Source: an optimization exercise on an open RTL-to-GDS flow (aim: small area). Production flows keep margins and buffers that such runs may drop. RTL that was checked went through simulation tests only; none was proved equivalent to the original. The series may have gaps, and a smaller design here may also do less where the tests do not look. No functional check of the RTL was part of runs 3, 8 and 9. Power and IR drop assume default switching activity.

===== flow/design.v =====
module AddModuleALU(
	input[31:0] firstInput,
	input[31:0] secondInput,
	output[31:0] result,
	input carryFlag,
	input countCarry,
	output newCarryFlag,
	output newOverflowFlag
);
	wire[31:0] tempResult;
	assign tempResult = firstInput + secondInput;
	assign result = countCarry ? tempResult + carryFlag : tempResult;
	assign newCarryFlag = (firstInput[31] & secondInput[31]) | (secondInput[31] & ~result[31]) | (firstInput[31] & ~result[31]);
	assign newOverflowFlag = (firstInput[31] & secondInput[31] & ~result[31]) | (~firstInput[31] & ~secondInput[31] & result[31]);
endmodule
module SubtractModuleALU (
	input[31:0] firstInput,
	input[31:0] secondInput,
	output[31:0] result,
	input carryFlag,
	input countCarry,
	input reverseInputs,
	output newCarryFlag,
	output newOverflowFlag
);
	wire[31:0] actualFirstInput, actualSecondInput, tempResult;
	assign actualFirstInput = reverseInputs ? secondInput : firstInput;
	assign actualSecondInput = reverseInputs ? firstInput : secondInput;
	assign tempResult = actualFirstInput - actualSecondInput;
	assign result = countCarry ? tempResult + carryFlag - 1 : tempResult;
	assign newCarryFlag = (actualFirstInput[31] & ~actualSecondInput[31]) | (~actualSecondInput[31] & ~result[31]) | (actualFirstInput[31] & ~result[31]);
	assign newOverflowFlag = (actualFirstInput[31] & ~actualSecondInput[31] & ~result[31]) | (~actualFirstInput[31] & actualSecondInput[31] & result[31]);										
endmodule
module ALU (
	input[31:0] aBus,
	input[31:0] barrelOutput,
	input clk,
	input[3:0] aluOp,
	input updateFlags,
	input carryFlag, zeroFlag, overflowFlag, negativeFlag,
	output newCarryFlag, newZeroFlag, newOverflowFlag, newNegativeFlag,
	output[31:0] aluBus
);
    logic opAnd, opEor, opSub, opRsb, opAdd, opAdc, opSbc, opRsc, opTst, opTeq, opCmp, opCmn, opOrr, opMov, opBic, opMvn;
    always @(posedge clk) begin
        opAnd = 1'b0;
        opEor = 1'b0;
        opSub = 1'b0;
        opRsb = 1'b0;
        opAdd = 1'b0;
        opAdc = 1'b0;
        opSbc = 1'b0;
        opRsc = 1'b0;
        opTst = 1'b0;
        opTeq = 1'b0;
        opCmp = 1'b0;
        opCmn = 1'b0;
        opOrr = 1'b0;
        opMov = 1'b0;
        opBic = 1'b0;
        opMvn = 1'b0;
        case(aluOp)
            4'b0000: begin
                opAnd = 1'b1;
            end
            4'b0001: begin
                opEor = 1'b1;
            end
            4'b0010: begin
                opSub = 1'b1;
            end
            4'b0011: begin
                opRsb = 1'b1;
            end
            4'b0100: begin
                opAdd = 1'b1;
            end
            4'b0101: begin
                opAdc = 1'b1;
            end
            4'b0110: begin
                opSbc = 1'b1;
            end
            4'b0111: begin
                opRsc = 1'b1;
            end
            4'b1000: begin
                opTst = 1'b1;
            end
            4'b1001: begin
                opTeq = 1'b1;
            end
            4'b1010: begin
                opCmp = 1'b1;
            end
            4'b1011: begin
                opCmn = 1'b1;
            end
            4'b1100: begin
                opOrr = 1'b1;
            end
            4'b1101: begin
                opMov = 1'b1;
            end
            4'b1110: begin
                opBic = 1'b1;
            end
            4'b1111: begin
                opMvn = 1'b1;
            end
        endcase
    end
	wire[31:0] outputValue;
	wire canOutput;
	assign canOutput = opAnd | opEor | opSub | opRsb | opAdd | opAdc | opSbc | opRsc | opTst | opTeq | opCmp | opCmn | opOrr | opMov | opBic | opMvn;
	assign aluBus = outputValue;
	wire considerCarryFlag;
	assign considerCarryFlag = opAdc | opSbc | opRsc;
	wire[31:0] addModuleResult;
	wire addModuleNewCarryFlag, addModuleNewOverflowFlag;
	AddModuleALU addModuleAlu(
		.firstInput(aBus),
		.secondInput(barrelOutput),
		.result(addModuleResult),
		.carryFlag(carryFlag),
		.countCarry(considerCarryFlag),
		.newCarryFlag(addModuleNewCarryFlag),
		.newOverflowFlag(addModuleNewOverflowFlag)
	);
	wire[31:0] subtractModuleResult;
	wire subtractModuleNewCarryFlag, subtractModuleNewOverflowFlag;
	wire reverseInputs;
	assign reverseInputs = opRsb | opRsc;
	SubtractModuleALU subtractModuleAlu(
		.firstInput(aBus),
		.secondInput(barrelOutput),
		.result(subtractModuleResult),
		.carryFlag(carryFlag),
		.countCarry(considerCarryFlag),
		.reverseInputs(reverseInputs),
		.newCarryFlag(subtractModuleNewCarryFlag),
		.newOverflowFlag(subtractModuleNewOverflowFlag)
	);
	wire[31:0] andResult;
	assign andResult = aBus & barrelOutput;
	wire[31:0] eorResult;
	assign eorResult = aBus ^ barrelOutput;
	wire[31:0] orrResult;
	assign orrResult = aBus | barrelOutput;
	wire[31:0] movResult;
	assign movResult = barrelOutput;
	wire[31:0] bicResult;
	assign bicResult = aBus & (~barrelOutput);
	wire[31:0] mvnResult;
	assign mvnResult = ~barrelOutput;
	assign outputValue = opAdd ? addModuleResult :
								opAdc ? addModuleResult :
								opCmn ? addModuleResult :
								opSbc ? subtractModuleResult :
								opRsc ? subtractModuleResult :
								opRsb ? subtractModuleResult :
								opSub ? subtractModuleResult :
								opCmp ? subtractModuleResult :
								opAnd ? andResult :
								opTst ? andResult :
								opEor ? eorResult :
								opTeq ? eorResult :
								opOrr ? orrResult :
								opMov ? movResult :
								opBic ? bicResult :
								opMvn ? mvnResult :
								32'h0;
	assign newCarryFlag = updateFlags ? (opAdd ? addModuleNewCarryFlag :
													 opAdc ? addModuleNewCarryFlag :
													 opCmn ? addModuleNewCarryFlag :
													 opSbc ? subtractModuleNewCarryFlag :
													 opRsc ? subtractModuleNewCarryFlag :
													 opRsb ? subtractModuleNewCarryFlag :
													 opSub ? subtractModuleNewCarryFlag :
													 opCmp ? subtractModuleNewCarryFlag :
													 1'b0)
												 : carryFlag;
	assign newZeroFlag = updateFlags ? outputValue == 0 : zeroFlag;
	assign newOverflowFlag = updateFlags ? (opAdd ? addModuleNewOverflowFlag :
														 opAdc ? addModuleNewOverflowFlag :
														 opCmn ? addModuleNewOverflowFlag :
														 opSbc ? subtractModuleNewOverflowFlag :
														 opRsc ? subtractModuleNewOverflowFlag :
														 opRsb ? subtractModuleNewOverflowFlag :
														 opSub ? subtractModuleNewOverflowFlag :
														 opCmp ? subtractModuleNewOverflowFlag :
														 1'b0)
													 : overflowFlag;
	assign newNegativeFlag = updateFlags ? outputValue[31] == 1 : negativeFlag;
endmodule
`timescale 1ns / 1ps
module BarrelShifter(
    input clk,
    input[31:0] b_bus,
    input[1:0] shift_type,
    input[4:0] shift_amount_imm,
    input[7:0] shift_amount_reg,
    input reg_shift,
    output logic [31:0] alu_input
);  
    logic [31:0] register_shift_output, imm_shift_output;
    always_ff @(posedge clk) begin
        case (shift_type)
         2'b00: begin
            register_shift_output = b_bus << shift_amount_reg;
         end
         2'b01: begin
            register_shift_output = b_bus >> shift_amount_reg;
         end
         2'b10: begin
            register_shift_output = $signed(b_bus) >>> shift_amount_reg;
         end
         2'b11: begin
            register_shift_output = (b_bus >> shift_amount_reg[4:0]) | (b_bus << (32 - shift_amount_reg[4:0]));
         end
        endcase
    end
    always_comb begin
        case (shift_type)
         2'b00: begin
            imm_shift_output = b_bus << shift_amount_imm;
         end
         2'b01: begin
            imm_shift_output = b_bus >> shift_amount_imm;
         end
         2'b10: begin
            imm_shift_output = $signed(b_bus) >>> shift_amount_imm;
         end
         2'b11: begin
            imm_shift_output = (b_bus >> shift_amount_imm) | (b_bus << (32 - shift_amount_imm));
         end
        endcase
    end
    always_comb begin
        if (reg_shift == 1'b1) begin
            alu_input = register_shift_output;
        end else begin
            alu_input = imm_shift_output;
        end
    end
endmodule
`timescale 1ns / 1ps
module BranchHandler (
    input overflow_flag,
    input carry_flag,
    input zero_flag,
    input negative_flag,
    input[3:0] op_condition_flag,
    output logic should_branch
);
    always_comb begin
        case(op_condition_flag)
            4'b0000: should_branch = zero_flag == 1;
            4'b0001: should_branch = zero_flag == 0;
            4'b0010: should_branch = carry_flag == 1;
            4'b0011: should_branch = carry_flag == 0;
            4'b0100: should_branch = negative_flag == 1;
            4'b0101: should_branch = negative_flag == 0;
            4'b0110: should_branch = overflow_flag == 1;
            4'b0111: should_branch = overflow_flag == 0;
            4'b1000: should_branch = carry_flag == 1 && zero_flag == 0;
            4'b1001: should_branch = carry_flag == 0 || zero_flag == 1;
            4'b1010: should_branch = negative_flag == overflow_flag;
            4'b1011: should_branch = negative_flag != overflow_flag;
            4'b1100: should_branch = zero_flag == 0 && (negative_flag == overflow_flag);
            4'b1101: should_branch = zero_flag == 1 || (negative_flag != overflow_flag);
            4'b1110: should_branch = 1;
            4'b1111: should_branch = 0;
        endcase      
    end
endmodule
module ARM7Execute (
    input         clk,
    input  [31:0] a_bus,
    input  [31:0] b_bus,
    input  [1:0]  shift_type,
    input  [4:0]  shift_amount_imm,
    input  [7:0]  shift_amount_reg,
    input         reg_shift,
    input  [3:0]  alu_op,
    input         update_flags,
    input         carry_flag,
    input         zero_flag,
    input         overflow_flag,
    input         negative_flag,
    input  [3:0]  cond,
    output [31:0] alu_bus,
    output        new_carry_flag,
    output        new_zero_flag,
    output        new_overflow_flag,
    output        new_negative_flag,
    output        cond_pass
);
    wire [31:0] shifter_out;
    BarrelShifter barrelShifter (
        .clk(clk),
        .b_bus(b_bus),
        .shift_type(shift_type),
        .shift_amount_imm(shift_amount_imm),
        .shift_amount_reg(shift_amount_reg),
        .reg_shift(reg_shift),
        .alu_input(shifter_out)
    );
    ALU alu (
        .aBus(a_bus),
        .barrelOutput(shifter_out),
        .clk(clk),
        .aluOp(alu_op),
        .updateFlags(update_flags),
        .carryFlag(carry_flag),
        .zeroFlag(zero_flag),
        .overflowFlag(overflow_flag),
        .negativeFlag(negative_flag),
        .newCarryFlag(new_carry_flag),
        .newZeroFlag(new_zero_flag),
        .newOverflowFlag(new_overflow_flag),
        .newNegativeFlag(new_negative_flag),
        .aluBus(alu_bus)
    );
    BranchHandler branchHandler (
        .overflow_flag(overflow_flag),
        .carry_flag(carry_flag),
        .zero_flag(zero_flag),
        .negative_flag(negative_flag),
        .op_condition_flag(cond),
        .should_branch(cond_pass)
    );
endmodule

===== flow/run.sh =====
#!/bin/bash
# synth_recipe.tcl (not shown) runs the flow's synth.tcl, then flattens the netlist and writes it again
# the make line also repeats each setting of config.mk as NAME=value (left out here)
make -C /OpenROAD-flow-scripts/flow DESIGN_CONFIG=/design/flow/config.mk WORK_HOME=/design/flow/orfs CLKGATE_MAP_FILE= SYNTH_SCRIPT=/design/flow/synth_recipe.tcl finish

===== flow/config.mk =====
export PLATFORM = sky130hd
export DESIGN_NAME = ARM7Execute
export DESIGN_NICKNAME = ARM7Execute
export VERILOG_FILES = /design/flow/design.v
export SDC_FILE = /design/flow/constraint.sdc
export NUM_CORES = 4
export LEC_CHECK = 0
export CAP_MARGIN = 20
export CORE_MARGIN = 2
export CORE_UTILIZATION = 30
export SLEW_MARGIN = 20

===== flow/constraint.sdc =====
create_clock -name core_clock -period 13.0 [get_ports {clk}]
set_input_delay 2.6000 -clock core_clock [delete_from_list [all_inputs] [get_ports {clk}]]
set_output_delay 2.6000 -clock core_clock [all_outputs]
set_load 0.01 [all_outputs]

Run 1, floorplan with the power grid:
(1.5 px per um) Pins as bars on the die edge. Tap cells in gray.
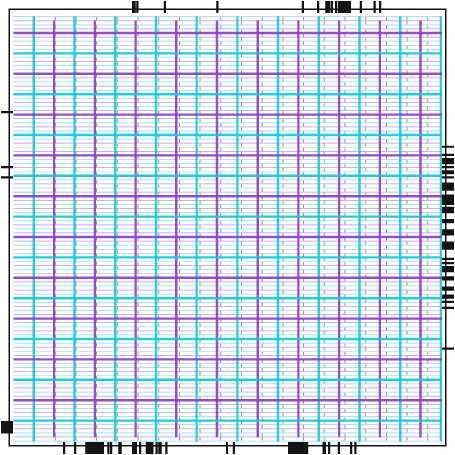
- VDD: purple
- VSS: cyan
- met4 straps: 21
- met1 rails: 105
- rows: 104
- signal pins: 131

Run 1, cell sizes after repair:
(3 px per um)
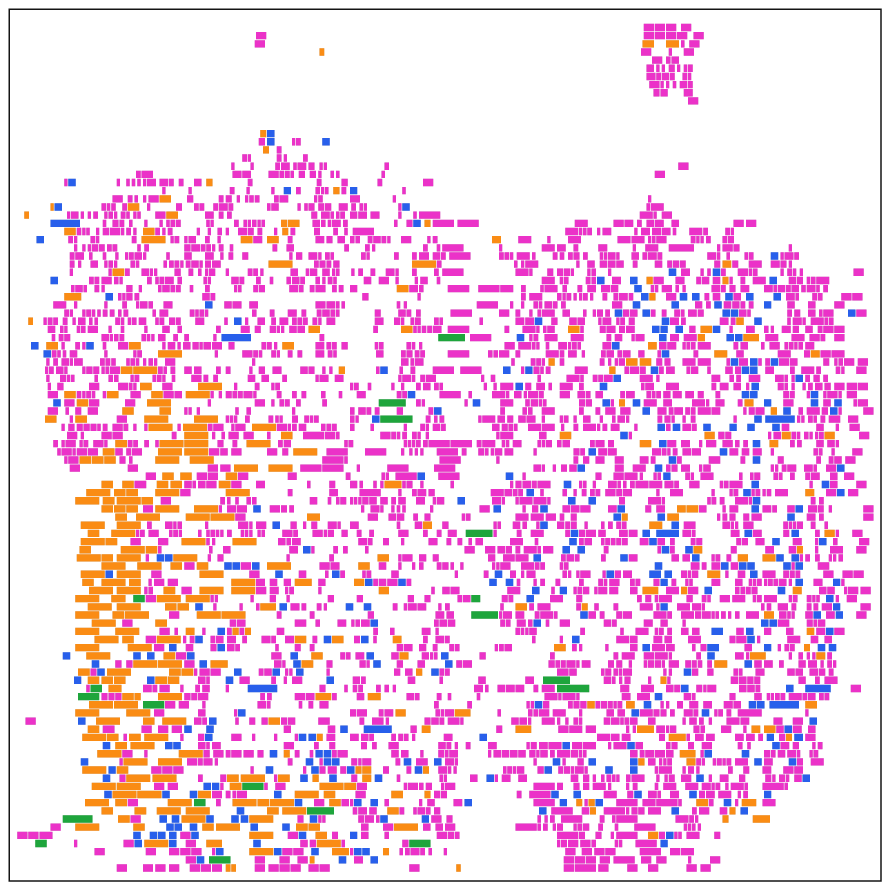
- _3 and _4 cells: blue (cells 350; most used buf_4)
- _0 and _1 cells: magenta (cells 2,949; most used nand2_1)
- _6 and larger: green (cells 19; most used clkbuf_16)
- _2 cells: orange (cells 345; most used mux4_2)

==> results.py, run 1 <==
metrics = {
    "status": {
        "status": "finished clean",
    },
    "final_layout": {
        "final_cell_mix": "407 x nand2_1, 350 x nor2_1, 338 x buf_4",
        "drive_gt1_frac": 0.195,
        "multi_input_area_mm2": 0.0218,
        "fillCellCount": 8660,
        "nets": 3892,
        "register_area_um2": 961,
        "finalCoreUtilization": 0.355,
        "antenna_cells": 0,
        "finalInstanceArea_mm2": 0.0287,
    },
    "pwr": {
        "p_leak_uw": 0.0112,
        "ir_drop_mv": 0.0607,
    },
    "setup_path": {
        "worstPathMaxFanout": 14,
        "cp_slowest_cell": "or4_1",
        "cp.arrival_ns": 10.21,
        "critPathKind": "in2out",
        "crit_family": "simple AND/OR/NAND/NOR gates",
        "cp.required_ns": 10.40,
        "cp_common_cell": "buf_4",
        "end_kind": "output pin",
    },
    "synth": {
        "synth_edf_count": 0,
        "yosys_register_bits": 48,
        "synth_ff_type": "dfxtp_1",
        "synth_area_mm2": 0.0246,
        "synth_cell_types": 124,
        "ys_seq_area_frac": 0.0391,
        "synthArstFlopShare": 0,
        "avgSynthCellArea_um2": 6.98,
        "ys.warnings.count": 3,
    },
    "global_route": {
        "antenna_found_initial": 1,
        "grt_overflow": 0,
        "grt_usage": 0.295,
    },
    "drt": {
        "wl_per_cell_um": 27.5,
        "vias_per_cell": 6.43,
        "detail-route-antenna-nets": 0,
        "drt_iter0_markers": 4126,
    },
    "sta": {
        "final.min_clock_period_ns": 12.81,
        "tns_ns": 0,
        "hold_slack_ns": 3.00,
        "rsz0062_at_grt": "false",
    },
    "cts": {
        "clk_pin_slew_worst_paths_ns": 0.08,
        "numCtsBuffers": 5,
        "clock-sinks": 48,
    },
    "place": {
        "dpl.hpwl_um": 101000,
        "dp_slack_ns": 0.0940,
    },
    "floorplan": {
        "die_w_um": 290,
        "core-area_mm2": 0.0808,
        "fp-row-count": 104,
        "dieArea_mm2": 0.0841,
        "floorplan.initialDensity": 0.304,
    },
    "worst_hold_path": {
        "hold_path.class": "in2reg",
        "min_to": "alu.opOrr",
    },
}
Run 1, supply voltage drop heat map:
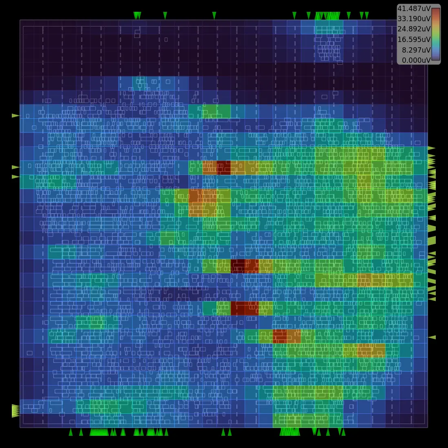
Tot Pwr: 2410 uW
NetSw: 1300 uW

Run 1, cell classes on the final placement:
(2 px per um)
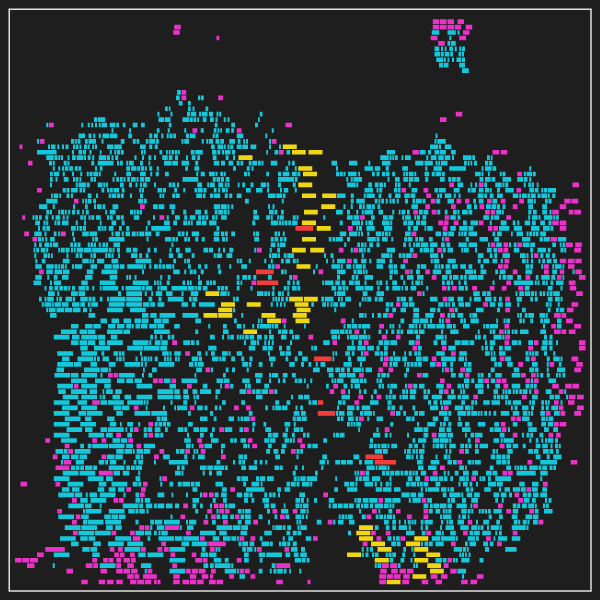
- clock drivers and dummy loads: red (cells 8)
- remaining buffers and delay cells: magenta (cells 475)
- combinational and other logic: cyan (cells 3,132)
- sequential cells: yellow (cells 48)

==> run 1: per-stage QoR <==
| step | power [uW] | cells |
|---|---|---|
| after floorplan | 1390 | 3518 |
| after global placement | 2150 | 4714 |
| after detailed placement | 2140 | 4714 |
| after CTS | 2330 | 4722 |
| after global routing | 2550 | 4723 |
| final | 2410 | 4723 |
==> run 1: layout make-up <==
| cell class | instances | share of cell area |
|---|---|---|
| Sequential cell | 48 | 0.0335 |
| Clock inverter | 3 | 0.00240 |
| Inverter | 120 | 0.0157 |
| Timing Repair Buffer | 475 | 0.138 |
| Multi-Input combinational cell | 3012 | 0.760 |
| Tap cell | 1060 | 0.0462 |
| Clock buffer | 5 | 0.00436 |
==> run 1: logic make-up after synthesis <==
logic type	Yosys count	synth area share
simple gates	1241	0.241
xor+xnor	71	0.0273
flops	48	0.0391
fa+ha+maj	136	0.0699
compound gates	1187	0.323
mux	377	0.218
buf+inv	458	0.0817
==> run 1: cell usage after synthesis (all sizes together) (46+ instances only) <==
library cell,number,area (um^2)
clkbuf,233,917
nor2,355,1340
a31oi,53,332
nor3,99,505
buf,104,606
a21oi,300,1510
mux2,110,1240
inv,113,424
o211ai,61,458
mux2i,151,1510
mux4,116,2610
ha,134,1680
o21ai,249,1250
nand2,408,1530
nand3,68,340
o22ai,51,325
a211oi,67,508
dfxtp,48,961
xnor2,46,403
==> run 1: where the power goes <==
group / internal [uW] / switching [uW]
sequential: 160 / 11.5
combinational: 840 / 1220
clock: 111 / 68.1
==> run 1: sequential cells by signal, summed over array words and instances, names as in the netlist <==
register,flops
alu.opSub,1
alu.opCmp,1
alu.opTst,1
alu.opSbc,1
alu.opAdc,1
alu.opTeq,1
barrelShifter.register_shift_output,32
alu.opMov,1
alu.opBic,1
alu.opAnd,1
alu.opRsc,1
alu.opCmn,1
alu.opMvn,1
alu.opAdd,1
alu.opEor,1
alu.opOrr,1
alu.opRsb,1
==> run 1: worst max path at each step <==
stage / start / to / slack (ns) / depth (start not counted)
after floorplan: shift_amount_imm[1] / new_zero_flag / 0.17 / 32
after global placement: b_bus[25] / new_zero_flag / 0.08 / 26
after detailed placement: b_bus[25] / new_zero_flag / 0.09 / 26
after CTS: b_bus[25] / new_zero_flag / 0.07 / 26
after global routing: b_bus[0] / new_zero_flag / 0.001 / 26
final: b_bus[2] / new_zero_flag / 0.19 / 26
==> run 1: repair_timing <==
item | 4_1_cts | 5_1_grt
buffers inserted | 0 | 0
resized for setup | 0 | 33
setup endpoints to repair | 0 | 8
==> run 1: routing by layer <==
layer	global-route usage	vias up	wire length, um	part of all wire
met2	0.453	1938	55900	0.43
met1	0.407	14500	54700	0.42
met4	0.117	0	5900	0.045
li1	-	13600	-	-
met3	0.0519	293	13300	0.10
met5	0	-	0	0
Run 1, clock wires, drivers and flops:
(2 px per um)
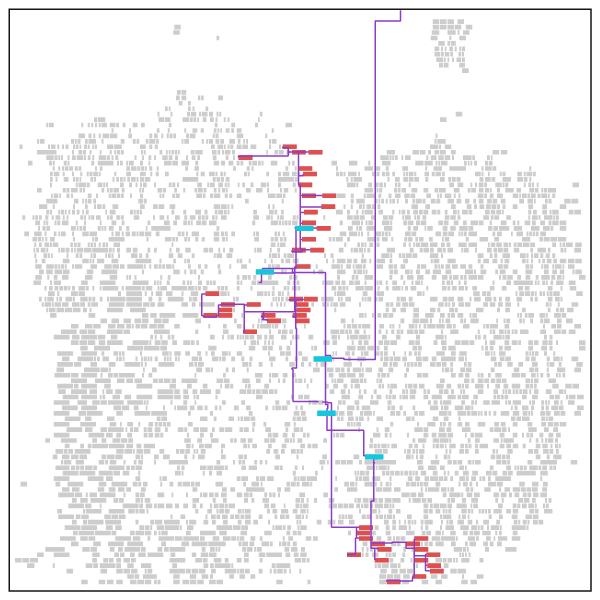

==> run 2: a larger rewrite; changed files in full <==
==> flow/design.v <==
module ALU (
    input [31:0] aBus,
    input [31:0] barrelOutput,
    input clk,
    input [3:0] aluOp,
    input updateFlags,
    input carryFlag, zeroFlag, overflowFlag, negativeFlag,
    output newCarryFlag, newZeroFlag, newOverflowFlag, newNegativeFlag,
    output [31:0] aluBus
);
    logic [3:0] op;
    always_ff @(posedge clk) op <= aluOp;
    wire arith = (op[3:2] == 2'b01) | (op[3:1] == 3'b001) | (op[3:1] == 3'b101);
    wire useC  = (op[3:2] == 2'b01) & (op[1:0] != 2'b00);    
    wire invA  = (op == 4'd3) | (op == 4'd7);                 
    wire invS  = (op == 4'd2) | (op == 4'd6) | (op == 4'd10) | (op == 4'd14) | (op == 4'd15);
    wire cin   = useC ? carryFlag : (op == 4'd2) | (op == 4'd3) | (op == 4'd10);
    wire [31:0] x = aBus ^ {32{invA}};
    wire [31:0] y = barrelOutput ^ {32{invS}};
    wire [32:0] sum = {1'b0, x} + {1'b0, y} + {32'd0, cin};
    wire cout = sum[32];
    wire ovf  = (x[31] == y[31]) & (sum[31] != x[31]);
    logic [31:0] res;
    always_comb begin
        case (op)
            4'd0, 4'd8, 4'd14: res = x & y;
            4'd1, 4'd9:        res = x ^ y;
            4'd12:             res = x | y;
            4'd13, 4'd15:      res = y;
            default:           res = sum[31:0];
        endcase
    end
    assign aluBus = res;
    assign newCarryFlag    = updateFlags ? (arith & cout) : carryFlag;
    assign newOverflowFlag = updateFlags ? (arith & ovf) : overflowFlag;
    assign newZeroFlag     = updateFlags ? (res == 32'd0) : zeroFlag;
    assign newNegativeFlag = updateFlags ? res[31] : negativeFlag;
endmodule
module BarrelShifter(
    input clk,
    input [31:0] b_bus,
    input [1:0] shift_type,
    input [4:0] shift_amount_imm,
    input [7:0] shift_amount_reg,
    input reg_shift,
    output logic [31:0] alu_input
);
    logic [31:0] b_q;
    logic [1:0]  t_q;
    logic [4:0]  n_q;
    logic        big_q;
    always_ff @(posedge clk) begin
        b_q   <= b_bus;
        t_q   <= shift_type;
        n_q   <= shift_amount_reg[4:0];
        big_q <= |shift_amount_reg[7:5];
    end
    wire [31:0] b   = reg_shift ? b_q : b_bus;
    wire [1:0]  t   = reg_shift ? t_q : shift_type;
    wire [4:0]  n   = reg_shift ? n_q : shift_amount_imm;
    wire        big = reg_shift & big_q;
    wire left = (t == 2'b00);
    wire ror  = (t == 2'b11);
    wire [4:0] r = left ? (5'd0 - n) : n;
    logic [31:0] rot;
    always_comb begin
        rot = b;
        for (int k = 0; k < 5; k++)
            if (r[k]) rot = {rot, rot} >> (1 << k);
    end
    logic [31:0] keep;
    always_comb begin
        for (int i = 0; i < 32; i++)
            keep[i] = ror | (~big & (left ? (n <= i) : (n <= 31 - i)));
    end
    wire fill = (t == 2'b10) & b[31];
    assign alu_input = (rot & keep) | ({32{fill}} & ~keep);
endmodule
`timescale 1ns / 1ps
module BranchHandler (
    input overflow_flag,
    input carry_flag,
    input zero_flag,
    input negative_flag,
    input[3:0] op_condition_flag,
    output logic should_branch
);
    always_comb begin
        case(op_condition_flag)
            4'b0000: should_branch = zero_flag == 1;
            4'b0001: should_branch = zero_flag == 0;
            4'b0010: should_branch = carry_flag == 1;
            4'b0011: should_branch = carry_flag == 0;
            4'b0100: should_branch = negative_flag == 1;
            4'b0101: should_branch = negative_flag == 0;
            4'b0110: should_branch = overflow_flag == 1;
            4'b0111: should_branch = overflow_flag == 0;
            4'b1000: should_branch = carry_flag == 1 && zero_flag == 0;
            4'b1001: should_branch = carry_flag == 0 || zero_flag == 1;
            4'b1010: should_branch = negative_flag == overflow_flag;
            4'b1011: should_branch = negative_flag != overflow_flag;
            4'b1100: should_branch = zero_flag == 0 && (negative_flag == overflow_flag);
            4'b1101: should_branch = zero_flag == 1 || (negative_flag != overflow_flag);
            4'b1110: should_branch = 1;
            4'b1111: should_branch = 0;
        endcase      
    end
endmodule
module ARM7Execute (
    input         clk,
    input  [31:0] a_bus,
    input  [31:0] b_bus,
    input  [1:0]  shift_type,
    input  [4:0]  shift_amount_imm,
    input  [7:0]  shift_amount_reg,
    input         reg_shift,
    input  [3:0]  alu_op,
    input         update_flags,
    input         carry_flag,
    input         zero_flag,
    input         overflow_flag,
    input         negative_flag,
    input  [3:0]  cond,
    output [31:0] alu_bus,
    output        new_carry_flag,
    output        new_zero_flag,
    output        new_overflow_flag,
    output        new_negative_flag,
    output        cond_pass
);
    wire [31:0] shifter_out;
    BarrelShifter barrelShifter (
        .clk(clk),
        .b_bus(b_bus),
        .shift_type(shift_type),
        .shift_amount_imm(shift_amount_imm),
        .shift_amount_reg(shift_amount_reg),
        .reg_shift(reg_shift),
        .alu_input(shifter_out)
    );
    ALU alu (
        .aBus(a_bus),
        .barrelOutput(shifter_out),
        .clk(clk),
        .aluOp(alu_op),
        .updateFlags(update_flags),
        .carryFlag(carry_flag),
        .zeroFlag(zero_flag),
        .overflowFlag(overflow_flag),
        .negativeFlag(negative_flag),
        .newCarryFlag(new_carry_flag),
        .newZeroFlag(new_zero_flag),
        .newOverflowFlag(new_overflow_flag),
        .newNegativeFlag(new_negative_flag),
        .aluBus(alu_bus)
    );
    BranchHandler branchHandler (
        .overflow_flag(overflow_flag),
        .carry_flag(carry_flag),
        .zero_flag(zero_flag),
        .negative_flag(negative_flag),
        .op_condition_flag(cond),
        .should_branch(cond_pass)
    );
endmodule
==> flow/config.mk <==
export PLATFORM = sky130hd
export DESIGN_NAME = ARM7Execute
export DESIGN_NICKNAME = ARM7Execute
export VERILOG_FILES = /design/flow/design.v
export SDC_FILE = /design/flow/constraint.sdc
export NUM_CORES = 4
export LEC_CHECK = 0
export ABC_AREA = 1
export CAP_MARGIN = 20
export CORE_MARGIN = 2
export CORE_UTILIZATION = 30
export SLEW_MARGIN = 20
Run 2, clock wires, drivers and flops:
(3 px per um)
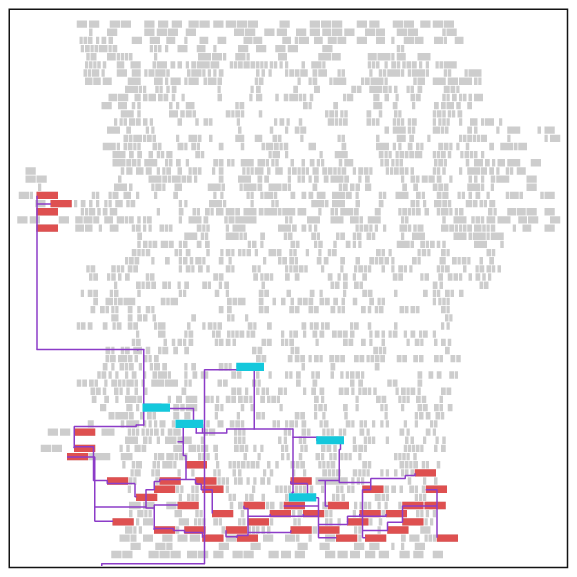
- flip-flops: red (count 44)
- clock wires: purple (length 864 um)
- clock drivers: cyan (count 5)
- routed clock nets: 6

Run 2, cell sizes after repair:
(4 px per um)
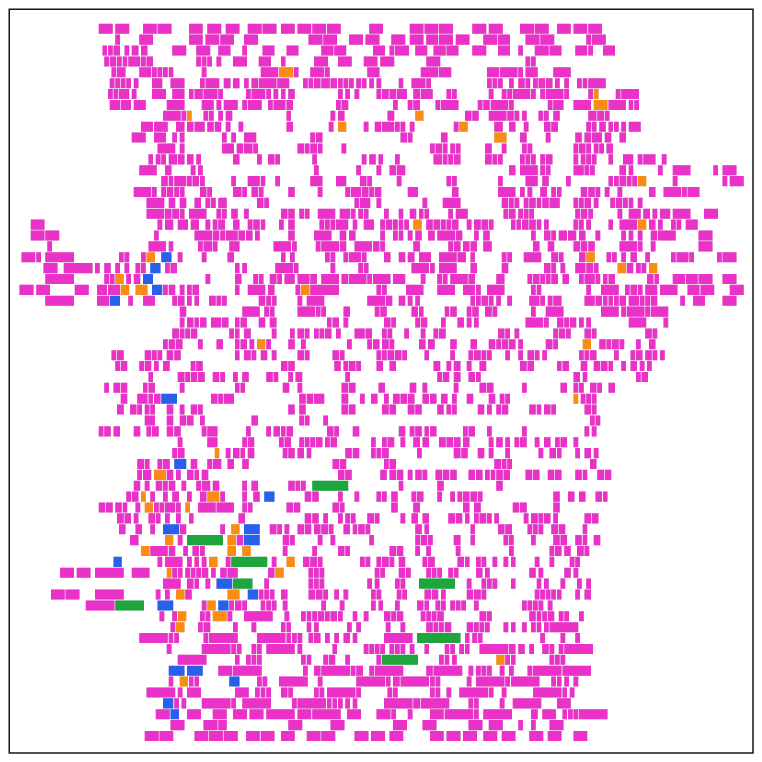
- _2 cells: orange (cells 46; most used nand2_2)
- _0 and _1 cells: magenta (cells 1,861; most used nand2_1)
- _3 and _4 cells: blue (cells 21; most used buf_4)
- _6 and larger: green (cells 8; most used clkbuf_16)

Run 2, floorplan with the power grid:
(2 px per um) Pins as bars on the die edge. Tap cells in gray.
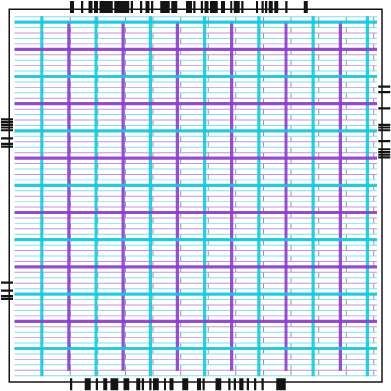
- VSS: cyan
- VDD: purple
- met1 rails: 67
- rows: 66
- signal pins: 131
- tap cells: 442
- met5 straps: 13

Run 2, cell classes on the final placement:
(3 px per um)
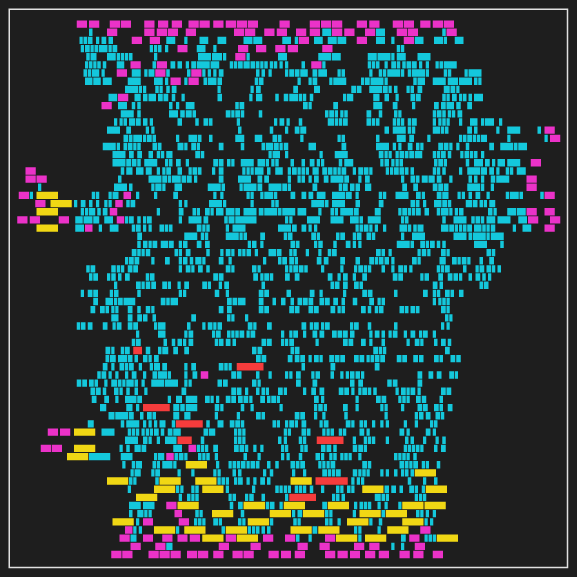
- remaining buffers and delay cells: magenta (cells 140)
- combinational and other logic: cyan (cells 1,744)
- clock drivers and dummy loads: red (cells 8)
- sequential cells: yellow (cells 44)

==> run 2 against run 1 <==
Count of clock-buffer cells in the layout is 1 higher. Wire length is 69% lower. Via count is 59% lower. Combinational power is 54% lower. Critical path depth is 12 higher. Largest cell class unchanged.
==> results.py, run 2 <==
metrics = {
    "status": {
        "status": "finished clean",
    },
    "setup_path": {
        "critPathKind": "in2out",
        "cp_slowest_cell": "clkdlybuf4s50_1",
        "worstPathMaxFanout": 45,
        "cp.required_ns": 10.40,
        "cp_common_cell": "nand2_1",
        "cp.arrival_ns": 9.25,
        "end_kind": "output pin",
    },
    "synth": {
        "synth_ff_type": "dfxtp_1",
        "avgSynthCellArea_um2": 5.28,
        "synth_edf_count": 0,
        "synth.top_cell.area_share": 0.258,
        "synth.most_common_cell": "nand2_1",
        "synthArstFlopShare": 0,
        "yosys_register_bits": 44,
        "synth_area_mm2": 0.00989,
    },
    "floorplan": {
        "core-area_mm2": 0.0325,
        "floorplan.initialDensity": 0.304,
        "dieArea_mm2": 0.0344,
        "die_w_um": 186,
    },
    "pwr": {
        "power_uw": 1240,
        "switching_power_uw": 672,
        "p_leak_uw": 0.00605,
        "combPwrFrac": 0.756,
        "ir_drop_mv": 0.0466,
        "p_int_uw": 571,
        "seq_power_share": 0.116,
    },
    "final_layout": {
        "register_area_um2": 881,
        "nets": 2100,
        "final_cell_mix": "679 x nand2_1, 359 x nand3_1, 206 x inv_1",
        "drive_gt1_frac": 0.0387,
        "multi_input_area_mm2": 0.00772,
        "antenna_cells": 0,
        "fillCellCount": 3708,
    },
    "cts": {
        "clock-sinks": 44,
        "ctsResizeCount": 0,
        "clk_pin_slew_worst_paths_ns": 0.07,
    },
    "drt": {
        "wl_per_cell_um": 16.7,
        "vias_per_cell": 5.20,
    },
    "place": {
        "dpl.hpwl_um": 32200,
    },
    "global_route": {
        "grt_overflow": 0,
        "antenna_found_initial": 0,
    },
    "sta": {
        "tns_ns": 0,
        "final.min_clock_period_ns": 11.85,
        "rsz0062_at_grt": "false",
    },
}
-- run 2: changes by cell type in the layout (fill, tap and decap cells not counted), moves of 94 or more --
cell     change
inv_1       +94
nand3_1    +291
nand2_1    +272
buf_4      -328
mux2_2     -108
mux2i_1    -149
nor2_1     -268
mux4_2     -116
o21ai_0    -176
a21oi_1    -227
-- run 2: worst max-delay path, delay by kind of cell --
kind / cells / cell delay [ns]
simple gates: 27 / 3.31
buf+inv: 5 / 1.63
fa+ha+maj: 2 / 0.59
compound gates: 4 / 1.07
-- run 2: cells by family after synthesis --
logic type | Yosys count | share of synthesized area
AO/OA/AOI/OAI | 232 | 0.137
XOR/XNOR | 38 | 0.0336
adder cells (fa/ha/maj) | 71 | 0.0906
AND/OR/NAND/NOR | 1187 | 0.518
buffers and inverters | 302 | 0.131
flip-flops | 44 | 0.0891
-- run 2: routing by layer --
metal,GRT usage,up-vias,share of wire
met5,0,-,0
met4,0.0794,0,0.035
met3,0.0338,78,0.063
met2,0.369,393,0.44
met1,0.310,5677,0.46
li1,-,6212,-
-- run 2: path summary, 6_finish.rpt --
kind,cells after the start,startpoint,end,slack (ns)
setup / recovery,38,reg_shift,new_zero_flag,1.15
hold / removal,1,shift_amount_reg[2],barrelShifter.n_q[2],2.74
-- run 2: power groups by stage --
| stage | combinational [uW] | clock, uW | sequential [uW] |
|---|---|---|---|
| finish | 940 | 158 | 144 |
| global route | 1050 | 167 | 145 |
| CTS | 927 | 160 | 144 |
| detailed placement | 923 | 0 | 148 |
| global placement | 920 | 0 | 148 |
| floorplan | 624 | 0 | 147 |
-- run 2: area by class of cell --
cell class,count,share of cell area
multi-input cells,1528,0.670
inverters,216,0.0708
repair buffers,140,0.119
clock buffers,6,0.0121
flip-flops and latches,44,0.0764
well taps,442,0.0480
clock inverters,2,0.00337
-- run 2: per-stage QoR --
| stage | setup slack [ns] | std cells | utilization | area (um^2) | hold WS, ns |
|---|---|---|---|---|---|
| floorplan | 3.53 | 1874 | - | 9890 | 2.63 |
| global placement | 1.31 | 2370 | 0.349 | 11300 | 3.06 |
| detailed placement | 1.28 | 2370 | 0.349 | 11300 | 3.05 |
| CTS | 1.27 | 2378 | 0.354 | 11500 | 2.73 |
| global route | 0.445 | 2378 | 0.354 | 11500 | 2.73 |
| finish | 1.15 | 2378 | 0.354 | 11500 | 2.74 |
Run 2, supply voltage drop heat map:
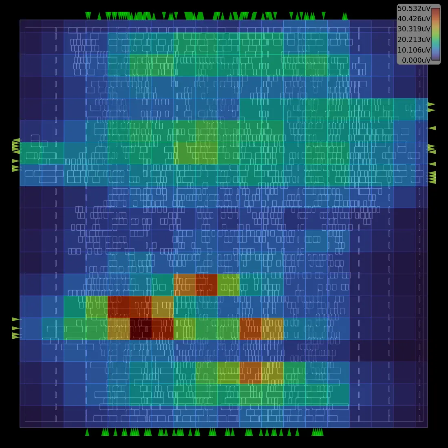

==> run 2 -> run 3 <==
--- a/flow/design.v
+++ b/flow/design.v
@@ -1,3 +1,37 @@
+module PrefixCarry (
+    input  [31:0] g,
+    input  [31:0] p,
+    input         cin,
+    output [32:0] c
+);
+    logic [31:0] G [0:5];
+    logic [31:0] P [0:5];
+    always_comb begin
+        G[0] = g;
+        P[0] = p;
+        G[0][0] = g[0] | (p[0] & cin);
+        for (int l = 0; l < 5; l++) begin
+            G[l+1] = G[l];
+            P[l+1] = P[l];
+            for (int i = 0; i < 32; i++)
+                if ((i % (2 << l)) == (2 << l) - 1) begin
+                    G[l+1][i] = G[l][i] | (P[l][i] & G[l][i - (1 << l)]);
+                    P[l+1][i] = P[l][i] & P[l][i - (1 << l)];
+                end
+        end
+    end
+    logic [31:0] D [0:4];
+    always_comb begin
+        D[4] = G[5];
+        for (int l = 3; l >= 0; l--) begin
+            D[l] = D[l+1];
+            for (int i = 0; i < 32; i++)
+                if ((i % (2 << l)) == (1 << l) - 1 && i >= (2 << l))
+                    D[l][i] = D[l+1][i] | (P[l][i] & D[l+1][i - (1 << l)]);
+        end
+    end
+    assign c = {D[0], cin};
+endmodule
 module ALU (
     input [31:0] aBus,
     input [31:0] barrelOutput,
@@ -17,17 +51,21 @@
     wire cin   = useC ? carryFlag : (op == 4'd2) | (op == 4'd3) | (op == 4'd10);
     wire [31:0] x = aBus ^ {32{invA}};
     wire [31:0] y = barrelOutput ^ {32{invS}};
-    wire [32:0] sum = {1'b0, x} + {1'b0, y} + {32'd0, cin};
-    wire cout = sum[32];
-    wire ovf  = (x[31] == y[31]) & (sum[31] != x[31]);
+    wire [31:0] g0 = x & y;
+    wire [31:0] p0 = x ^ y;
+    wire [32:0] c;
+    PrefixCarry pc (.g(g0), .p(p0), .cin(cin), .c(c));
+    wire [31:0] sum = p0 ^ c[31:0];
+    wire cout = c[32];
+    wire ovf  = c[32] ^ c[31];
     logic [31:0] res;
     always_comb begin
         case (op)
-            4'd0, 4'd8, 4'd14: res = x & y;
-            4'd1, 4'd9:        res = x ^ y;
+            4'd0, 4'd8, 4'd14: res = g0;
+            4'd1, 4'd9:        res = p0;
             4'd12:             res = x | y;
             4'd13, 4'd15:      res = y;
-            default:           res = sum[31:0];
+            default:           res = sum;
         endcase
     end
     assign aluBus = res;
==> flow/flow/run.sh (new file) <==
#!/bin/bash
# Standard ORFS layout, with one change to synthesis: ABC maps for area with
# the script in flow/abc_area.script, and Yosys's full-adder extraction is
# skipped (ADDER_MAP_FILE empty). Every later step is the standard one.
set -euo pipefail
W=$PWD
mkdir -p "$W/orfs_scripts"
cp -r "$FLOW_HOME/scripts/." "$W/orfs_scripts/"
cp "$W/flow/abc_area.script" "$W/orfs_scripts/abc_area.script"
bash standard.sh SCRIPTS_DIR="$W/orfs_scripts" ABC_AREA=1 ADDER_MAP_FILE= synth > "$W/synth.log" 2>&1
bash standard.sh > "$W/layout.log" 2>&1
==> flow/flow/abc_area.script (new file) <==
strash
dch -f
amap
topo
==> flow/standard.sh (new file) <==
#!/bin/bash
# synth_recipe.tcl (not shown) runs the flow's synth.tcl, then flattens the netlist and writes it again
# the make line also repeats each setting of config.mk as NAME=value (left out here)
make -C /OpenROAD-flow-scripts/flow DESIGN_CONFIG=/design/flow/config.mk WORK_HOME=/design/flow/orfs CLKGATE_MAP_FILE= SYNTH_SCRIPT=/design/flow/synth_recipe.tcl "${@:-finish}"
removed: flow/run.sh
Run 3, supply voltage drop heat map:
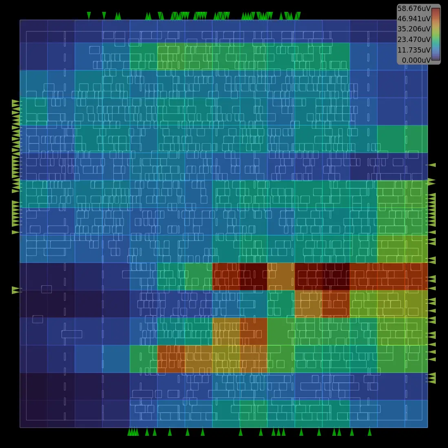
Pint: 526 uW
Tot Pwr: 991 uW

Run 3, clock wires, drivers and flops:
(4 px per um)
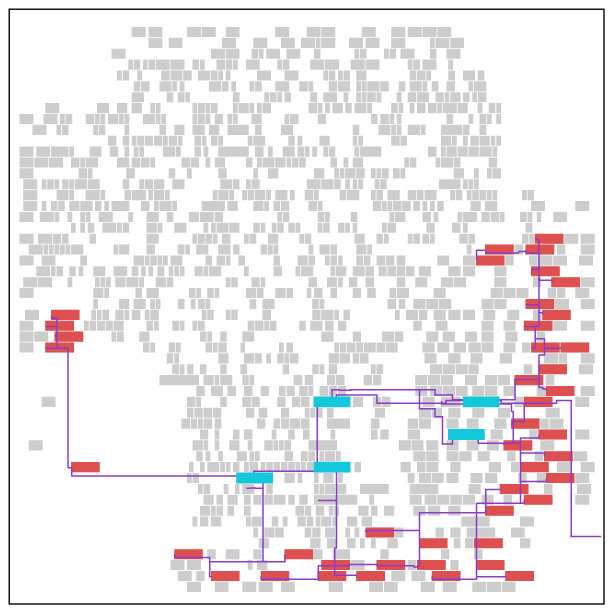
- clock drivers: cyan (count 5)
- flip-flops: red (count 44)
- clock wires: purple (length 761 um)
- routed clock nets: 6

==> run 3 against run 2 <==
Still clean. First-iteration DRC count is 43% lower. Synthesized area is 37% lower. Non-clock buffer count is 43 higher. Final area is 25% lower. Fmax is 3.6% lower. Wire length is 35% lower. Die area is 36% lower. Worst setup slack worse by 0.44 ns. Final cell count is 39% lower. Combinational power is 27% lower. Global-route usage is 0.41 points lower. Worst hold slack better by 0.0065 ns. Largest power group unchanged.
==> results.py, run 3 <==
metrics = {
    "status": {
        "status": "finished clean",
    },
    "sta": {
        "tightest_slew_ns": 1.10,
        "max_freq_mhz": 81.4,
        "setup_viol_count_final": 0,
        "hold_violations": 0,
        "hold_slack_ns": 2.74,
        "rsz0062_at_grt": "false",
        "report.final.slew_viol_count": 0,
        "relSlewSlack": 0.260,
        "fin_crit_sh": 0.946,
        "final.min_clock_period_ns": 12.29,
    },
    "final_layout": {
        "finalInstanceArea_mm2": 0.00865,
        "largest_reg_flops": 32,
        "syn_to_final_growth_pct": 38.5,
        "antenna_cells": 0,
        "fillCellCount": 2159,
        "multi_input_area_mm2": 0.00530,
        "register_area_um2": 881,
        "drive_gt1_frac": 0.0733,
        "final_cell_mix": "172 x nor2_1, 129 x clkdlybuf4s50_1, 102 x o22a_1",
        "nets": 1280,
        "finalCoreUtilization": 0.425,
    },
    "synth": {
        "synth.most_common_cell": "nor2_1",
        "synth.top_cell.area_share": 0.143,
        "synthCells": 996,
        "yosysTopAreaCell": "o22a_1",
        "synth_area_leaders": "o22a_1 14%, dfxtp_1 14%, o22ai_1 11%",
        "avgSynthCellArea_um2": 6.27,
        "synth_area_mm2": 0.00625,
        "ys_top_cells_by_count": "174 x nor2_1, 105 x o22ai_1, 102 x a21oi_1, 102 x o22a_1, 97 x nand2_1",
        "synth_ff_type": "dfxtp_1",
        "ys_seq_area_frac": 0.141,
        "synthArstFlopShare": 0,
        "yosys_register_bits": 44,
        "synth_edf_count": 0,
        "synth_cell_types": 37,
        "syn-num-nets": 1090,
        "ys.warnings.count": 7,
    },
    "drt": {
        "detail-route-antenna-nets": 0,
        "routed_wl_um": 25700,
        "drc_errors": 0,
        "wl_per_cell_um": 17.7,
        "vias_per_cell": 5.91,
        "drt_iter0_markers": 746,
        "vias": 8608,
        "first_pass_iters": 5,
    },
    "setup_path": {
        "cp.arrival_ns": 9.69,
        "cp_slowest_cell": "clkdlybuf4s50_1",
        "cp.required_ns": 10.40,
        "worstPathMaxFanout": 32,
        "path_buf_inv": 10,
        "critPathKind": "in2out",
        "end_kind": "output pin",
        "max_stage_delay_ns": 0.60,
        "crit_family": "compound AO/OA/AOI/OAI gates",
        "crit_path_start_kind": "primary input",
        "cp_common_cell": "buf_4",
    },
    "place": {
        "placed_area_mm2": 0.00839,
        "dpl.hpwl_um": 19900,
        "gp_congestion": 0.909,
        "portBuffers": 130,
    },
    "floorplan": {
        "die_h_um": 148,
        "die_w_um": 148,
        "dieArea_mm2": 0.0220,
        "pin_count": 131,
        "core-area_mm2": 0.0204,
        "floorplan.initialDensity": 0.307,
    },
    "global_route": {
        "antenna_found_initial": 0,
        "grt_pass1_vias": 7795,
        "grt_usage": 0.225,
        "grt_max_degree": 55,
        "grt_overflow": 0,
        "grt_pass1_wl_um": 40800,
    },
    "cts": {
        "clk_pin_slew_worst_paths_ns": 0.07,
        "hold_buffers": 0,
        "clock_path_buffers": 2,
        "clock-sinks": 44,
        "cts_tree": "built",
        "ctsRootBufferMaster": "clkbuf_16",
        "htree_levels": 2,
    },
    "pwr": {
        "ir_drop_mv": 0.0504,
        "power.density_mw_per_mm2": 115,
        "p_leak_uw": 0.00302,
    },
    "run": {
        "drv_cap": 0,
    },
    "worst_hold_path": {
        "hold_path.class": "in2reg",
    },
}
Run 3, cell sizes after repair:
(4 px per um)
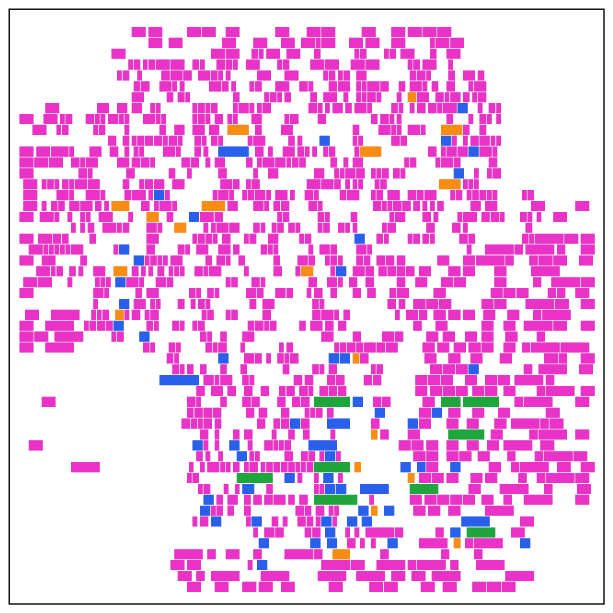
- _2 cells: orange (cells 19; most used clkinv_2)
- _6 and larger: green (cells 9; most used clkbuf_16)
- _3 and _4 cells: blue (cells 59; most used buf_4)
- _0 and _1 cells: magenta (cells 1,100; most used nor2_1)

Run 3, cell classes on the final placement:
(4 px per um)
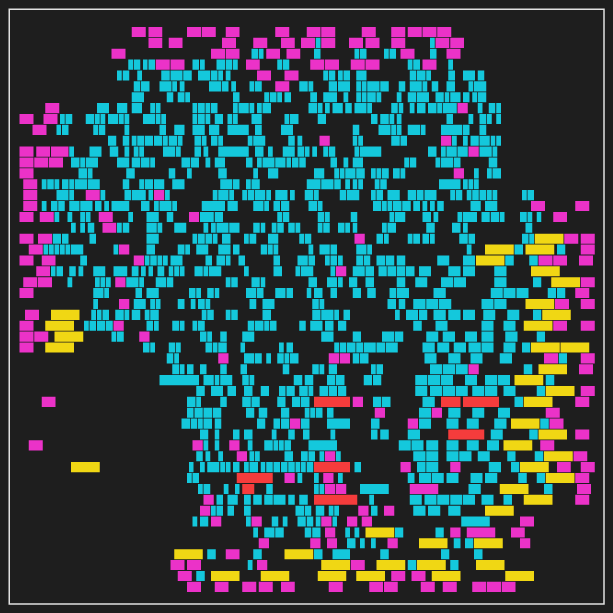
- sequential cells: yellow (cells 44)
- combinational and other logic: cyan (cells 952)
- remaining buffers and delay cells: magenta (cells 183)
- clock drivers and dummy loads: red (cells 8)

run 3: cell types whose count changed after synthesis, sizes merged, moves of 70 or more:
| cell | change |
|---|---|
| ha | -70 |
| inv | -215 |
| nand2 | -605 |
| nand3 | -352 |
| nor2 | +87 |
| o22a | +102 |
| o22ai | +95 |
run 3: per-stage QoR:
stage	setup slack, ns	total power, uW	TNS, ns	instances
floorplan	0.0592	564	0	996
global placement	0.151	809	0	1448
detailed placement	-0.137	810	-0.137	1448
CTS	0.0201	971	0	1457
global route	0.0932	1060	0	1457
finish	0.708	991	0	1457
run 3: kinds of logic after synthesis:
family                    synth area share
buffers and inverters               0.0349
AOI/OAI and AO/OA                    0.579
and+or+nand+nor                      0.244
xor gates and xnor gates           0.00140
DFF                                  0.141
run 3: area by class of cell:
| class | instances | area share |
|---|---|---|
| Tap cell | 270 | 0.0391 |
| Clock buffer | 6 | 0.0161 |
| Sequential cell | 44 | 0.102 |
| Inverter | 58 | 0.0263 |
| Timing Repair Buffer | 183 | 0.200 |
| Clock inverter | 2 | 0.00448 |
| Multi-Input combinational cell | 894 | 0.613 |
run 3: path summary, 6_finish.rpt:
path | depth (start not counted) | from | endpoint
worst max-delay path | 36 | reg_shift | new_overflow_flag
worst min-delay path | 1 | shift_amount_reg[0] | barrelShifter.n_q[0]
run 3: metal layers:
metal  global-route usage  up-vias  share of wire
li1                     -     4353              -
met1                0.316     3882           0.47
met4               0.0590        0          0.023
met3               0.0230       48          0.058
met5                    0        -              0
met2                0.367      325           0.45
run 3: repair_timing:
action / 4_1_cts / 5_1_grt
endpoints found under the hold margin: 0 / 0
pin swaps: 2 / 3
gates resized for setup: 3 / 15
buffers inserted: 1 / 0
setup endpoints to repair: 1 / 3
run 3: power breakdown:
part           internal (uW)  switching, uW
sequential               142           3.05
combinational            288            402
clock                   96.4           59.2
Run 3, floorplan with the power grid:
(3 px per um) Pins as bars on the die edge. Tap cells in gray.
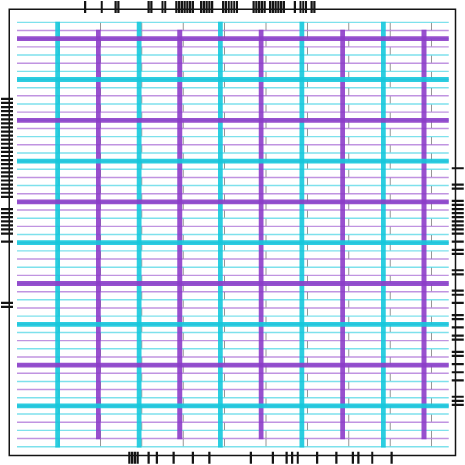

## Run 4: files that changed since run 3, shown whole
==> flow/design.v <==
module PrefixCarry (
    input  [31:0] g,
    input  [31:0] p,
    input         cin,
    output [32:0] c
);
    logic [31:0] G [0:5];
    logic [31:0] P [0:5];
    always_comb begin
        G[0] = g;
        P[0] = p;
        G[0][0] = g[0] | (p[0] & cin);
        for (int l = 0; l < 5; l++) begin
            G[l+1] = G[l];
            P[l+1] = P[l];
            for (int i = 0; i < 32; i++)
                if ((i % (2 << l)) == (2 << l) - 1) begin
                    G[l+1][i] = G[l][i] | (P[l][i] & G[l][i - (1 << l)]);
                    P[l+1][i] = P[l][i] & P[l][i - (1 << l)];
                end
        end
    end
    logic [31:0] D [0:4];
    always_comb begin
        D[4] = G[5];
        for (int l = 3; l >= 0; l--) begin
            D[l] = D[l+1];
            for (int i = 0; i < 32; i++)
                if ((i % (2 << l)) == (1 << l) - 1 && i >= (2 << l))
                    D[l][i] = D[l+1][i] | (P[l][i] & D[l+1][i - (1 << l)]);
        end
    end
    assign c = {D[0], cin};
endmodule
module ALU (
    input [31:0] aBus,
    input [31:0] barrelOutput,
    input clk,
    input [3:0] aluOp,
    input updateFlags,
    input carryFlag, zeroFlag, overflowFlag, negativeFlag,
    output newCarryFlag, newZeroFlag, newOverflowFlag, newNegativeFlag,
    output [31:0] aluBus
);
    logic [3:0] op;
    always_ff @(posedge clk) op <= aluOp;
    logic [3:0] k;
    logic arith, invA, cinOne, useC;
    always_comb begin
        arith = 1'b1; invA = 1'b0; cinOne = 1'b0; useC = 1'b0;
        case (op)
            4'd0, 4'd8: begin k = 4'b1000; arith = 1'b0; end   
            4'd1, 4'd9: begin k = 4'b0110; arith = 1'b0; end   
            4'd2, 4'd10: begin k = 4'b1001; cinOne = 1'b1; end  
            4'd3: begin k = 4'b1001; invA = 1'b1; cinOne = 1'b1; end  
            4'd4, 4'd11: k = 4'b0110;                            
            4'd5: begin k = 4'b0110; useC = 1'b1; end            
            4'd6: begin k = 4'b1001; useC = 1'b1; end            
            4'd7: begin k = 4'b1001; invA = 1'b1; useC = 1'b1; end  
            4'd12: begin k = 4'b1110; arith = 1'b0; end          
            4'd13: begin k = 4'b1010; arith = 1'b0; end          
            4'd14: begin k = 4'b0100; arith = 1'b0; end          
            default: begin k = 4'b0101; arith = 1'b0; end        
        endcase
    end
    wire gA  = arith & ~invA;
    wire gNA = arith & invA;
    wire cin = cinOne | (useC & carryFlag);
    logic [31:0] p, g;
    always_comb begin
        for (int i = 0; i < 32; i++) begin
            p[i] = k[{aBus[i], barrelOutput[i]}];
            g[i] = ~p[i] & (aBus[i] ? gA : gNA);
        end
    end
    wire [32:0] c;
    PrefixCarry pc (.g(g), .p(p), .cin(cin), .c(c));
    wire [31:0] res = p ^ c[31:0];
    assign aluBus = res;
    assign newCarryFlag    = updateFlags ? c[32] : carryFlag;
    assign newOverflowFlag = updateFlags ? (c[32] ^ c[31]) : overflowFlag;
    assign newZeroFlag     = updateFlags ? (res == 32'd0) : zeroFlag;
    assign newNegativeFlag = updateFlags ? res[31] : negativeFlag;
endmodule
module BarrelShifter(
    input clk,
    input [31:0] b_bus,
    input [1:0] shift_type,
    input [4:0] shift_amount_imm,
    input [7:0] shift_amount_reg,
    input reg_shift,
    output logic [31:0] alu_input
);
    logic [31:0] b_q;
    logic [1:0]  t_q;
    logic [4:0]  n_q;
    logic        big_q;
    always_ff @(posedge clk) begin
        b_q   <= b_bus;
        t_q   <= shift_type;
        n_q   <= shift_amount_reg[4:0];
        big_q <= |shift_amount_reg[7:5];
    end
    wire [31:0] b   = reg_shift ? b_q : b_bus;
    wire [1:0]  t   = reg_shift ? t_q : shift_type;
    wire [4:0]  n   = reg_shift ? n_q : shift_amount_imm;
    wire        big = reg_shift & big_q;
    wire left  = (t == 2'b00);
    wire ror   = (t == 2'b11);
    wire right = t[1] ^ t[0];
    wire none  = big & ~ror;
    wire [4:0] r = left ? (5'd0 - n) : n;
    logic [31:0] rot;
    always_comb begin
        rot = b;
        for (int k = 0; k < 5; k++)
            if (r[k]) rot = {rot, rot} >> (1 << k);
    end
    logic [7:0] LT, EQL, EQR;
    logic [3:0] LEL, LER;
    always_comb begin
        for (int h = 0; h < 8; h++) begin
            LT[h]  = ror | ~none & (left & (n[4:2] < h) | right & (n[4:2] < 7 - h));
            EQL[h] = ~none & left & (n[4:2] == h);
            EQR[h] = ~none & right & (n[4:2] == 7 - h);
        end
        for (int l = 0; l < 4; l++) begin
            LEL[l] = (n[1:0] <= l);
            LER[l] = (n[1:0] <= 3 - l);
        end
    end
    wire fill = (t == 2'b10) & b[31];
    logic [31:0] keep;
    always_comb
        for (int i = 0; i < 32; i++) begin
            keep[i] = LT[i/4] | EQL[i/4] & LEL[i%4] | EQR[i/4] & LER[i%4];
            alu_input[i] = keep[i] ? rot[i] : fill;
        end
endmodule
module BranchHandler (
    input overflow_flag,
    input carry_flag,
    input zero_flag,
    input negative_flag,
    input[3:0] op_condition_flag,
    output logic should_branch
);
    logic base;
    wire nv = negative_flag ~^ overflow_flag;
    always_comb begin
        case (op_condition_flag[3:1])
            3'd0: base = zero_flag;
            3'd1: base = carry_flag;
            3'd2: base = negative_flag;
            3'd3: base = overflow_flag;
            3'd4: base = carry_flag & ~zero_flag;
            3'd5: base = nv;
            3'd6: base = ~zero_flag & nv;
            default: base = 1'b1;
        endcase
    end
    assign should_branch = base ^ op_condition_flag[0];
endmodule
module ARM7Execute (
    input         clk,
    input  [31:0] a_bus,
    input  [31:0] b_bus,
    input  [1:0]  shift_type,
    input  [4:0]  shift_amount_imm,
    input  [7:0]  shift_amount_reg,
    input         reg_shift,
    input  [3:0]  alu_op,
    input         update_flags,
    input         carry_flag,
    input         zero_flag,
    input         overflow_flag,
    input         negative_flag,
    input  [3:0]  cond,
    output [31:0] alu_bus,
    output        new_carry_flag,
    output        new_zero_flag,
    output        new_overflow_flag,
    output        new_negative_flag,
    output        cond_pass
);
    wire [31:0] shifter_out;
    BarrelShifter barrelShifter (
        .clk(clk),
        .b_bus(b_bus),
        .shift_type(shift_type),
        .shift_amount_imm(shift_amount_imm),
        .shift_amount_reg(shift_amount_reg),
        .reg_shift(reg_shift),
        .alu_input(shifter_out)
    );
    ALU alu (
        .aBus(a_bus),
        .barrelOutput(shifter_out),
        .clk(clk),
        .aluOp(alu_op),
        .updateFlags(update_flags),
        .carryFlag(carry_flag),
        .zeroFlag(zero_flag),
        .overflowFlag(overflow_flag),
        .negativeFlag(negative_flag),
        .newCarryFlag(new_carry_flag),
        .newZeroFlag(new_zero_flag),
        .newOverflowFlag(new_overflow_flag),
        .newNegativeFlag(new_negative_flag),
        .aluBus(alu_bus)
    );
    BranchHandler branchHandler (
        .overflow_flag(overflow_flag),
        .carry_flag(carry_flag),
        .zero_flag(zero_flag),
        .negative_flag(negative_flag),
        .op_condition_flag(cond),
        .should_branch(cond_pass)
    );
endmodule
==> flow/flow/run.sh <==
#!/bin/bash
# Standard ORFS layout with two changes: synthesis maps with ABC's area
# mapper (flow/abc_area.script) and skips Yosys's full-adder extraction, and
# the port buffers are the library's smallest buffer (buf_1). Every other
# step is the standard one.
set -euo pipefail
W=$PWD
mkdir -p "$W/orfs_scripts"
cp -r "$FLOW_HOME/scripts/." "$W/orfs_scripts/"
cp "$W/flow/abc_area.script" "$W/orfs_scripts/abc_area.script"
bash standard.sh SCRIPTS_DIR="$W/orfs_scripts" ABC_AREA=1 ADDER_MAP_FILE= synth > "$W/synth.log" 2>&1
bash standard.sh "BUFFER_PORTS_ARGS=-buffer_cell sky130_fd_sc_hd__buf_1" > "$W/layout.log" 2>&1
==> flow/config.mk <==
export PLATFORM = sky130hd
export DESIGN_NAME = ARM7Execute
export DESIGN_NICKNAME = ARM7Execute
export VERILOG_FILES = /design/flow/design.v
export SDC_FILE = /design/flow/constraint.sdc
export NUM_CORES = 4
export LEC_CHECK = 0
export ABC_AREA = 1
export CAP_MARGIN = 20
export CORE_MARGIN = 2
export CORE_UTILIZATION = 30
export GPL_TIMING_DRIVEN = 0
export SLEW_MARGIN = 20
Run 4, floorplan with the power grid:
(3 px per um) Pins as bars on the die edge. Tap cells in gray.
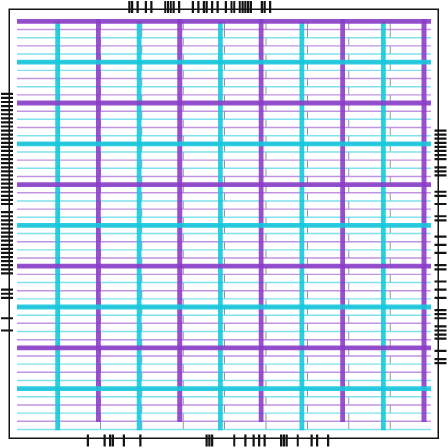
- VDD: purple
- VSS: cyan
- met5 straps: 10
- tap cells: 234
- signal pins: 131
- rows: 50

Run 4, clock wires, drivers and flops:
(4 px per um)
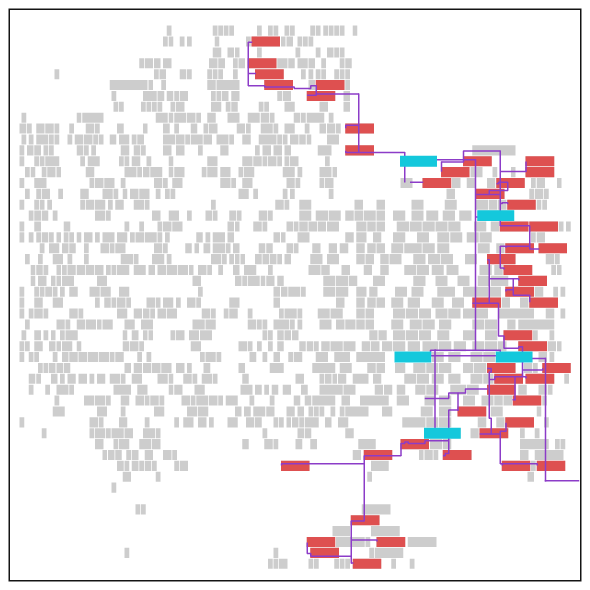
- clock wires: purple (length 653 um)
- clock drivers: cyan (count 5)
- flip-flops: red (count 48)
- routed clock nets: 6

==> run 4 against run 3 <==
Worst hold slack got worse by 0.36 ns. Critical path depth rose by 4. Core utilization fell by 3.6 points. Synthesized cell count fell by 13%. Final cell count fell by 13%. Sequential share of layout area rose by 3.0 points. Flip-flop and latch count rose by 4. First-iteration DRC count fell by 37%. Non-clock buffer count fell by 32. Critical endpoint is now new_zero_flag. Largest cell class unchanged.
==> results.py, run 4 <==
metrics = {
    "floorplan": {
        "core-area_mm2": 0.0188,
        "dieArea_mm2": 0.0203,
        "die_h_um": 143,
        "die_w_um": 143,
        "pin_count": 131,
        "floorplan.initialDensity": 0.307,
        "fp-row-count": 50,
    },
    "place": {
        "dpl.hpwl_um": 16100,
        "gp_congestion": 0.928,
        "dp_slack_ns": -3.21,
        "portBuffers": 130,
    },
    "setup_path": {
        "cp_slowest_cell": "a32oi_1",
        "cp.required_ns": 10.40,
        "worstPathMaxFanout": 40,
        "path_buf_inv": 11,
        "critPathKind": "in2out",
        "crit_family": "compound AO/OA/AOI/OAI gates",
        "max_stage_delay_ns": 0.41,
        "crit_path_start_kind": "primary input",
        "cp_common_cell": "nand2_1",
        "end_kind": "output pin",
        "cp.arrival_ns": 9.83,
    },
    "synth": {
        "yosysTopAreaCell": "o22ai_1",
        "synth_area_leaders": "o22ai_1 20%, o22a_1 18%, dfxtp_1 17%",
        "synth.top_cell.area_share": 0.196,
        "synth_edf_count": 0,
        "ys.warnings.count": 7,
        "yosys_register_bits": 48,
        "synth_area_mm2": 0.00576,
        "synthCells": 869,
        "syn-num-nets": 963,
        "avgSynthCellArea_um2": 6.62,
        "synth.most_common_cell": "o22ai_1",
        "ys_top_cells_by_count": "180 x o22ai_1, 153 x clkinv_1, 117 x o22a_1, 63 x nand2_1, 61 x nor2_1",
        "ys_seq_area_frac": 0.167,
        "synthArstFlopShare": 0,
        "synth_ff_type": "dfxtp_1",
        "synth_cell_types": 39,
    },
    "final_layout": {
        "final_common_cell": "o22ai_1",
        "finalCoreUtilization": 0.389,
        "drive_gt1_frac": 0.0773,
        "largest_reg_flops": 32,
        "antenna_cells": 0,
        "syn_to_final_growth_pct": 26.8,
        "nets": 1128,
        "final_cell_mix": "170 x o22ai_1, 138 x clkinv_1, 129 x buf_1",
    },
    "global_route": {
        "grt_usage": 0.207,
        "grt_overflow": 0,
        "antenna_found_initial": 0,
        "grt_pass1_vias": 6672,
        "grt_max_degree": 42,
        "grt_pass1_wl_um": 34500,
    },
    "cts": {
        "cts_tree": "built",
        "clock-sinks": 48,
        "ctsRootBufferMaster": "clkbuf_16",
        "htree_levels": 2,
        "clk_pin_slew_worst_paths_ns": 0.07,
        "hold_buffers": 0,
        "numCtsBuffers": 5,
        "clock_path_buffers": 2,
    },
    "sta": {
        "rsz0062_at_grt": "false",
        "relSlewSlack": 0.329,
        "fin_crit_sh": 0.956,
        "setup_viol_count_final": 0,
        "hold_violations": 0,
        "hold_slack_ns": 2.39,
        "tightest_slew_ns": 1.00,
        "report.final.slew_viol_count": 0,
        "final.min_clock_period_ns": 12.43,
        "setup_ws_ns": 0.567,
        "tns_ns": 0,
        "max_freq_mhz": 80.4,
    },
    "pwr": {
        "ir_drop_mv": 0.0576,
        "p_leak_uw": 0.00233,
    },
    "drt": {
        "drt_iter0_markers": 469,
        "wl_per_cell_um": 17.4,
        "routed_wl_um": 22100,
        "detail-route-antenna-nets": 0,
        "vias": 7772,
        "first_pass_iters": 5,
        "drc_errors": 0,
        "vias_per_cell": 6.12,
    },
    "worst_hold_path": {
        "hold_path.class": "in2reg",
    },
    "run": {
        "drv_cap": 0,
    },
    "status": {
        "status": "finished clean",
    },
}
Run 4, cell classes on the final placement:
(4 px per um)
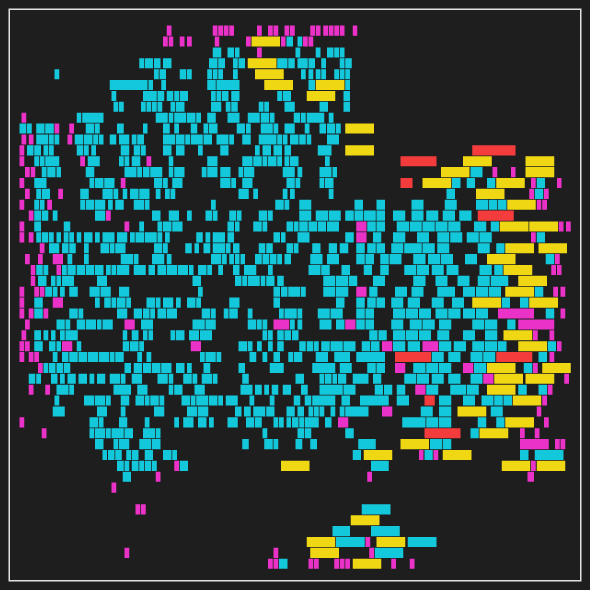
- sequential cells: yellow (cells 48)
- remaining buffers and delay cells: magenta (cells 151)
- combinational and other logic: cyan (cells 828)
- clock drivers and dummy loads: red (cells 8)

Run 4, supply voltage drop heat map:
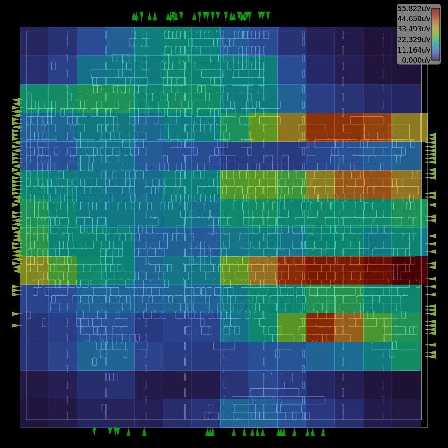
Pint: 476 uW
pwr dens: 128 mW/mm^2
Tot Pwr: 932 uW
NetSw: 456 uW

## run 4: cell types whose count changed after synthesis, moves of 27 or more
cell / change
nand2_1: -34
nor2_1: -113
a22oi_1: +30
o21ai_0: -35
a21oi_1: -67
o22ai_1: +75
and2_0: -27
clkinv_1: +95
## run 4: power by group
group	total, uW	internal, uW	leakage, uW	switching, uW
registers	163	155	0.000404	7.15
logic	617	229	0.00184	388
clock network	152	91.5	0.0000804	60.9
total	932	476	0.00233	456
## run 4: cell families after synthesis
family          count (synthesis)  share of synthesized area
compound gates                502                      0.610
buf+inv                       153                     0.0998
flops                          48                      0.167
simple gates                  166                      0.123
## run 4: through the flow
step / cell area (um^2) / cells
5_1_grt: 7300 / 1269
2_1_floorplan: 5830 / 869
3_3_place_gp: 6610 / 1233
6_report: 7300 / 1269
3_5_place_dp: 6660 / 1236
4_1_cts: 7140 / 1259
## run 4: worst paths after layout
check,from,endpoint,cells after the start
min,shift_amount_reg[2],barrelShifter.n_q[2],1
max,reg_shift,new_zero_flag,40
## run 4: metal layers
layer  wire length, um  share of wire  track usage  vias up
met4               490          0.022       0.0537        0
met2             10300           0.46        0.344      299
met3              1420          0.064       0.0249       35
met1              9960           0.45        0.283     3541
li1                  -              -            -     3897
met5                 0              0            0        -
## run 4: layout make-up
| type | instances | area (um^2) |
|---|---|---|
| Tap cell | 234 | 293 |
| Timing Repair Buffer | 151 | 702 |
| Sequential cell | 48 | 961 |
| Clock buffer | 5 | 125 |
| Timing Repair inverter | 2 | 15.0 |
| Multi-Input combinational cell | 673 | 4520 |
| Fill cell | 2037 | 11500 |
| Inverter | 153 | 637 |
| Clock inverter | 3 | 46.3 |
## run 4: timing repair
item                                    in CTS  in global routing
endpoints found under the setup margin      28                  2
setup buffers                                9                  7
gates resized for setup                     39                 17
endpoints found under the hold margin        0                  0
pin swaps                                    8                  7
gates cloned                                 6                  3
Run 4, cell sizes after repair:
(6 px per um)
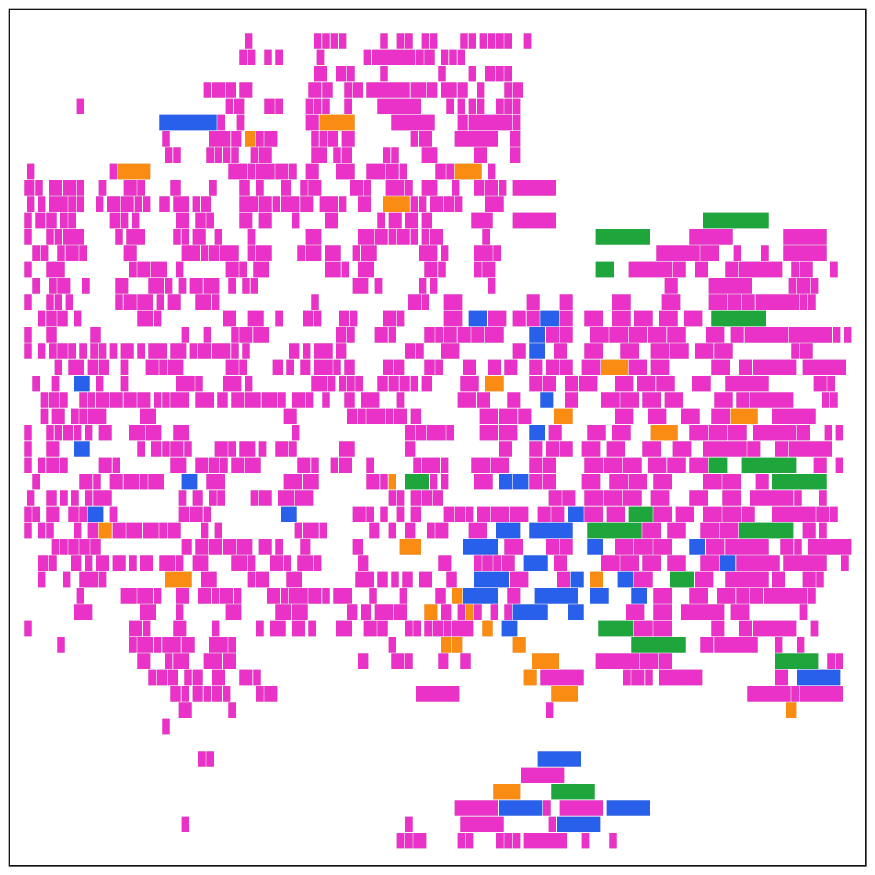

==> run 4 -> run 5 <==
--- a/flow/config.mk
+++ b/flow/config.mk
@@ -9,5 +9,4 @@
 export CAP_MARGIN = 20
 export CORE_MARGIN = 2
 export CORE_UTILIZATION = 30
-export GPL_TIMING_DRIVEN = 0
 export SLEW_MARGIN = 20
Run 5, cell sizes after repair:
(6 px per um)
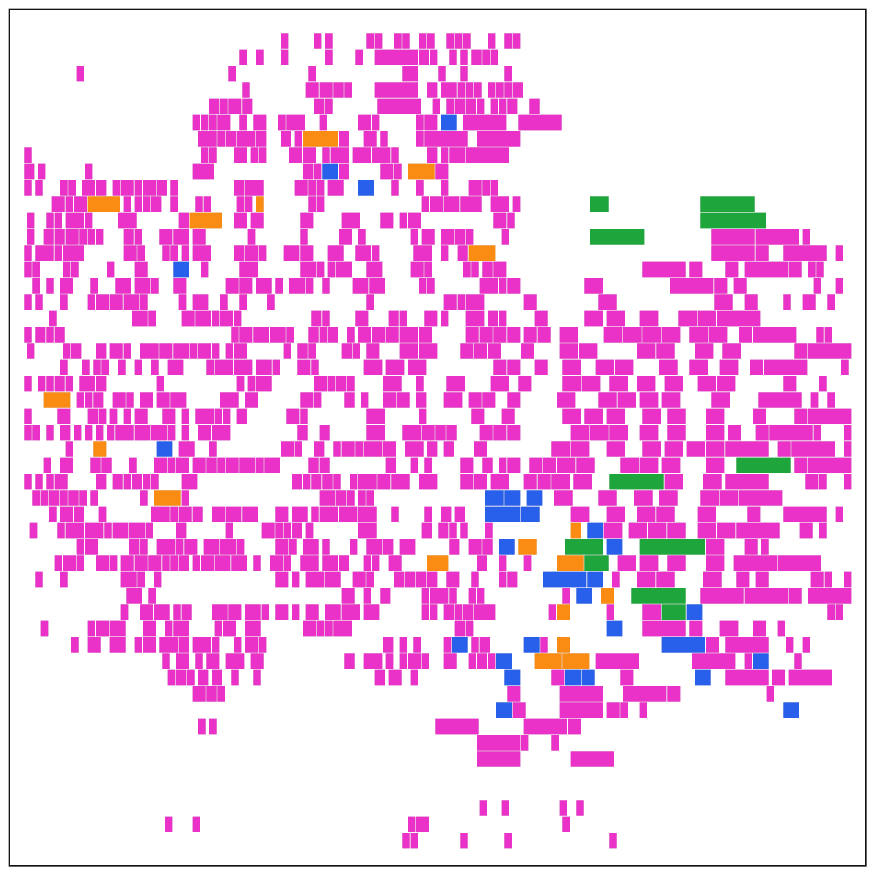
- _6 and larger: green (cells 11; most used clkbuf_16)
- _2 cells: orange (cells 18)
- _0 and _1 cells: magenta (cells 972; most used o22ai_1)
- _3 and _4 cells: blue (cells 29; most used buf_4)

Run 5, cell classes on the final placement:
(4 px per um)
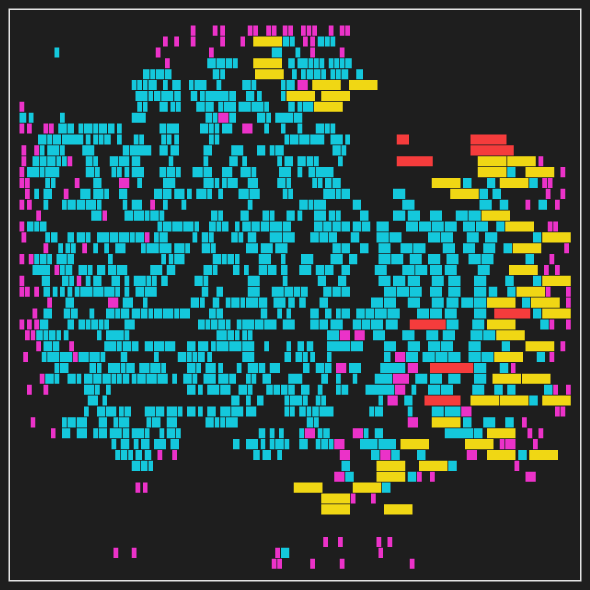
- combinational and other logic: cyan (cells 821)
- clock drivers and dummy loads: red (cells 8)
- remaining buffers and delay cells: magenta (cells 153)
- sequential cells: yellow (cells 48)

Run 5, clock wires, drivers and flops:
(4 px per um)
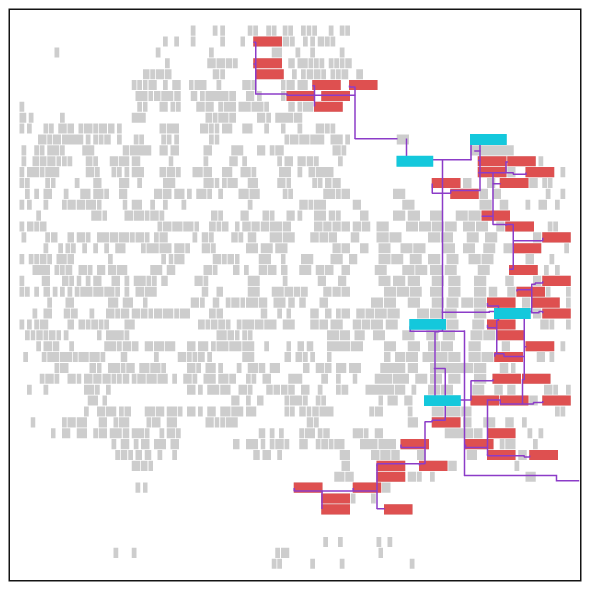
- clock drivers: cyan (count 5)
- clock wires: purple (length 580 um)
- flip-flops: red (count 48)
- routed clock nets: 6

Run 5, supply voltage drop heat map:
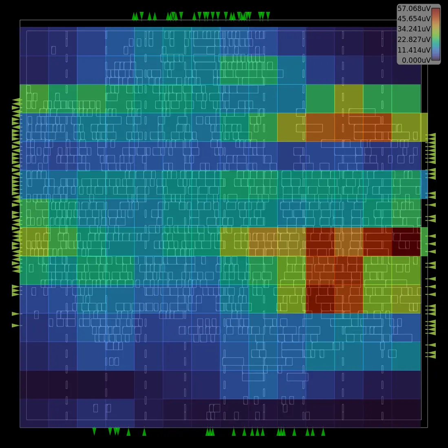
Tot Pwr: 927 uW
pwr dens: 131 mW/mm^2
NetSw: 439 uW
Pint: 488 uW

==> run 5 against run 4 <==
Flip-flop and latch count is the same. Wire length shrank 5.7%. Fmax grew 0.68%. Die area is the same. Non-clock buffer count grew 2. Synthesized area is the same. Final cell count shrank 0.39%.
==> results.py, run 5 <==
metrics = {
    "final_layout": {
        "antenna_cells": 0,
        "final_common_cell": "o22ai_1",
        "largest_reg_flops": 32,
        "fillCellCount": 2049,
        "syn_to_final_growth_pct": 22.8,
        "finalInstanceArea_mm2": 0.00707,
        "final_cell_mix": "175 x o22ai_1, 146 x clkinv_1, 129 x buf_1",
        "drive_gt1_frac": 0.0563,
        "nets": 1123,
    },
    "setup_path": {
        "crit_path_start_kind": "primary input",
        "worstPathMaxFanout": 33,
        "max_stage_delay_ns": 0.38,
        "cp.arrival_ns": 9.75,
        "critPathKind": "in2out",
        "cp.required_ns": 10.40,
        "cp_slowest_cell": "nor4_2",
        "end_kind": "output pin",
    },
    "global_route": {
        "antenna_found_initial": 0,
        "grt_pass1_vias": 6495,
        "grt_pass1_wl_um": 32800,
        "grt_max_degree": 34,
        "grt_usage": 0.196,
    },
    "synth": {
        "ys_top_cells_by_count": "180 x o22ai_1, 153 x clkinv_1, 117 x o22a_1, 63 x nand2_1, 61 x nor2_1",
        "synth_top_family_by_area": "compound AO/OA/AOI/OAI gates",
        "yosys_register_bits": 48,
        "ys_seq_area_frac": 0.167,
        "synthArstFlopShare": 0,
        "synthAdderAreaFrac": 0,
        "synth_compound_area_frac": 0.610,
        "syn-num-nets": 963,
        "synthCells": 869,
        "synth.top_cell.area_share": 0.196,
        "yosys.area_share.simple": 0.123,
        "avgSynthCellArea_um2": 6.62,
        "synth_edf_count": 0,
        "synth_ff_type": "dfxtp_1",
        "synth_cell_types": 39,
        "synth_xor_area_frac": 0,
        "synth.mux.area_fraction": 0,
        "yosysTopAreaCell": "o22ai_1",
        "synth.most_common_cell": "o22ai_1",
        "synth_area_leaders": "o22ai_1 20%, o22a_1 18%, dfxtp_1 17%",
    },
    "drt": {
        "routed_wl_um": 20900,
        "vias_per_cell": 5.97,
        "drc_errors": 0,
        "drt_iter0_markers": 503,
        "vias": 7543,
        "first_pass_iters": 6,
        "detail-route-antenna-nets": 0,
        "wl_per_cell_um": 16.5,
    },
    "pwr": {
        "p_leak_uw": 0.00228,
        "switching_share": 0.474,
        "seq_power_share": 0.175,
        "ir_drop_mv": 0.0616,
        "combPwrFrac": 0.645,
    },
    "sta": {
        "relSlewSlack": 0.480,
        "rsz0062_at_grt": "false",
        "final.min_clock_period_ns": 12.35,
        "max_freq_mhz": 81.0,
        "tightest_slew_ns": 0.779,
        "fin_crit_sh": 0.950,
        "setup_viol_count_final": 0,
        "hold_slack_ns": 2.40,
    },
    "floorplan": {
        "die_w_um": 143,
        "fp-row-count": 50,
        "floorplan.initialDensity": 0.307,
        "core-area_mm2": 0.0188,
        "pin_count": 131,
        "die_h_um": 143,
    },
    "place": {
        "portBuffers": 130,
        "dpl.hpwl_um": 16500,
        "gp_congestion": 1.01,
    },
    "worst_hold_path": {
        "min_from": "shift_amount_reg[0]",
        "min_to": "barrelShifter.n_q[0]",
        "hold_depth": 1,
        "hold_path.class": "in2reg",
    },
    "run": {
        "drv_cap": 0,
    },
    "cts": {
        "cts_tree": "built",
        "htree_levels": 2,
        "ctsRootBufferMaster": "clkbuf_16",
        "clk_pin_slew_worst_paths_ns": 0.07,
    },
    "status": {
        "status": "finished clean",
    },
}
run 5: cell counts after synthesis:
No cell type changed its count.
run 5: through the flow:
stage | setup WS, ns | util | power (uW) | instances | setup TNS (ns)
finish | 0.651 | 0.377 | 927 | 1264 | 0
global route | 0.0221 | 0.377 | 1000 | 1264 | 0
CTS | 0.0918 | 0.372 | 913 | 1262 | 0
detailed placement | -0.188 | 0.361 | 742 | 1254 | -0.188
global placement | 0.138 | 0.361 | 738 | 1254 | 0
floorplan | 0.0405 | - | 583 | 869 | 0
run 5: logic make-up (layout without fill, tap and decap cells):
family	after synthesis	in the layout
AND/OR/NAND/NOR	166	166
buffers and inverters	153	314
flip-flops	48	48
AO/OA/AOI/OAI	502	502
run 5: routing by layer:
metal  GRT usage  share of wire
met5           0              0
met4      0.0537          0.017
met3      0.0212          0.081
met2       0.315           0.44
met1       0.279           0.46
run 5: worst max path at each step:
stage / endpoint / startpoint
4_1_cts: new_zero_flag / reg_shift
3_3_place_gp: new_zero_flag / reg_shift
2_1_floorplan: new_zero_flag / reg_shift
5_1_grt: new_zero_flag / reg_shift
6_report: new_zero_flag / reg_shift
3_5_place_dp: new_zero_flag / reg_shift
run 5: area by class of cell:
class | instances | area [um^2] | share of cell area
multi-input cells | 668 | 4340 | 0.614
flip-flops and latches | 48 | 961 | 0.136
repair buffers | 153 | 668 | 0.0945
inverters | 153 | 609 | 0.0862
well taps | 234 | 293 | 0.0414
clock buffers | 5 | 125 | 0.0177
clock inverters | 3 | 68.8 | 0.00974
run 5: worst max-delay path: cells and delay by family:
| kind | cells | cell delay, ns |
|---|---|---|
| AOI/OAI and AO/OA | 17 | 3.11 |
| buffers and inverters | 12 | 1.93 |
| and+or+nand+nor | 13 | 2.09 |
run 5: what timing repair did:
action	CTS	global route
pin swaps	0	2
gates resized for setup	3	18
hold buffers	0	0
endpoints found under the setup margin	1	2
endpoints found under the hold margin	0	0
buffers inserted	0	2
run 5: power by group through the flow:
stage               Combinational (uW)  Sequential [uW]  Clock (uW)
detailed placement                 577              165           0
CTS                                581              162         170
global placement                   573              165           0
global route                       662              163         175
finish                             598              162         167
floorplan                          420              163           0
==> run 5 -> run 6 <==
--- a/flow/design.v
+++ b/flow/design.v
@@ -44,25 +44,18 @@
 );
     logic [3:0] op;
     always_ff @(posedge clk) op <= aluOp;
-    logic [3:0] k;
-    logic arith, invA, cinOne, useC;
-    always_comb begin
-        arith = 1'b1; invA = 1'b0; cinOne = 1'b0; useC = 1'b0;
-        case (op)
-            4'd0, 4'd8: begin k = 4'b1000; arith = 1'b0; end   
-            4'd1, 4'd9: begin k = 4'b0110; arith = 1'b0; end   
-            4'd2, 4'd10: begin k = 4'b1001; cinOne = 1'b1; end  
-            4'd3: begin k = 4'b1001; invA = 1'b1; cinOne = 1'b1; end  
-            4'd4, 4'd11: k = 4'b0110;                            
-            4'd5: begin k = 4'b0110; useC = 1'b1; end            
-            4'd6: begin k = 4'b1001; useC = 1'b1; end            
-            4'd7: begin k = 4'b1001; invA = 1'b1; useC = 1'b1; end  
-            4'd12: begin k = 4'b1110; arith = 1'b0; end          
-            4'd13: begin k = 4'b1010; arith = 1'b0; end          
-            4'd14: begin k = 4'b0100; arith = 1'b0; end          
-            default: begin k = 4'b0101; arith = 1'b0; end        
-        endcase
-    end
+    function automatic logic member(input logic [3:0] v, input logic [15:0] set);
+        member = set[v];
+    endfunction
+    wire [3:0] k;
+    assign k[0] = member(op, 16'b1000_0100_1100_1100);   
+    assign k[1] = member(op, 16'b0011_1010_0011_0010);   
+    assign k[2] = member(op, 16'b1101_1010_0011_0010);   
+    assign k[3] = member(op, 16'b0011_0101_1100_1101);   
+    wire arith  = member(op, 16'b0000_1100_1111_1100);
+    wire invA   = member(op, 16'b0000_0000_1000_1000);   
+    wire cinOne = member(op, 16'b0000_0100_0000_1100);   
+    wire useC   = member(op, 16'b0000_0000_1110_0000);   
     wire gA  = arith & ~invA;
     wire gNA = arith & invA;
     wire cin = cinOne | (useC & carryFlag);
--- a/flow/config.mk
+++ b/flow/config.mk
@@ -6,7 +6,7 @@
 export NUM_CORES = 4
 export LEC_CHECK = 0
 export ABC_AREA = 1
-export CAP_MARGIN = 20
+export CAP_MARGIN = 0
 export CORE_MARGIN = 2
-export CORE_UTILIZATION = 30
-export SLEW_MARGIN = 20
+export CORE_UTILIZATION = 50
+export SLEW_MARGIN = 0
Run 6, supply voltage drop heat map:
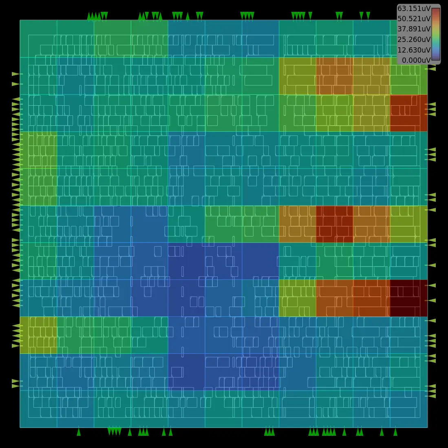
NetSw: 434 uW
Pint: 431 uW

Run 6, cell classes on the final placement:
(4 px per um)
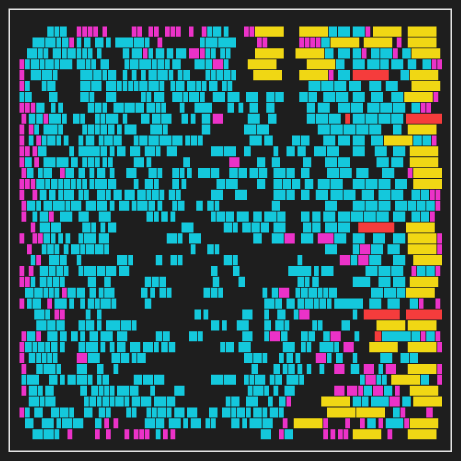
- sequential cells: yellow (cells 44)
- remaining buffers and delay cells: magenta (cells 154)
- combinational and other logic: cyan (cells 812)
- clock drivers and dummy loads: red (cells 7)

==> run 6 against run 5 <==
Final area shrank 4.9%. Worst hold slack improved by 0.0061 ns. Sequential share of layout area down 0.50 points. Critical path type unchanged. Combinational power is 0.8% higher. First-iteration DRC count up 7.6%. Flip-flop and latch count decreased by 4. Wire length fell by 1.4%. Power decreased by 6.7%. Core utilization increased by 24 points. Largest power group unchanged. Sequential power down about 10%. Synthesized area fell by 2.2%.
==> results.py, run 6 <==
metrics = {
    "floorplan": {
        "fp-row-count": 38,
        "core-area_mm2": 0.0109,
        "floorplan.initialDensity": 0.515,
        "die_w_um": 110,
    },
    "drt": {
        "vias": 7600,
        "wl_per_cell_um": 17.8,
        "met3_length_um": 1190,
        "wl_met1_um": 8830,
        "detail-route-antenna-nets": 0,
        "wl_met2_um": 9820,
        "routed_wl_um": 20600,
        "first_pass_iters": 5,
        "top_layer": "met4",
        "drc_errors": 0,
        "drt_iter0_markers": 541,
        "vias_per_cell": 6.57,
    },
    "synth": {
        "synth_edf_count": 0,
        "synthArstFlopShare": 0,
        "ys_top_cells_by_count": "171 x o22ai_1, 149 x clkinv_1, 117 x o22a_1, 69 x nor2_1, 62 x a22oi_1",
        "synth_cell_types": 35,
        "avgSynthCellArea_um2": 6.58,
        "synth.top_cell.area_share": 0.190,
        "synth.most_common_cell": "o22ai_1",
        "synthCells": 856,
        "ys_seq_area_frac": 0.156,
        "syn-num-nets": 950,
        "yosys_register_bits": 44,
        "synth_area_leaders": "o22ai_1 19%, o22a_1 18%, dfxtp_1 16%",
        "synth_ff_type": "dfxtp_1",
    },
    "final_layout": {
        "drive_gt1_frac": 0.0501,
        "nets": 1111,
        "final_common_cell": "o22ai_1",
        "multi_input_area_mm2": 0.00428,
        "syn_to_final_growth_pct": 19.4,
        "register_area_um2": 881,
        "finalCoreUtilization": 0.615,
        "antenna_cells": 0,
    },
    "setup_path": {
        "crit_path_start_kind": "primary input",
        "cp.arrival_ns": 9.84,
        "cp_slowest_cell": "a311oi_2",
        "cp.required_ns": 10.40,
        "max_stage_delay_ns": 0.39,
        "end_kind": "output pin",
        "critPathKind": "in2out",
        "worstPathMaxFanout": 33,
    },
    "global_route": {
        "grt_max_degree": 34,
        "grt_usage": 0.325,
        "grt_pass1_vias": 6602,
        "grt_pass1_wl_um": 31400,
        "antenna_found_initial": 0,
    },
    "pwr": {
        "clockPowerShare": 0.135,
        "power.density_mw_per_mm2": 129,
        "seq_power_share": 0.168,
        "combPwrFrac": 0.697,
        "ir_drop_mv": 0.165,
    },
    "sta": {
        "setup_viol_count_final": 0,
        "max_freq_mhz": 80.4,
        "final.min_clock_period_ns": 12.44,
        "relSlewSlack": 0.330,
        "fin_crit_sh": 0.957,
        "setup_ws_ns": 0.561,
        "tightest_slew_ns": 1.00,
        "hold_slack_ns": 2.40,
        "rsz0062_at_grt": "false",
    },
    "cts": {
        "clk_pin_slew_worst_paths_ns": 0.06,
        "ctsRootBufferMaster": "clkbuf_16",
        "htree_levels": 2,
    },
    "status": {
        "status": "finished clean",
    },
    "place": {
        "dp_slack_ns": 0.142,
        "gp_congestion": 1.01,
        "portBuffers": 130,
        "dpl.hpwl_um": 16300,
    },
    "worst_hold_path": {
        "min_to": "alu.op[2]",
        "hold_depth": 1,
    },
    "run": {
        "drv_cap": 0,
    },
}
Run 6, floorplan with the power grid:
(4 px per um) Pins as bars on the die edge. Tap cells in gray.
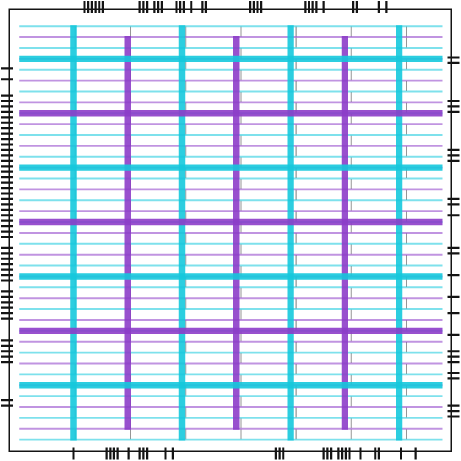
- VSS: cyan
- VDD: purple
- rows: 38
- met5 straps: 7
- met4 straps: 7

Run 6, cell sizes after repair:
(6 px per um)
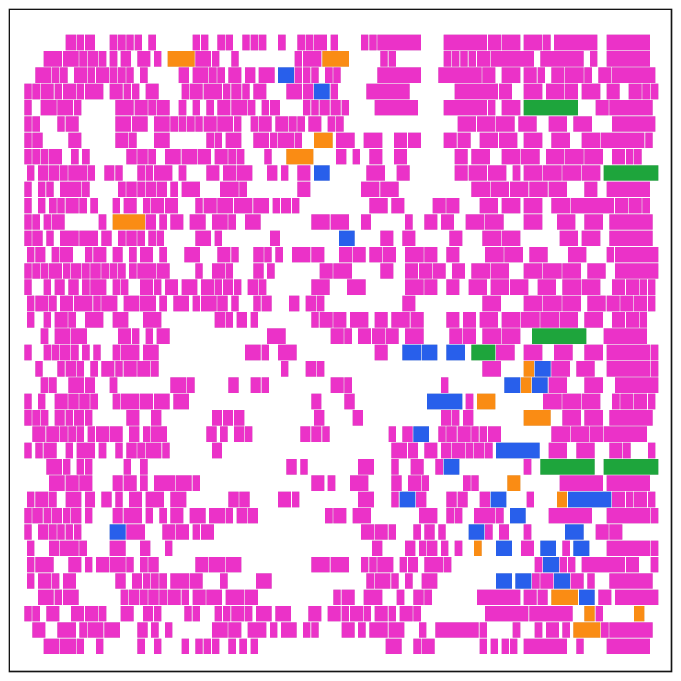
- _6 and larger: green (cells 6; most used clkbuf_16)
- _2 cells: orange (cells 16; most used clkinv_2)
- _3 and _4 cells: blue (cells 29; most used buf_4)
- _0 and _1 cells: magenta (cells 966; most used o22ai_1)

## run 6: logic make-up after synthesis
logic type,Yosys count,synth area share
AOI/OAI and AO/OA,505,0.625
buffers and inverters,149,0.0993
DFF,44,0.156
and+or+nand+nor,158,0.120
## run 6: worst max path at each step
stage | start | endpoint | slack (ns)
2_1_floorplan | reg_shift | new_zero_flag | 0.11
3_3_place_gp | reg_shift | new_zero_flag | 0.60
3_5_place_dp | reg_shift | new_zero_flag | 0.14
4_1_cts | reg_shift | new_zero_flag | 0.07
5_1_grt | reg_shift | new_zero_flag | 0.005
6_report | reg_shift | new_zero_flag | 0.56
## run 6: cell type report
type                    instances  share of cell area
clock inverters                 1            0.000744
flip-flops and latches         44               0.131
well taps                     140              0.0261
multi-input cells             663               0.637
clock buffers                   6              0.0192
inverters                     149              0.0860
repair buffers                154               0.100
## run 6: worst max-delay path, delay by kind of cell
| family | cells | cell delay (ns) |
|---|---|---|
| AND/OR/NAND/NOR | 12 | 1.94 |
| buffers and inverters | 10 | 1.81 |
| AO/OA/AOI/OAI | 17 | 3.48 |
## run 6: metal layers
metal	up-vias	track usage
met1	3445	0.402
met2	307	0.574
met3	52	0.0282
met5	-	0
met4	0	0.136
li1	3796	-
## run 6: timing repair
item,4_1_cts,5_1_grt
endpoints found under the setup margin,0,1
resized for setup,0,9
hold buffers,0,0
## run 6: per-stage QoR
step / total power, uW / area, um^2 / instances
6_report: 865 / 6720 / 1157
3_5_place_dp: 734 / 6560 / 1150
2_1_floorplan: 572 / 5700 / 856
3_3_place_gp: 719 / 6560 / 1150
5_1_grt: 928 / 6720 / 1157
4_1_cts: 850 / 6690 / 1157
## run 6: power groups by stage
stage / Sequential (uW) / Combinational (uW) / Clock (uW)
2_1_floorplan: 147 / 425 / 0
3_3_place_gp: 148 / 572 / 0
3_5_place_dp: 148 / 586 / 0
4_1_cts: 145 / 589 / 116
5_1_grt: 146 / 662 / 120
6_report: 145 / 603 / 117
Run 6, clock wires, drivers and flops:
(4 px per um)
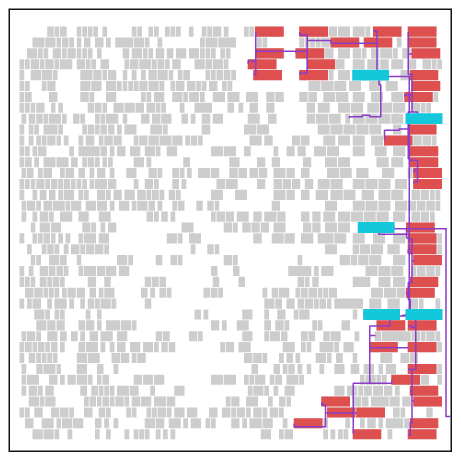

==> run 6 -> run 7 <==
--- a/flow/config.mk
+++ b/flow/config.mk
@@ -6,7 +6,7 @@
 export NUM_CORES = 4
 export LEC_CHECK = 0
 export ABC_AREA = 1
-export CAP_MARGIN = 0
+export CAP_MARGIN = 20
 export CORE_MARGIN = 2
-export CORE_UTILIZATION = 50
-export SLEW_MARGIN = 0
+export CORE_UTILIZATION = 30
+export SLEW_MARGIN = 20
Run 7, clock wires, drivers and flops:
(4 px per um)
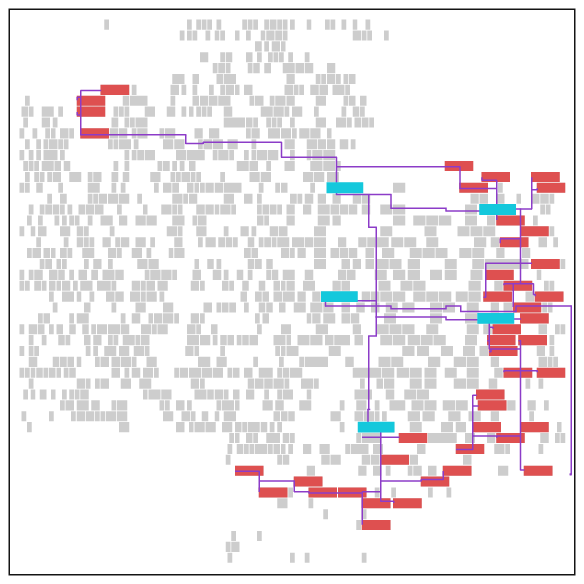
- clock wires: purple (length 699 um)
- clock drivers: cyan (count 5)
- flip-flops: red (count 44)
- routed clock nets: 6

Run 7, cell sizes after repair:
(6 px per um)
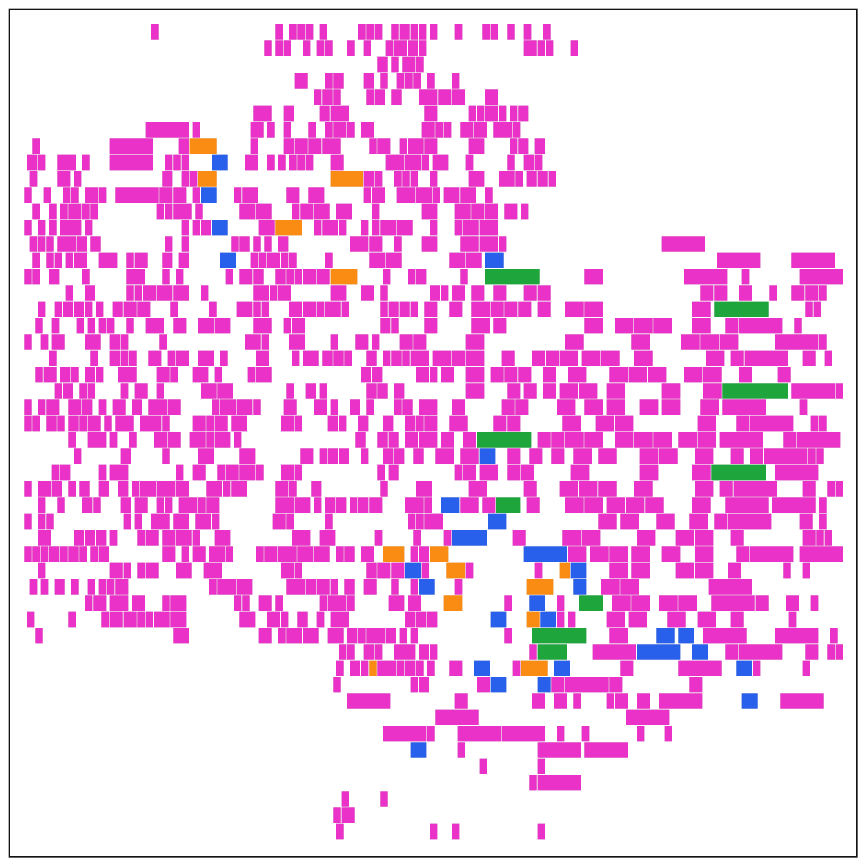
- _6 and larger: green (cells 9; most used clkbuf_16)
- _2 cells: orange (cells 14; most used o21ai_2)
- _0 and _1 cells: magenta (cells 962; most used o22ai_1)
- _3 and _4 cells: blue (cells 28; most used buf_4)

Run 7, supply voltage drop heat map:
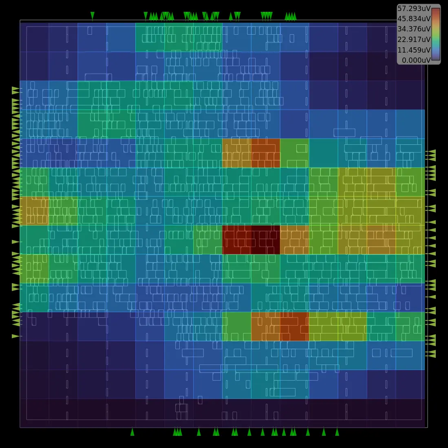
pwr dens: 130 mW/mm^2
Tot Pwr: 891 uW

Run 7, cell classes on the final placement:
(4 px per um)
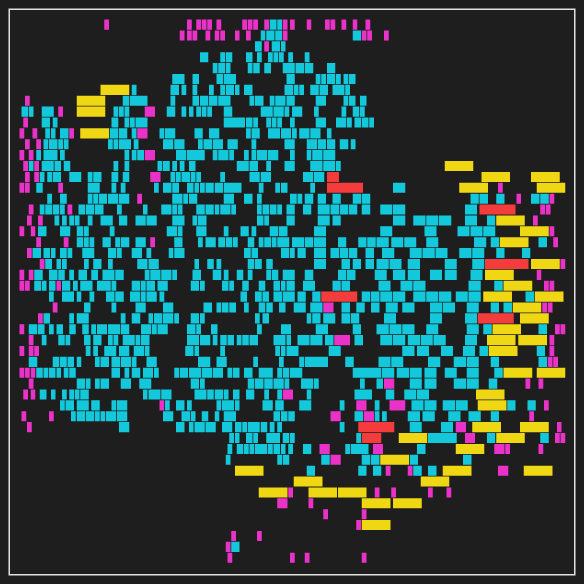
- clock drivers and dummy loads: red (cells 8)
- sequential cells: yellow (cells 44)
- remaining buffers and delay cells: magenta (cells 149)
- combinational and other logic: cyan (cells 812)

==> run 7 against run 6 <==
Sequential power about the same. Final area increased by 2.1%. Global-route usage decreased by 13 points. Count of clock-buffer cells in the layout did not move. Critical path type unchanged. Largest cell class unchanged. Highest routed layer unchanged.
==> results.py, run 7 <==
metrics = {
    "final_layout": {
        "syn_to_final_growth_pct": 21.9,
        "nets": 1106,
    },
    "synth": {
        "avgSynthCellArea_um2": 6.58,
        "synthCells": 856,
        "ys_seq_area_frac": 0.156,
        "syn-num-nets": 950,
        "synth_ff_type": "dfxtp_1",
        "yosys_register_bits": 44,
        "synthArstFlopShare": 0,
        "ys_top_cells_by_count": "171 x o22ai_1, 149 x clkinv_1, 117 x o22a_1, 69 x nor2_1, 62 x a22oi_1",
        "synth_cell_types": 35,
        "synth.most_common_cell": "o22ai_1",
    },
    "global_route": {
        "grtUsageMet3": 0.0353,
        "antenna_found_initial": 0,
        "grt_pass1_vias": 6531,
        "grt_max_degree": 34,
        "grtUsageMet1": 0.262,
        "busiest_layer": "met2",
        "use_met2": 0.312,
    },
    "place": {
        "gp_congestion": 0.951,
        "portBuffers": 130,
    },
    "setup_path": {
        "cp.arrival_ns": 9.58,
        "cp_slowest_cell": "o22ai_1",
        "crit_path_start_kind": "primary input",
        "critPathKind": "in2out",
        "worstPathMaxFanout": 32,
        "end_kind": "output pin",
        "max_stage_delay_ns": 0.41,
        "cp.required_ns": 10.40,
        "path_buf_inv": 9,
    },
    "cts": {
        "hold_buffers": 0,
        "htree_levels": 2,
        "ctsRootBufferMaster": "clkbuf_16",
    },
    "status": {
        "status": "finished clean",
    },
    "floorplan": {
        "core-area_mm2": 0.0186,
        "die_w_um": 141,
        "fp-row-count": 50,
    },
    "drt": {
        "routed_wl_um": 20100,
        "drt_iter0_markers": 553,
        "drc_errors": 0,
        "vias": 7396,
    },
    "pwr": {
        "ir_drop_mv": 0.0534,
    },
    "sta": {
        "tightest_slew_ns": 0.976,
        "max_freq_mhz": 82.1,
        "final.min_clock_period_ns": 12.18,
    },
    "worst_hold_path": {
        "hold_depth": 1,
    },
    "run": {
        "drv_cap": 0,
    },
}
## run 7: cell families after synthesis
| kind of cell | synth area share |
|---|---|
| flops | 0.156 |
| buf+inv | 0.0993 |
| simple gates | 0.120 |
| compound gates | 0.625 |
## run 7: cell type report
| cell class | instances | area [um^2] |
|---|---|---|
| inverters | 149 | 584 |
| clock buffers | 6 | 139 |
| well taps | 234 | 293 |
| multi-input cells | 663 | 4290 |
| flip-flops and latches | 44 | 881 |
| repair buffers | 149 | 642 |
| fillers | 2056 | 11700 |
| clock inverters | 2 | 38.8 |
## run 7: worst paths after layout
| check | endpoint | startpoint |
|---|---|---|
| max | new_zero_flag | reg_shift |
| min | alu.op[1] | alu_op[1] |
## run 7: repair_timing
action	4_1_cts	5_1_grt
setup buffers	0	0
endpoints found under the setup margin	0	4
resized for setup	0	18
## run 7: per-layer routing
metal | vias up | wire length, um | share of wire
met5 | - | 0 | 0
met4 | 0 | 612 | 0.030
met3 | 45 | 1450 | 0.072
met2 | 272 | 8790 | 0.44
met1 | 3282 | 9220 | 0.46
li1 | 3797 | - | -
## run 7: stage by stage
stage,utilization,cells,total power (uW),area (um^2)
after global routing,0.370,1247,966,6870
after floorplan,-,856,572,5700
after CTS,0.367,1247,883,6820
final,0.370,1247,891,6870
after detailed placement,0.357,1239,729,6640
after global placement,0.357,1239,725,6640
## run 7: where the power goes
| group | switching [uW] | internal (uW) |
|---|---|---|
| registers | 2.79 | 142 |
| clock network | 54.9 | 96.2 |
| logic | 376 | 218 |
Run 7, floorplan with the power grid:
(3 px per um) Pins as bars on the die edge. Tap cells in gray.
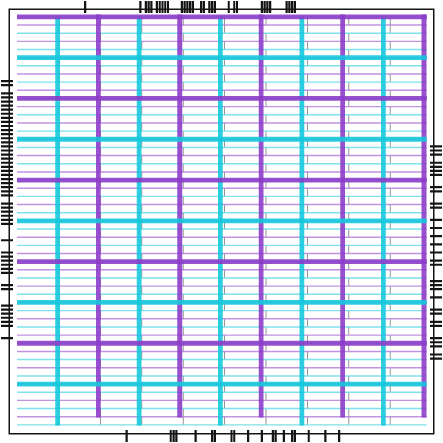

==> run 7 -> run 8 <==
--- a/flow/design.v
+++ b/flow/design.v
@@ -88,47 +88,48 @@
     logic [1:0]  t_q;
     logic [4:0]  n_q;
     logic        big_q;
+    wire reg_big = |shift_amount_reg[7:5];
     always_ff @(posedge clk) begin
         b_q   <= b_bus;
         t_q   <= shift_type;
-        n_q   <= shift_amount_reg[4:0];
-        big_q <= |shift_amount_reg[7:5];
+        n_q   <= shift_amount_reg[4:0] | {5{reg_big & (shift_type == 2'b10)}};
+        big_q <= reg_big & ~shift_type[1];
     end
     wire [31:0] b   = reg_shift ? b_q : b_bus;
     wire [1:0]  t   = reg_shift ? t_q : shift_type;
     wire [4:0]  n   = reg_shift ? n_q : shift_amount_imm;
-    wire        big = reg_shift & big_q;
-    wire left  = (t == 2'b00);
-    wire ror   = (t == 2'b11);
-    wire right = t[1] ^ t[0];
-    wire none  = big & ~ror;
+    wire        zero = reg_shift & big_q;
+    wire left = (t == 2'b00);
+    wire wrap = (t == 2'b11) | left;    
+    wire fill = (t == 2'b10) & b[31];
+    logic [7:0] LT, EQ;
+    logic [3:0] LE;
+    always_comb begin
+        for (int h = 0; h < 8; h++) begin
+            LT[h] = ~zero & (~left | (n[4:2] < 7 - h));
+            EQ[h] = ~zero & left & (n[4:2] == 7 - h);
+        end
+        for (int l = 0; l < 4; l++)
+            LE[l] = (n[1:0] <= 3 - l);
+    end
+    logic [31:0] bm;
+    always_comb
+        for (int i = 0; i < 32; i++)
+            bm[i] = b[i] & (LT[i/4] | EQ[i/4] & LE[i%4]);
     wire [4:0] r = left ? (5'd0 - n) : n;
-    logic [31:0] rot;
-    always_comb begin
-        rot = b;
-        for (int k = 0; k < 5; k++)
-            if (r[k]) rot = {rot, rot} >> (1 << k);
-    end
-    logic [7:0] LT, EQL, EQR;
-    logic [3:0] LEL, LER;
-    always_comb begin
-        for (int h = 0; h < 8; h++) begin
-            LT[h]  = ror | ~none & (left & (n[4:2] < h) | right & (n[4:2] < 7 - h));
-            EQL[h] = ~none & left & (n[4:2] == h);
-            EQR[h] = ~none & right & (n[4:2] == 7 - h);
-        end
-        for (int l = 0; l < 4; l++) begin
-            LEL[l] = (n[1:0] <= l);
-            LER[l] = (n[1:0] <= 3 - l);
-        end
-    end
-    wire fill = (t == 2'b10) & b[31];
-    logic [31:0] keep;
-    always_comb
-        for (int i = 0; i < 32; i++) begin
-            keep[i] = LT[i/4] | EQL[i/4] & LEL[i%4] | EQR[i/4] & LER[i%4];
-            alu_input[i] = keep[i] ? rot[i] : fill;
-        end
+    logic [31:0] s [0:5];
+    assign s[0] = bm;
+    genvar k, i;
+    generate for (k = 0; k < 5; k++) begin : st
+        for (i = 0; i < 32; i++) begin : bt
+            if (i + (1 << k) < 32) begin : in_range
+                assign s[k+1][i] = r[k] ? s[k][i + (1 << k)] : s[k][i];
+            end else begin : wrapped
+                assign s[k+1][i] = r[k] ? (wrap ? s[k][i + (1 << k) - 32] : fill) : s[k][i];
+            end
+        end
+    end endgenerate
+    assign alu_input = s[5];
 endmodule
 module BranchHandler (
     input overflow_flag,
Run 8, floorplan with the power grid:
(3 px per um) Pins as bars on the die edge. Tap cells in gray.
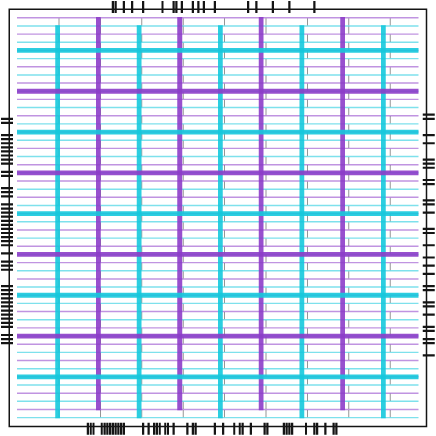
- VSS: cyan
- VDD: purple
- rows: 49
- met1 rails: 50
- signal pins: 131
- met4 straps: 9
- tap cells: 229

Run 8, supply voltage drop heat map:
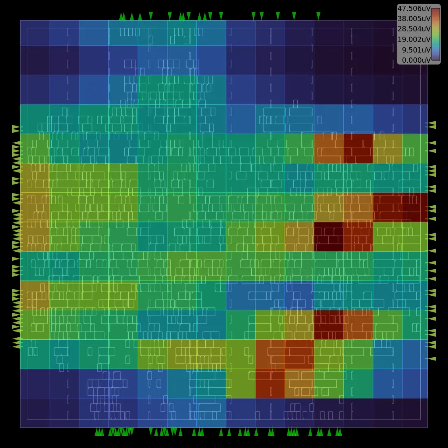
NetSw: 471 uW
Tot Pwr: 977 uW

Run 8, cell classes on the final placement:
(4 px per um)
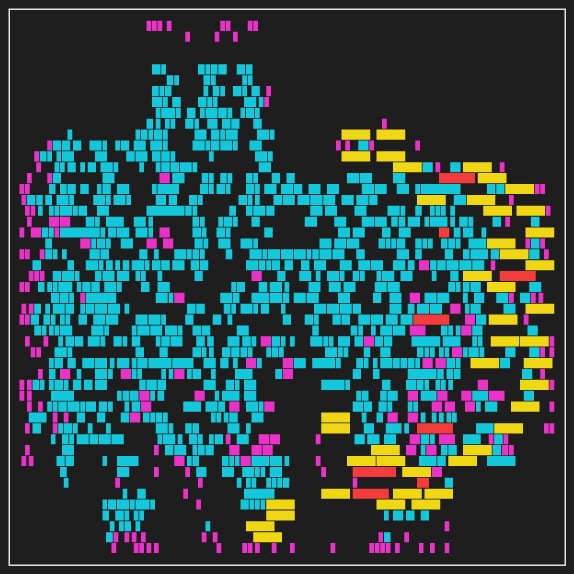
- combinational and other logic: cyan (cells 778)
- remaining buffers and delay cells: magenta (cells 185)
- clock drivers and dummy loads: red (cells 8)
- sequential cells: yellow (cells 44)

Run 8, clock wires, drivers and flops:
(4 px per um)
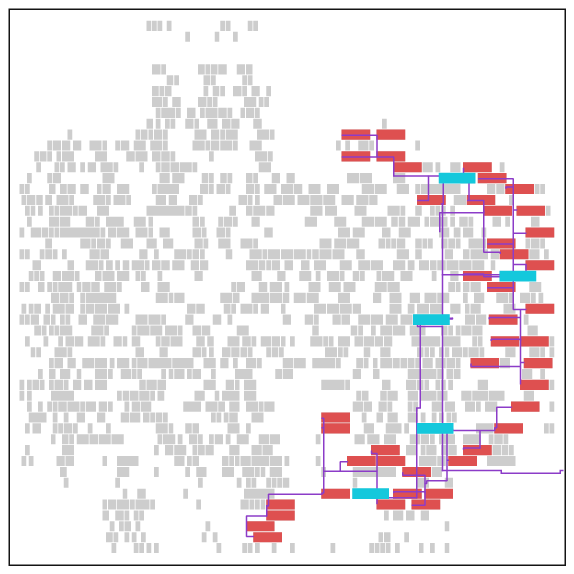
- clock drivers: cyan (count 5)
- flip-flops: red (count 44)
- clock wires: purple (length 593 um)
- routed clock nets: 6

==> run 8 against run 7 <==
Global-route usage decreased by 0.14 points. Largest power group unchanged. Flip-flop and latch count unchanged. Largest cell class unchanged. Fmax down 1.7%. Count of clock-buffer cells in the layout is 1 lower. Clock power decreased by 3%.
==> results.py, run 8 <==
metrics = {
    "status": {
        "status": "finished clean",
    },
    "sta": {
        "max_freq_mhz": 80.7,
        "report.final.slew_viol_count": 0,
        "final.min_clock_period_ns": 12.39,
        "tightest_slew_ns": 0.629,
        "setup_ws_ns": 0.607,
        "fin_crit_sh": 0.953,
        "hold_violations": 0,
    },
    "final_layout": {
        "nets": 1108,
        "syn_to_final_growth_pct": 31.0,
        "fillCellCount": 1882,
        "largest_reg_flops": 32,
        "register_area_um2": 881,
        "fin_cells": 1244,
        "drive_gt1_frac": 0.111,
        "multi_input_area_mm2": 0.00436,
        "finalCoreUtilization": 0.399,
    },
    "cts": {
        "ctsRootBufferMaster": "clkbuf_16",
        "clock_path_buffers": 2,
        "htree_levels": 2,
        "hold_buffers": 0,
        "cts_tree": "built",
    },
    "floorplan": {
        "fp-row-count": 49,
        "floorplan.initialDensity": 0.305,
        "die_w_um": 139,
        "core-area_mm2": 0.0178,
    },
    "global_route": {
        "use_met2": 0.322,
        "busiest_layer": "met2",
        "grt_max_degree": 35,
        "grtUsageMet3": 0.0214,
        "grt_pass1_vias": 6423,
        "antenna_found_initial": 0,
        "grtUsageMet1": 0.263,
    },
    "place": {
        "portBuffers": 130,
        "gp_congestion": 0.880,
        "dp_slack_ns": -0.134,
        "place_inst": 1235,
    },
    "drt": {
        "drt_iter0_markers": 508,
        "drc_errors": 0,
        "vias": 7135,
        "routed_wl_um": 19600,
        "vias_per_cell": 5.74,
    },
    "setup_path": {
        "worstPathMaxFanout": 8,
        "cp_common_cell": "clkinv_1",
        "cp.arrival_ns": 9.79,
        "max_stage_delay_ns": 0.58,
        "cp.required_ns": 10.40,
        "end_kind": "output pin",
        "critPathKind": "in2out",
        "cp_slowest_cell": "or4_4",
        "path_buf_inv": 11,
        "crit_path_start_kind": "primary input",
    },
    "synth": {
        "avgSynthCellArea_um2": 6.61,
        "synthCells": 822,
        "synth_cell_types": 40,
        "yosys_register_bits": 44,
        "synth_area_mm2": 0.00544,
        "synth_area_leaders": "o22a_1 23%, o22ai_1 16%, dfxtp_1 16%",
        "ys_top_cells_by_count": "144 x o22a_1, 141 x o22ai_1, 133 x clkinv_1, 99 x nor2_1, 54 x a21oi_1",
        "synthArstFlopShare": 0,
        "synth_ff_type": "dfxtp_1",
        "syn-num-nets": 916,
        "synth.most_common_cell": "o22a_1",
        "ys_seq_area_frac": 0.162,
        "synth_edf_count": 0,
    },
    "worst_hold_path": {
        "hold_depth": 1,
    },
    "pwr": {
        "ir_drop_mv": 0.110,
        "power.density_mw_per_mm2": 137,
        "p_leak_uw": 0.00231,
    },
    "run": {
        "drv_cap": 0,
    },
}
run 8: routing by layer:
metal  vias up  share of wire
li1       3659              -
met2       205           0.46
met1      3243           0.47
met4         0          0.022
met3        28          0.052
met5         -              0
run 8: power by group:
part           total [uW]  internal (uW)  switching (uW)  leakage, uW
logic                 686            273             413      0.00186
clock network         146           91.3            54.6    0.0000804
registers             146            142            3.21     0.000371
run 8: worst paths after layout:
path | start | endpoint | slack, ns
setup / recovery | reg_shift | new_zero_flag | 0.61
hold / removal | alu_op[3] | alu.op[3] | 2.40
run 8: stage by stage:
step	hold WS [ns]	instance area (um^2)	TNS, ns
3_3_place_gp	2.70	6730	0
4_1_cts	2.39	6920	0
5_1_grt	2.40	7120	-0.0141
6_report	2.40	7120	0
3_5_place_dp	2.70	6730	-0.134
2_1_floorplan	2.63	5510	0
run 8: what timing repair did:
action,CTS,global route
gates resized for setup,4,43
gates cloned,0,0
pin swaps,0,5
buffers inserted,0,1
endpoints found under the setup margin,1,4
run 8: kinds of logic (layout without fill, tap and decap cells):
| kind of cell | after synthesis | count (layout) | share of synthesized area |
|---|---|---|---|
| compound gates | 460 | 460 | 0.600 |
| buf+inv | 133 | 326 | 0.0919 |
| simple gates | 185 | 185 | 0.146 |
| flops | 44 | 44 | 0.162 |
run 8: layout make-up:
cell class                 count  area share
sequential                    44       0.124
multi-input combinational    645       0.612
tap                          229      0.0402
clock buffer                   5      0.0176
inverter                     133      0.0722
clock inverter                 3     0.00650
timing repair buffer         185       0.128
Run 8, cell sizes after repair:
(6 px per um)
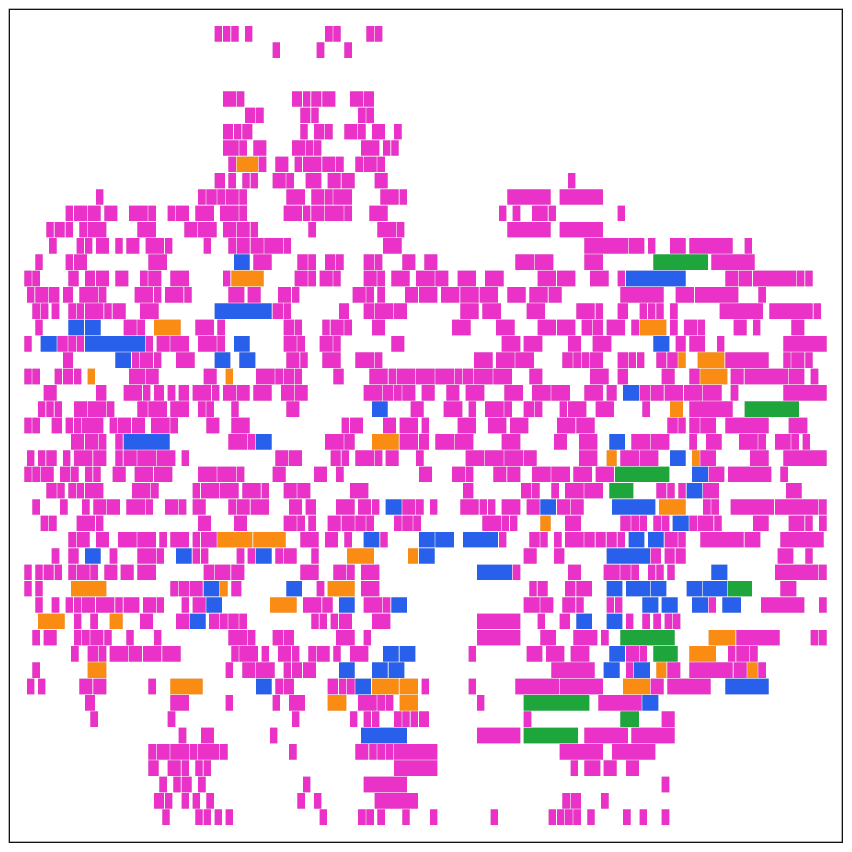

==> run 8 -> run 9 <==
--- a/flow/config.mk
+++ b/flow/config.mk
@@ -6,7 +6,7 @@
 export NUM_CORES = 4
 export LEC_CHECK = 0
 export ABC_AREA = 1
-export CAP_MARGIN = 20
+export CAP_MARGIN = 0
 export CORE_MARGIN = 2
-export CORE_UTILIZATION = 30
-export SLEW_MARGIN = 20
+export CORE_UTILIZATION = 50
+export SLEW_MARGIN = 0
Run 9, cell sizes after repair:
(8 px per um)
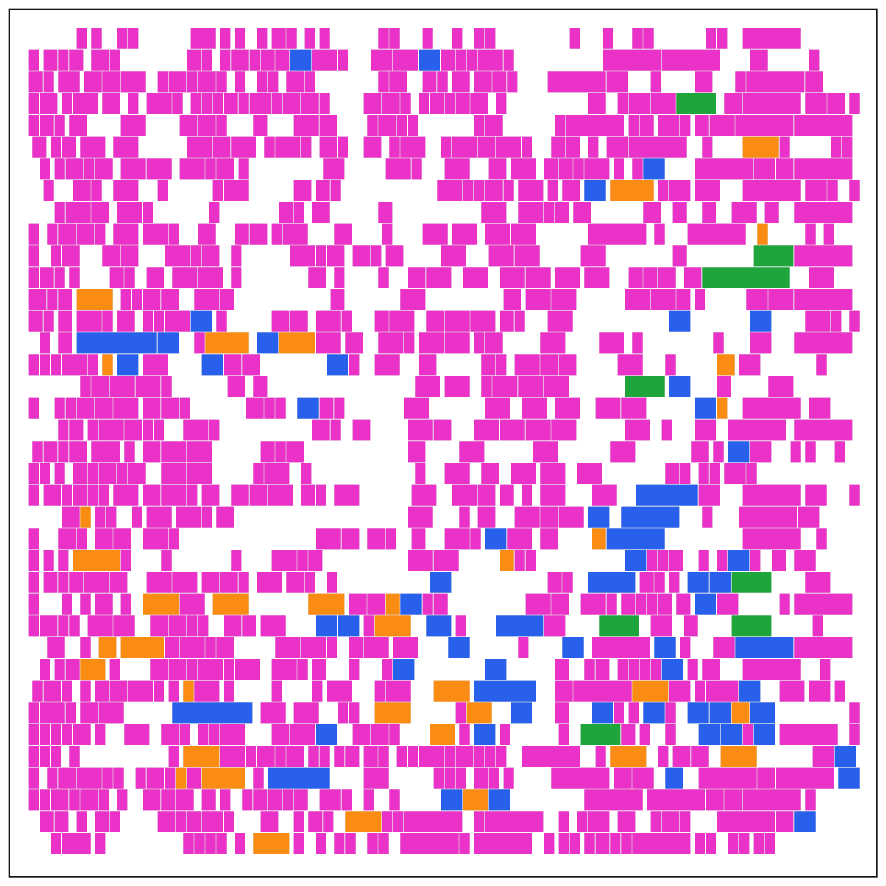
- _0 and _1 cells: magenta (cells 902; most used o22a_1)
- _6 and larger: green (cells 8; most used clkbuf_8)
- _2 cells: orange (cells 36; most used o22ai_2)
- _3 and _4 cells: blue (cells 62; most used buf_4)

Run 9, cell classes on the final placement:
(6 px per um)
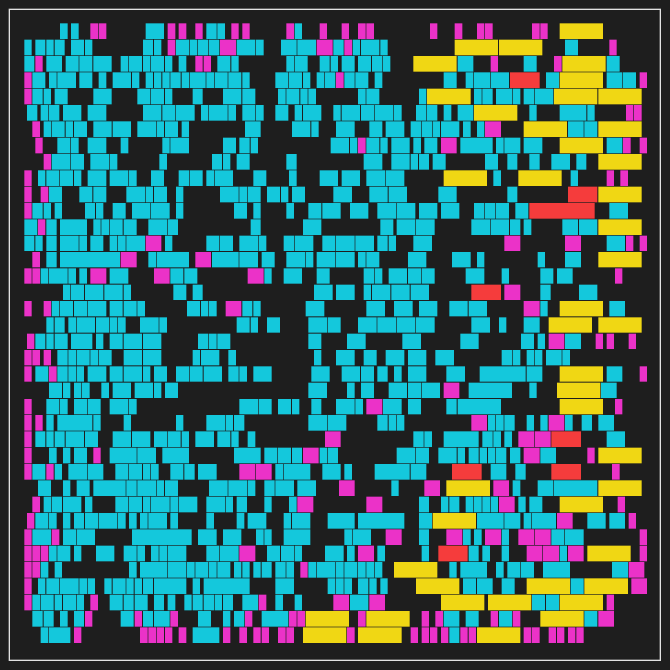
- remaining buffers and delay cells: magenta (cells 178)
- sequential cells: yellow (cells 44)
- clock drivers and dummy loads: red (cells 8)
- combinational and other logic: cyan (cells 778)

Run 9, supply voltage drop heat map:
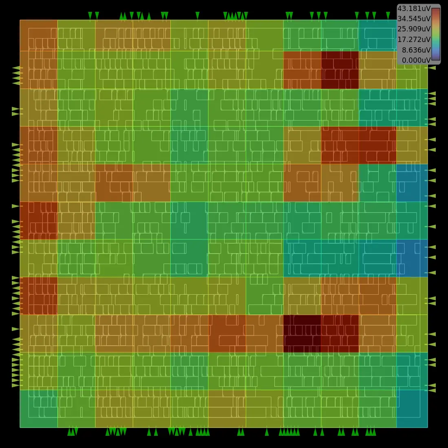
Pint: 473 uW
pwr dens: 136 mW/mm^2
Tot Pwr: 940 uW
NetSw: 467 uW

Run 9, clock wires, drivers and flops:
(6 px per um)
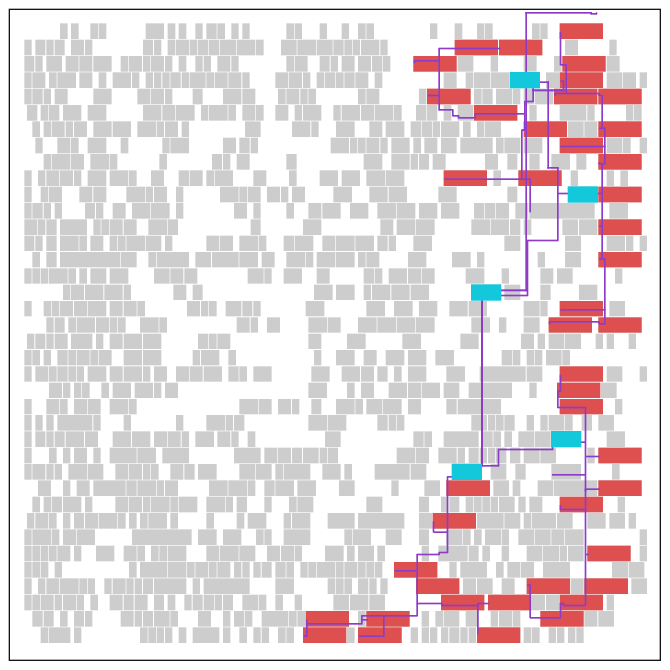
- clock drivers: cyan (count 5)
- flip-flops: red (count 44)
- clock wires: purple (length 522 um)
- routed clock nets: 6

==> run 9 against run 8 <==
Global-route usage is 13 points higher. Sequential share of layout area is 0.41 points higher. Flip-flop and latch count stayed put. Final cell count is 7.7% lower. Critical path depth is 1 higher. Largest cell class unchanged.
==> results.py, run 9 <==
metrics = {
    "floorplan": {
        "fp-row-count": 38,
        "floorplan.initialDensity": 0.506,
        "die_w_um": 108,
    },
    "run": {
        "drv_cap": 0,
    },
    "setup_path": {
        "cp.required_ns": 10.40,
        "worstPathMaxFanout": 11,
        "cp_common_cell": "clkinv_1",
        "critPathKind": "in2out",
        "end_kind": "output pin",
        "cp.arrival_ns": 9.92,
        "cp_slowest_cell": "or4_1",
        "path_buf_inv": 12,
    },
    "global_route": {
        "antenna_found_initial": 0,
    },
    "sta": {
        "fin_crit_sh": 0.963,
        "max_freq_mhz": 79.9,
        "final.min_clock_period_ns": 12.52,
        "report.final.slew_viol_count": 0,
        "setup_ws_ns": 0.477,
        "tightest_slew_ns": 0.774,
    },
    "cts": {
        "cts_tree": "built",
        "clock_path_buffers": 2,
        "hold_buffers": 0,
    },
    "synth": {
        "synth_ff_type": "dfxtp_1",
        "synth_area_leaders": "o22a_1 23%, o22ai_1 16%, dfxtp_1 16%",
        "synth_cell_types": 40,
        "synth.most_common_cell": "o22a_1",
        "avgSynthCellArea_um2": 6.61,
        "yosys_register_bits": 44,
        "syn-num-nets": 916,
        "ys_top_cells_by_count": "144 x o22a_1, 141 x o22ai_1, 133 x clkinv_1, 99 x nor2_1, 54 x a21oi_1",
        "synthCells": 822,
    },
    "drt": {
        "wl_met2_um": 9750,
        "routed_wl_um": 19500,
        "vias_per_cell": 6.43,
        "top_layer": "met4",
        "drc_errors": 0,
        "drt_iter0_markers": 557,
    },
    "final_layout": {
        "drive_gt1_frac": 0.105,
        "fin_cells": 1148,
        "fillCellCount": 980,
        "nets": 1101,
        "multi_input_area_mm2": 0.00435,
        "register_area_um2": 881,
        "syn_to_final_growth_pct": 26.9,
        "largest_reg_flops": 32,
    },
    "status": {
        "status": "finished clean",
    },
    "pwr": {
        "p_leak_uw": 0.00226,
        "ir_drop_mv": 0.111,
    },
    "place": {
        "place_inst": 1139,
        "portBuffers": 130,
        "dp_slack_ns": -0.384,
    },
}
run 9: path summary, 6_finish.rpt:
check	endpoint	slack [ns]	cells past startpoint	start
max	new_zero_flag	0.48	40	reg_shift
min	alu.op[3]	2.38	1	alu_op[3]
run 9: layer usage:
| metal | track usage | vias up |
|---|---|---|
| li1 | - | 3636 |
| met1 | 0.389 | 3426 |
| met5 | 0 | - |
| met3 | 0.0338 | 51 |
| met4 | 0.106 | 0 |
| met2 | 0.606 | 274 |
run 9: metrics by stage:
step	power (uW)	util	hold slack, ns	instance area [um^2]
global placement	767	0.611	2.69	6560
global route	1010	0.642	2.37	6900
CTS	909	0.628	2.37	6750
floorplan	600	-	2.63	5510
detailed placement	785	0.611	2.69	6560
finish	940	0.642	2.38	6900
run 9: kinds of logic (layout without fill, tap and decap cells):
logic type,Yosys count,after routing,share of synthesized area
compound gates,460,460,0.600
buf+inv,133,319,0.0919
flops,44,44,0.162
simple gates,185,185,0.146
run 9: repair_timing:
| action | 4_1_cts | 5_1_grt |
|---|---|---|
| pin swaps | 0 | 4 |
| buffers inserted | 0 | 1 |
| endpoints found under the hold margin | 0 | 0 |
| gates resized for setup | 9 | 35 |
| endpoints found under the setup margin | 1 | 3 |
run 9: cell type report:
cell class,instances,area share
multi-input combinational,645,0.630
clock buffer,7,0.0140
inverter,133,0.0748
timing repair buffer,178,0.124
clock inverter,1,0.00435
sequential,44,0.128
tap,140,0.0254
run 9: power breakdown:
| group | total (uW) | internal [uW] | switching [uW] |
|---|---|---|---|
| clock network | 114 | 67.8 | 45.9 |
| logic | 681 | 263 | 418 |
| registers | 145 | 142 | 3.14 |
| total | 940 | 473 | 467 |

[separate check: timing with driven ports]
No port has a modelled driver above. Below, the same layouts with a new extraction and two added sets of constraints.
Step 1, drivers: a clkbuf_16 drives clk and a buf_2 each remaining input, both assumed.
Step 2 times the ports against the registers' clock, not the clock port: input delays grow and output delays shrink by t, the midpoint of the rising clock arrivals with the driver on.
Three values: no drivers, after step 1, after step 2; two values: the first two.
run | t (ns) | slack for setup (ns) | worst register clock-pin slew, ns | worst slew at a driven data input, ns
run 1 | 0.369 | 0.192 / 0.171 / 0.171 | 0.08 / 0.08 | 0.06
run 2 | 0.339 | 1.147 / 1.125 / 1.125 | 0.07 / 0.07 | 0.06
run 3 | 0.335 | 0.708 / 0.675 / 0.675 | 0.07 / 0.07 | 0.04
run 4 | 0.331 | 0.567 / 0.539 / 0.539 | 0.07 / 0.07 | 0.06
run 5 | 0.323 | 0.651 / 0.626 / 0.626 | 0.07 / 0.07 | 0.05
run 6 | 0.315 | 0.561 / 0.536 / 0.536 | 0.06 / 0.06 | 0.04
run 7 | 0.336 | 0.821 / 0.789 / 0.789 | 0.07 / 0.07 | 0.05
run 8 | 0.324 | 0.607 / 0.574 / 0.574 | 0.07 / 0.07 | 0.04
run 9 | 0.329 | 0.477 / 0.452 / 0.452 | 0.08 / 0.08 | 0.04
After both steps every run listed still meets setup and hold.
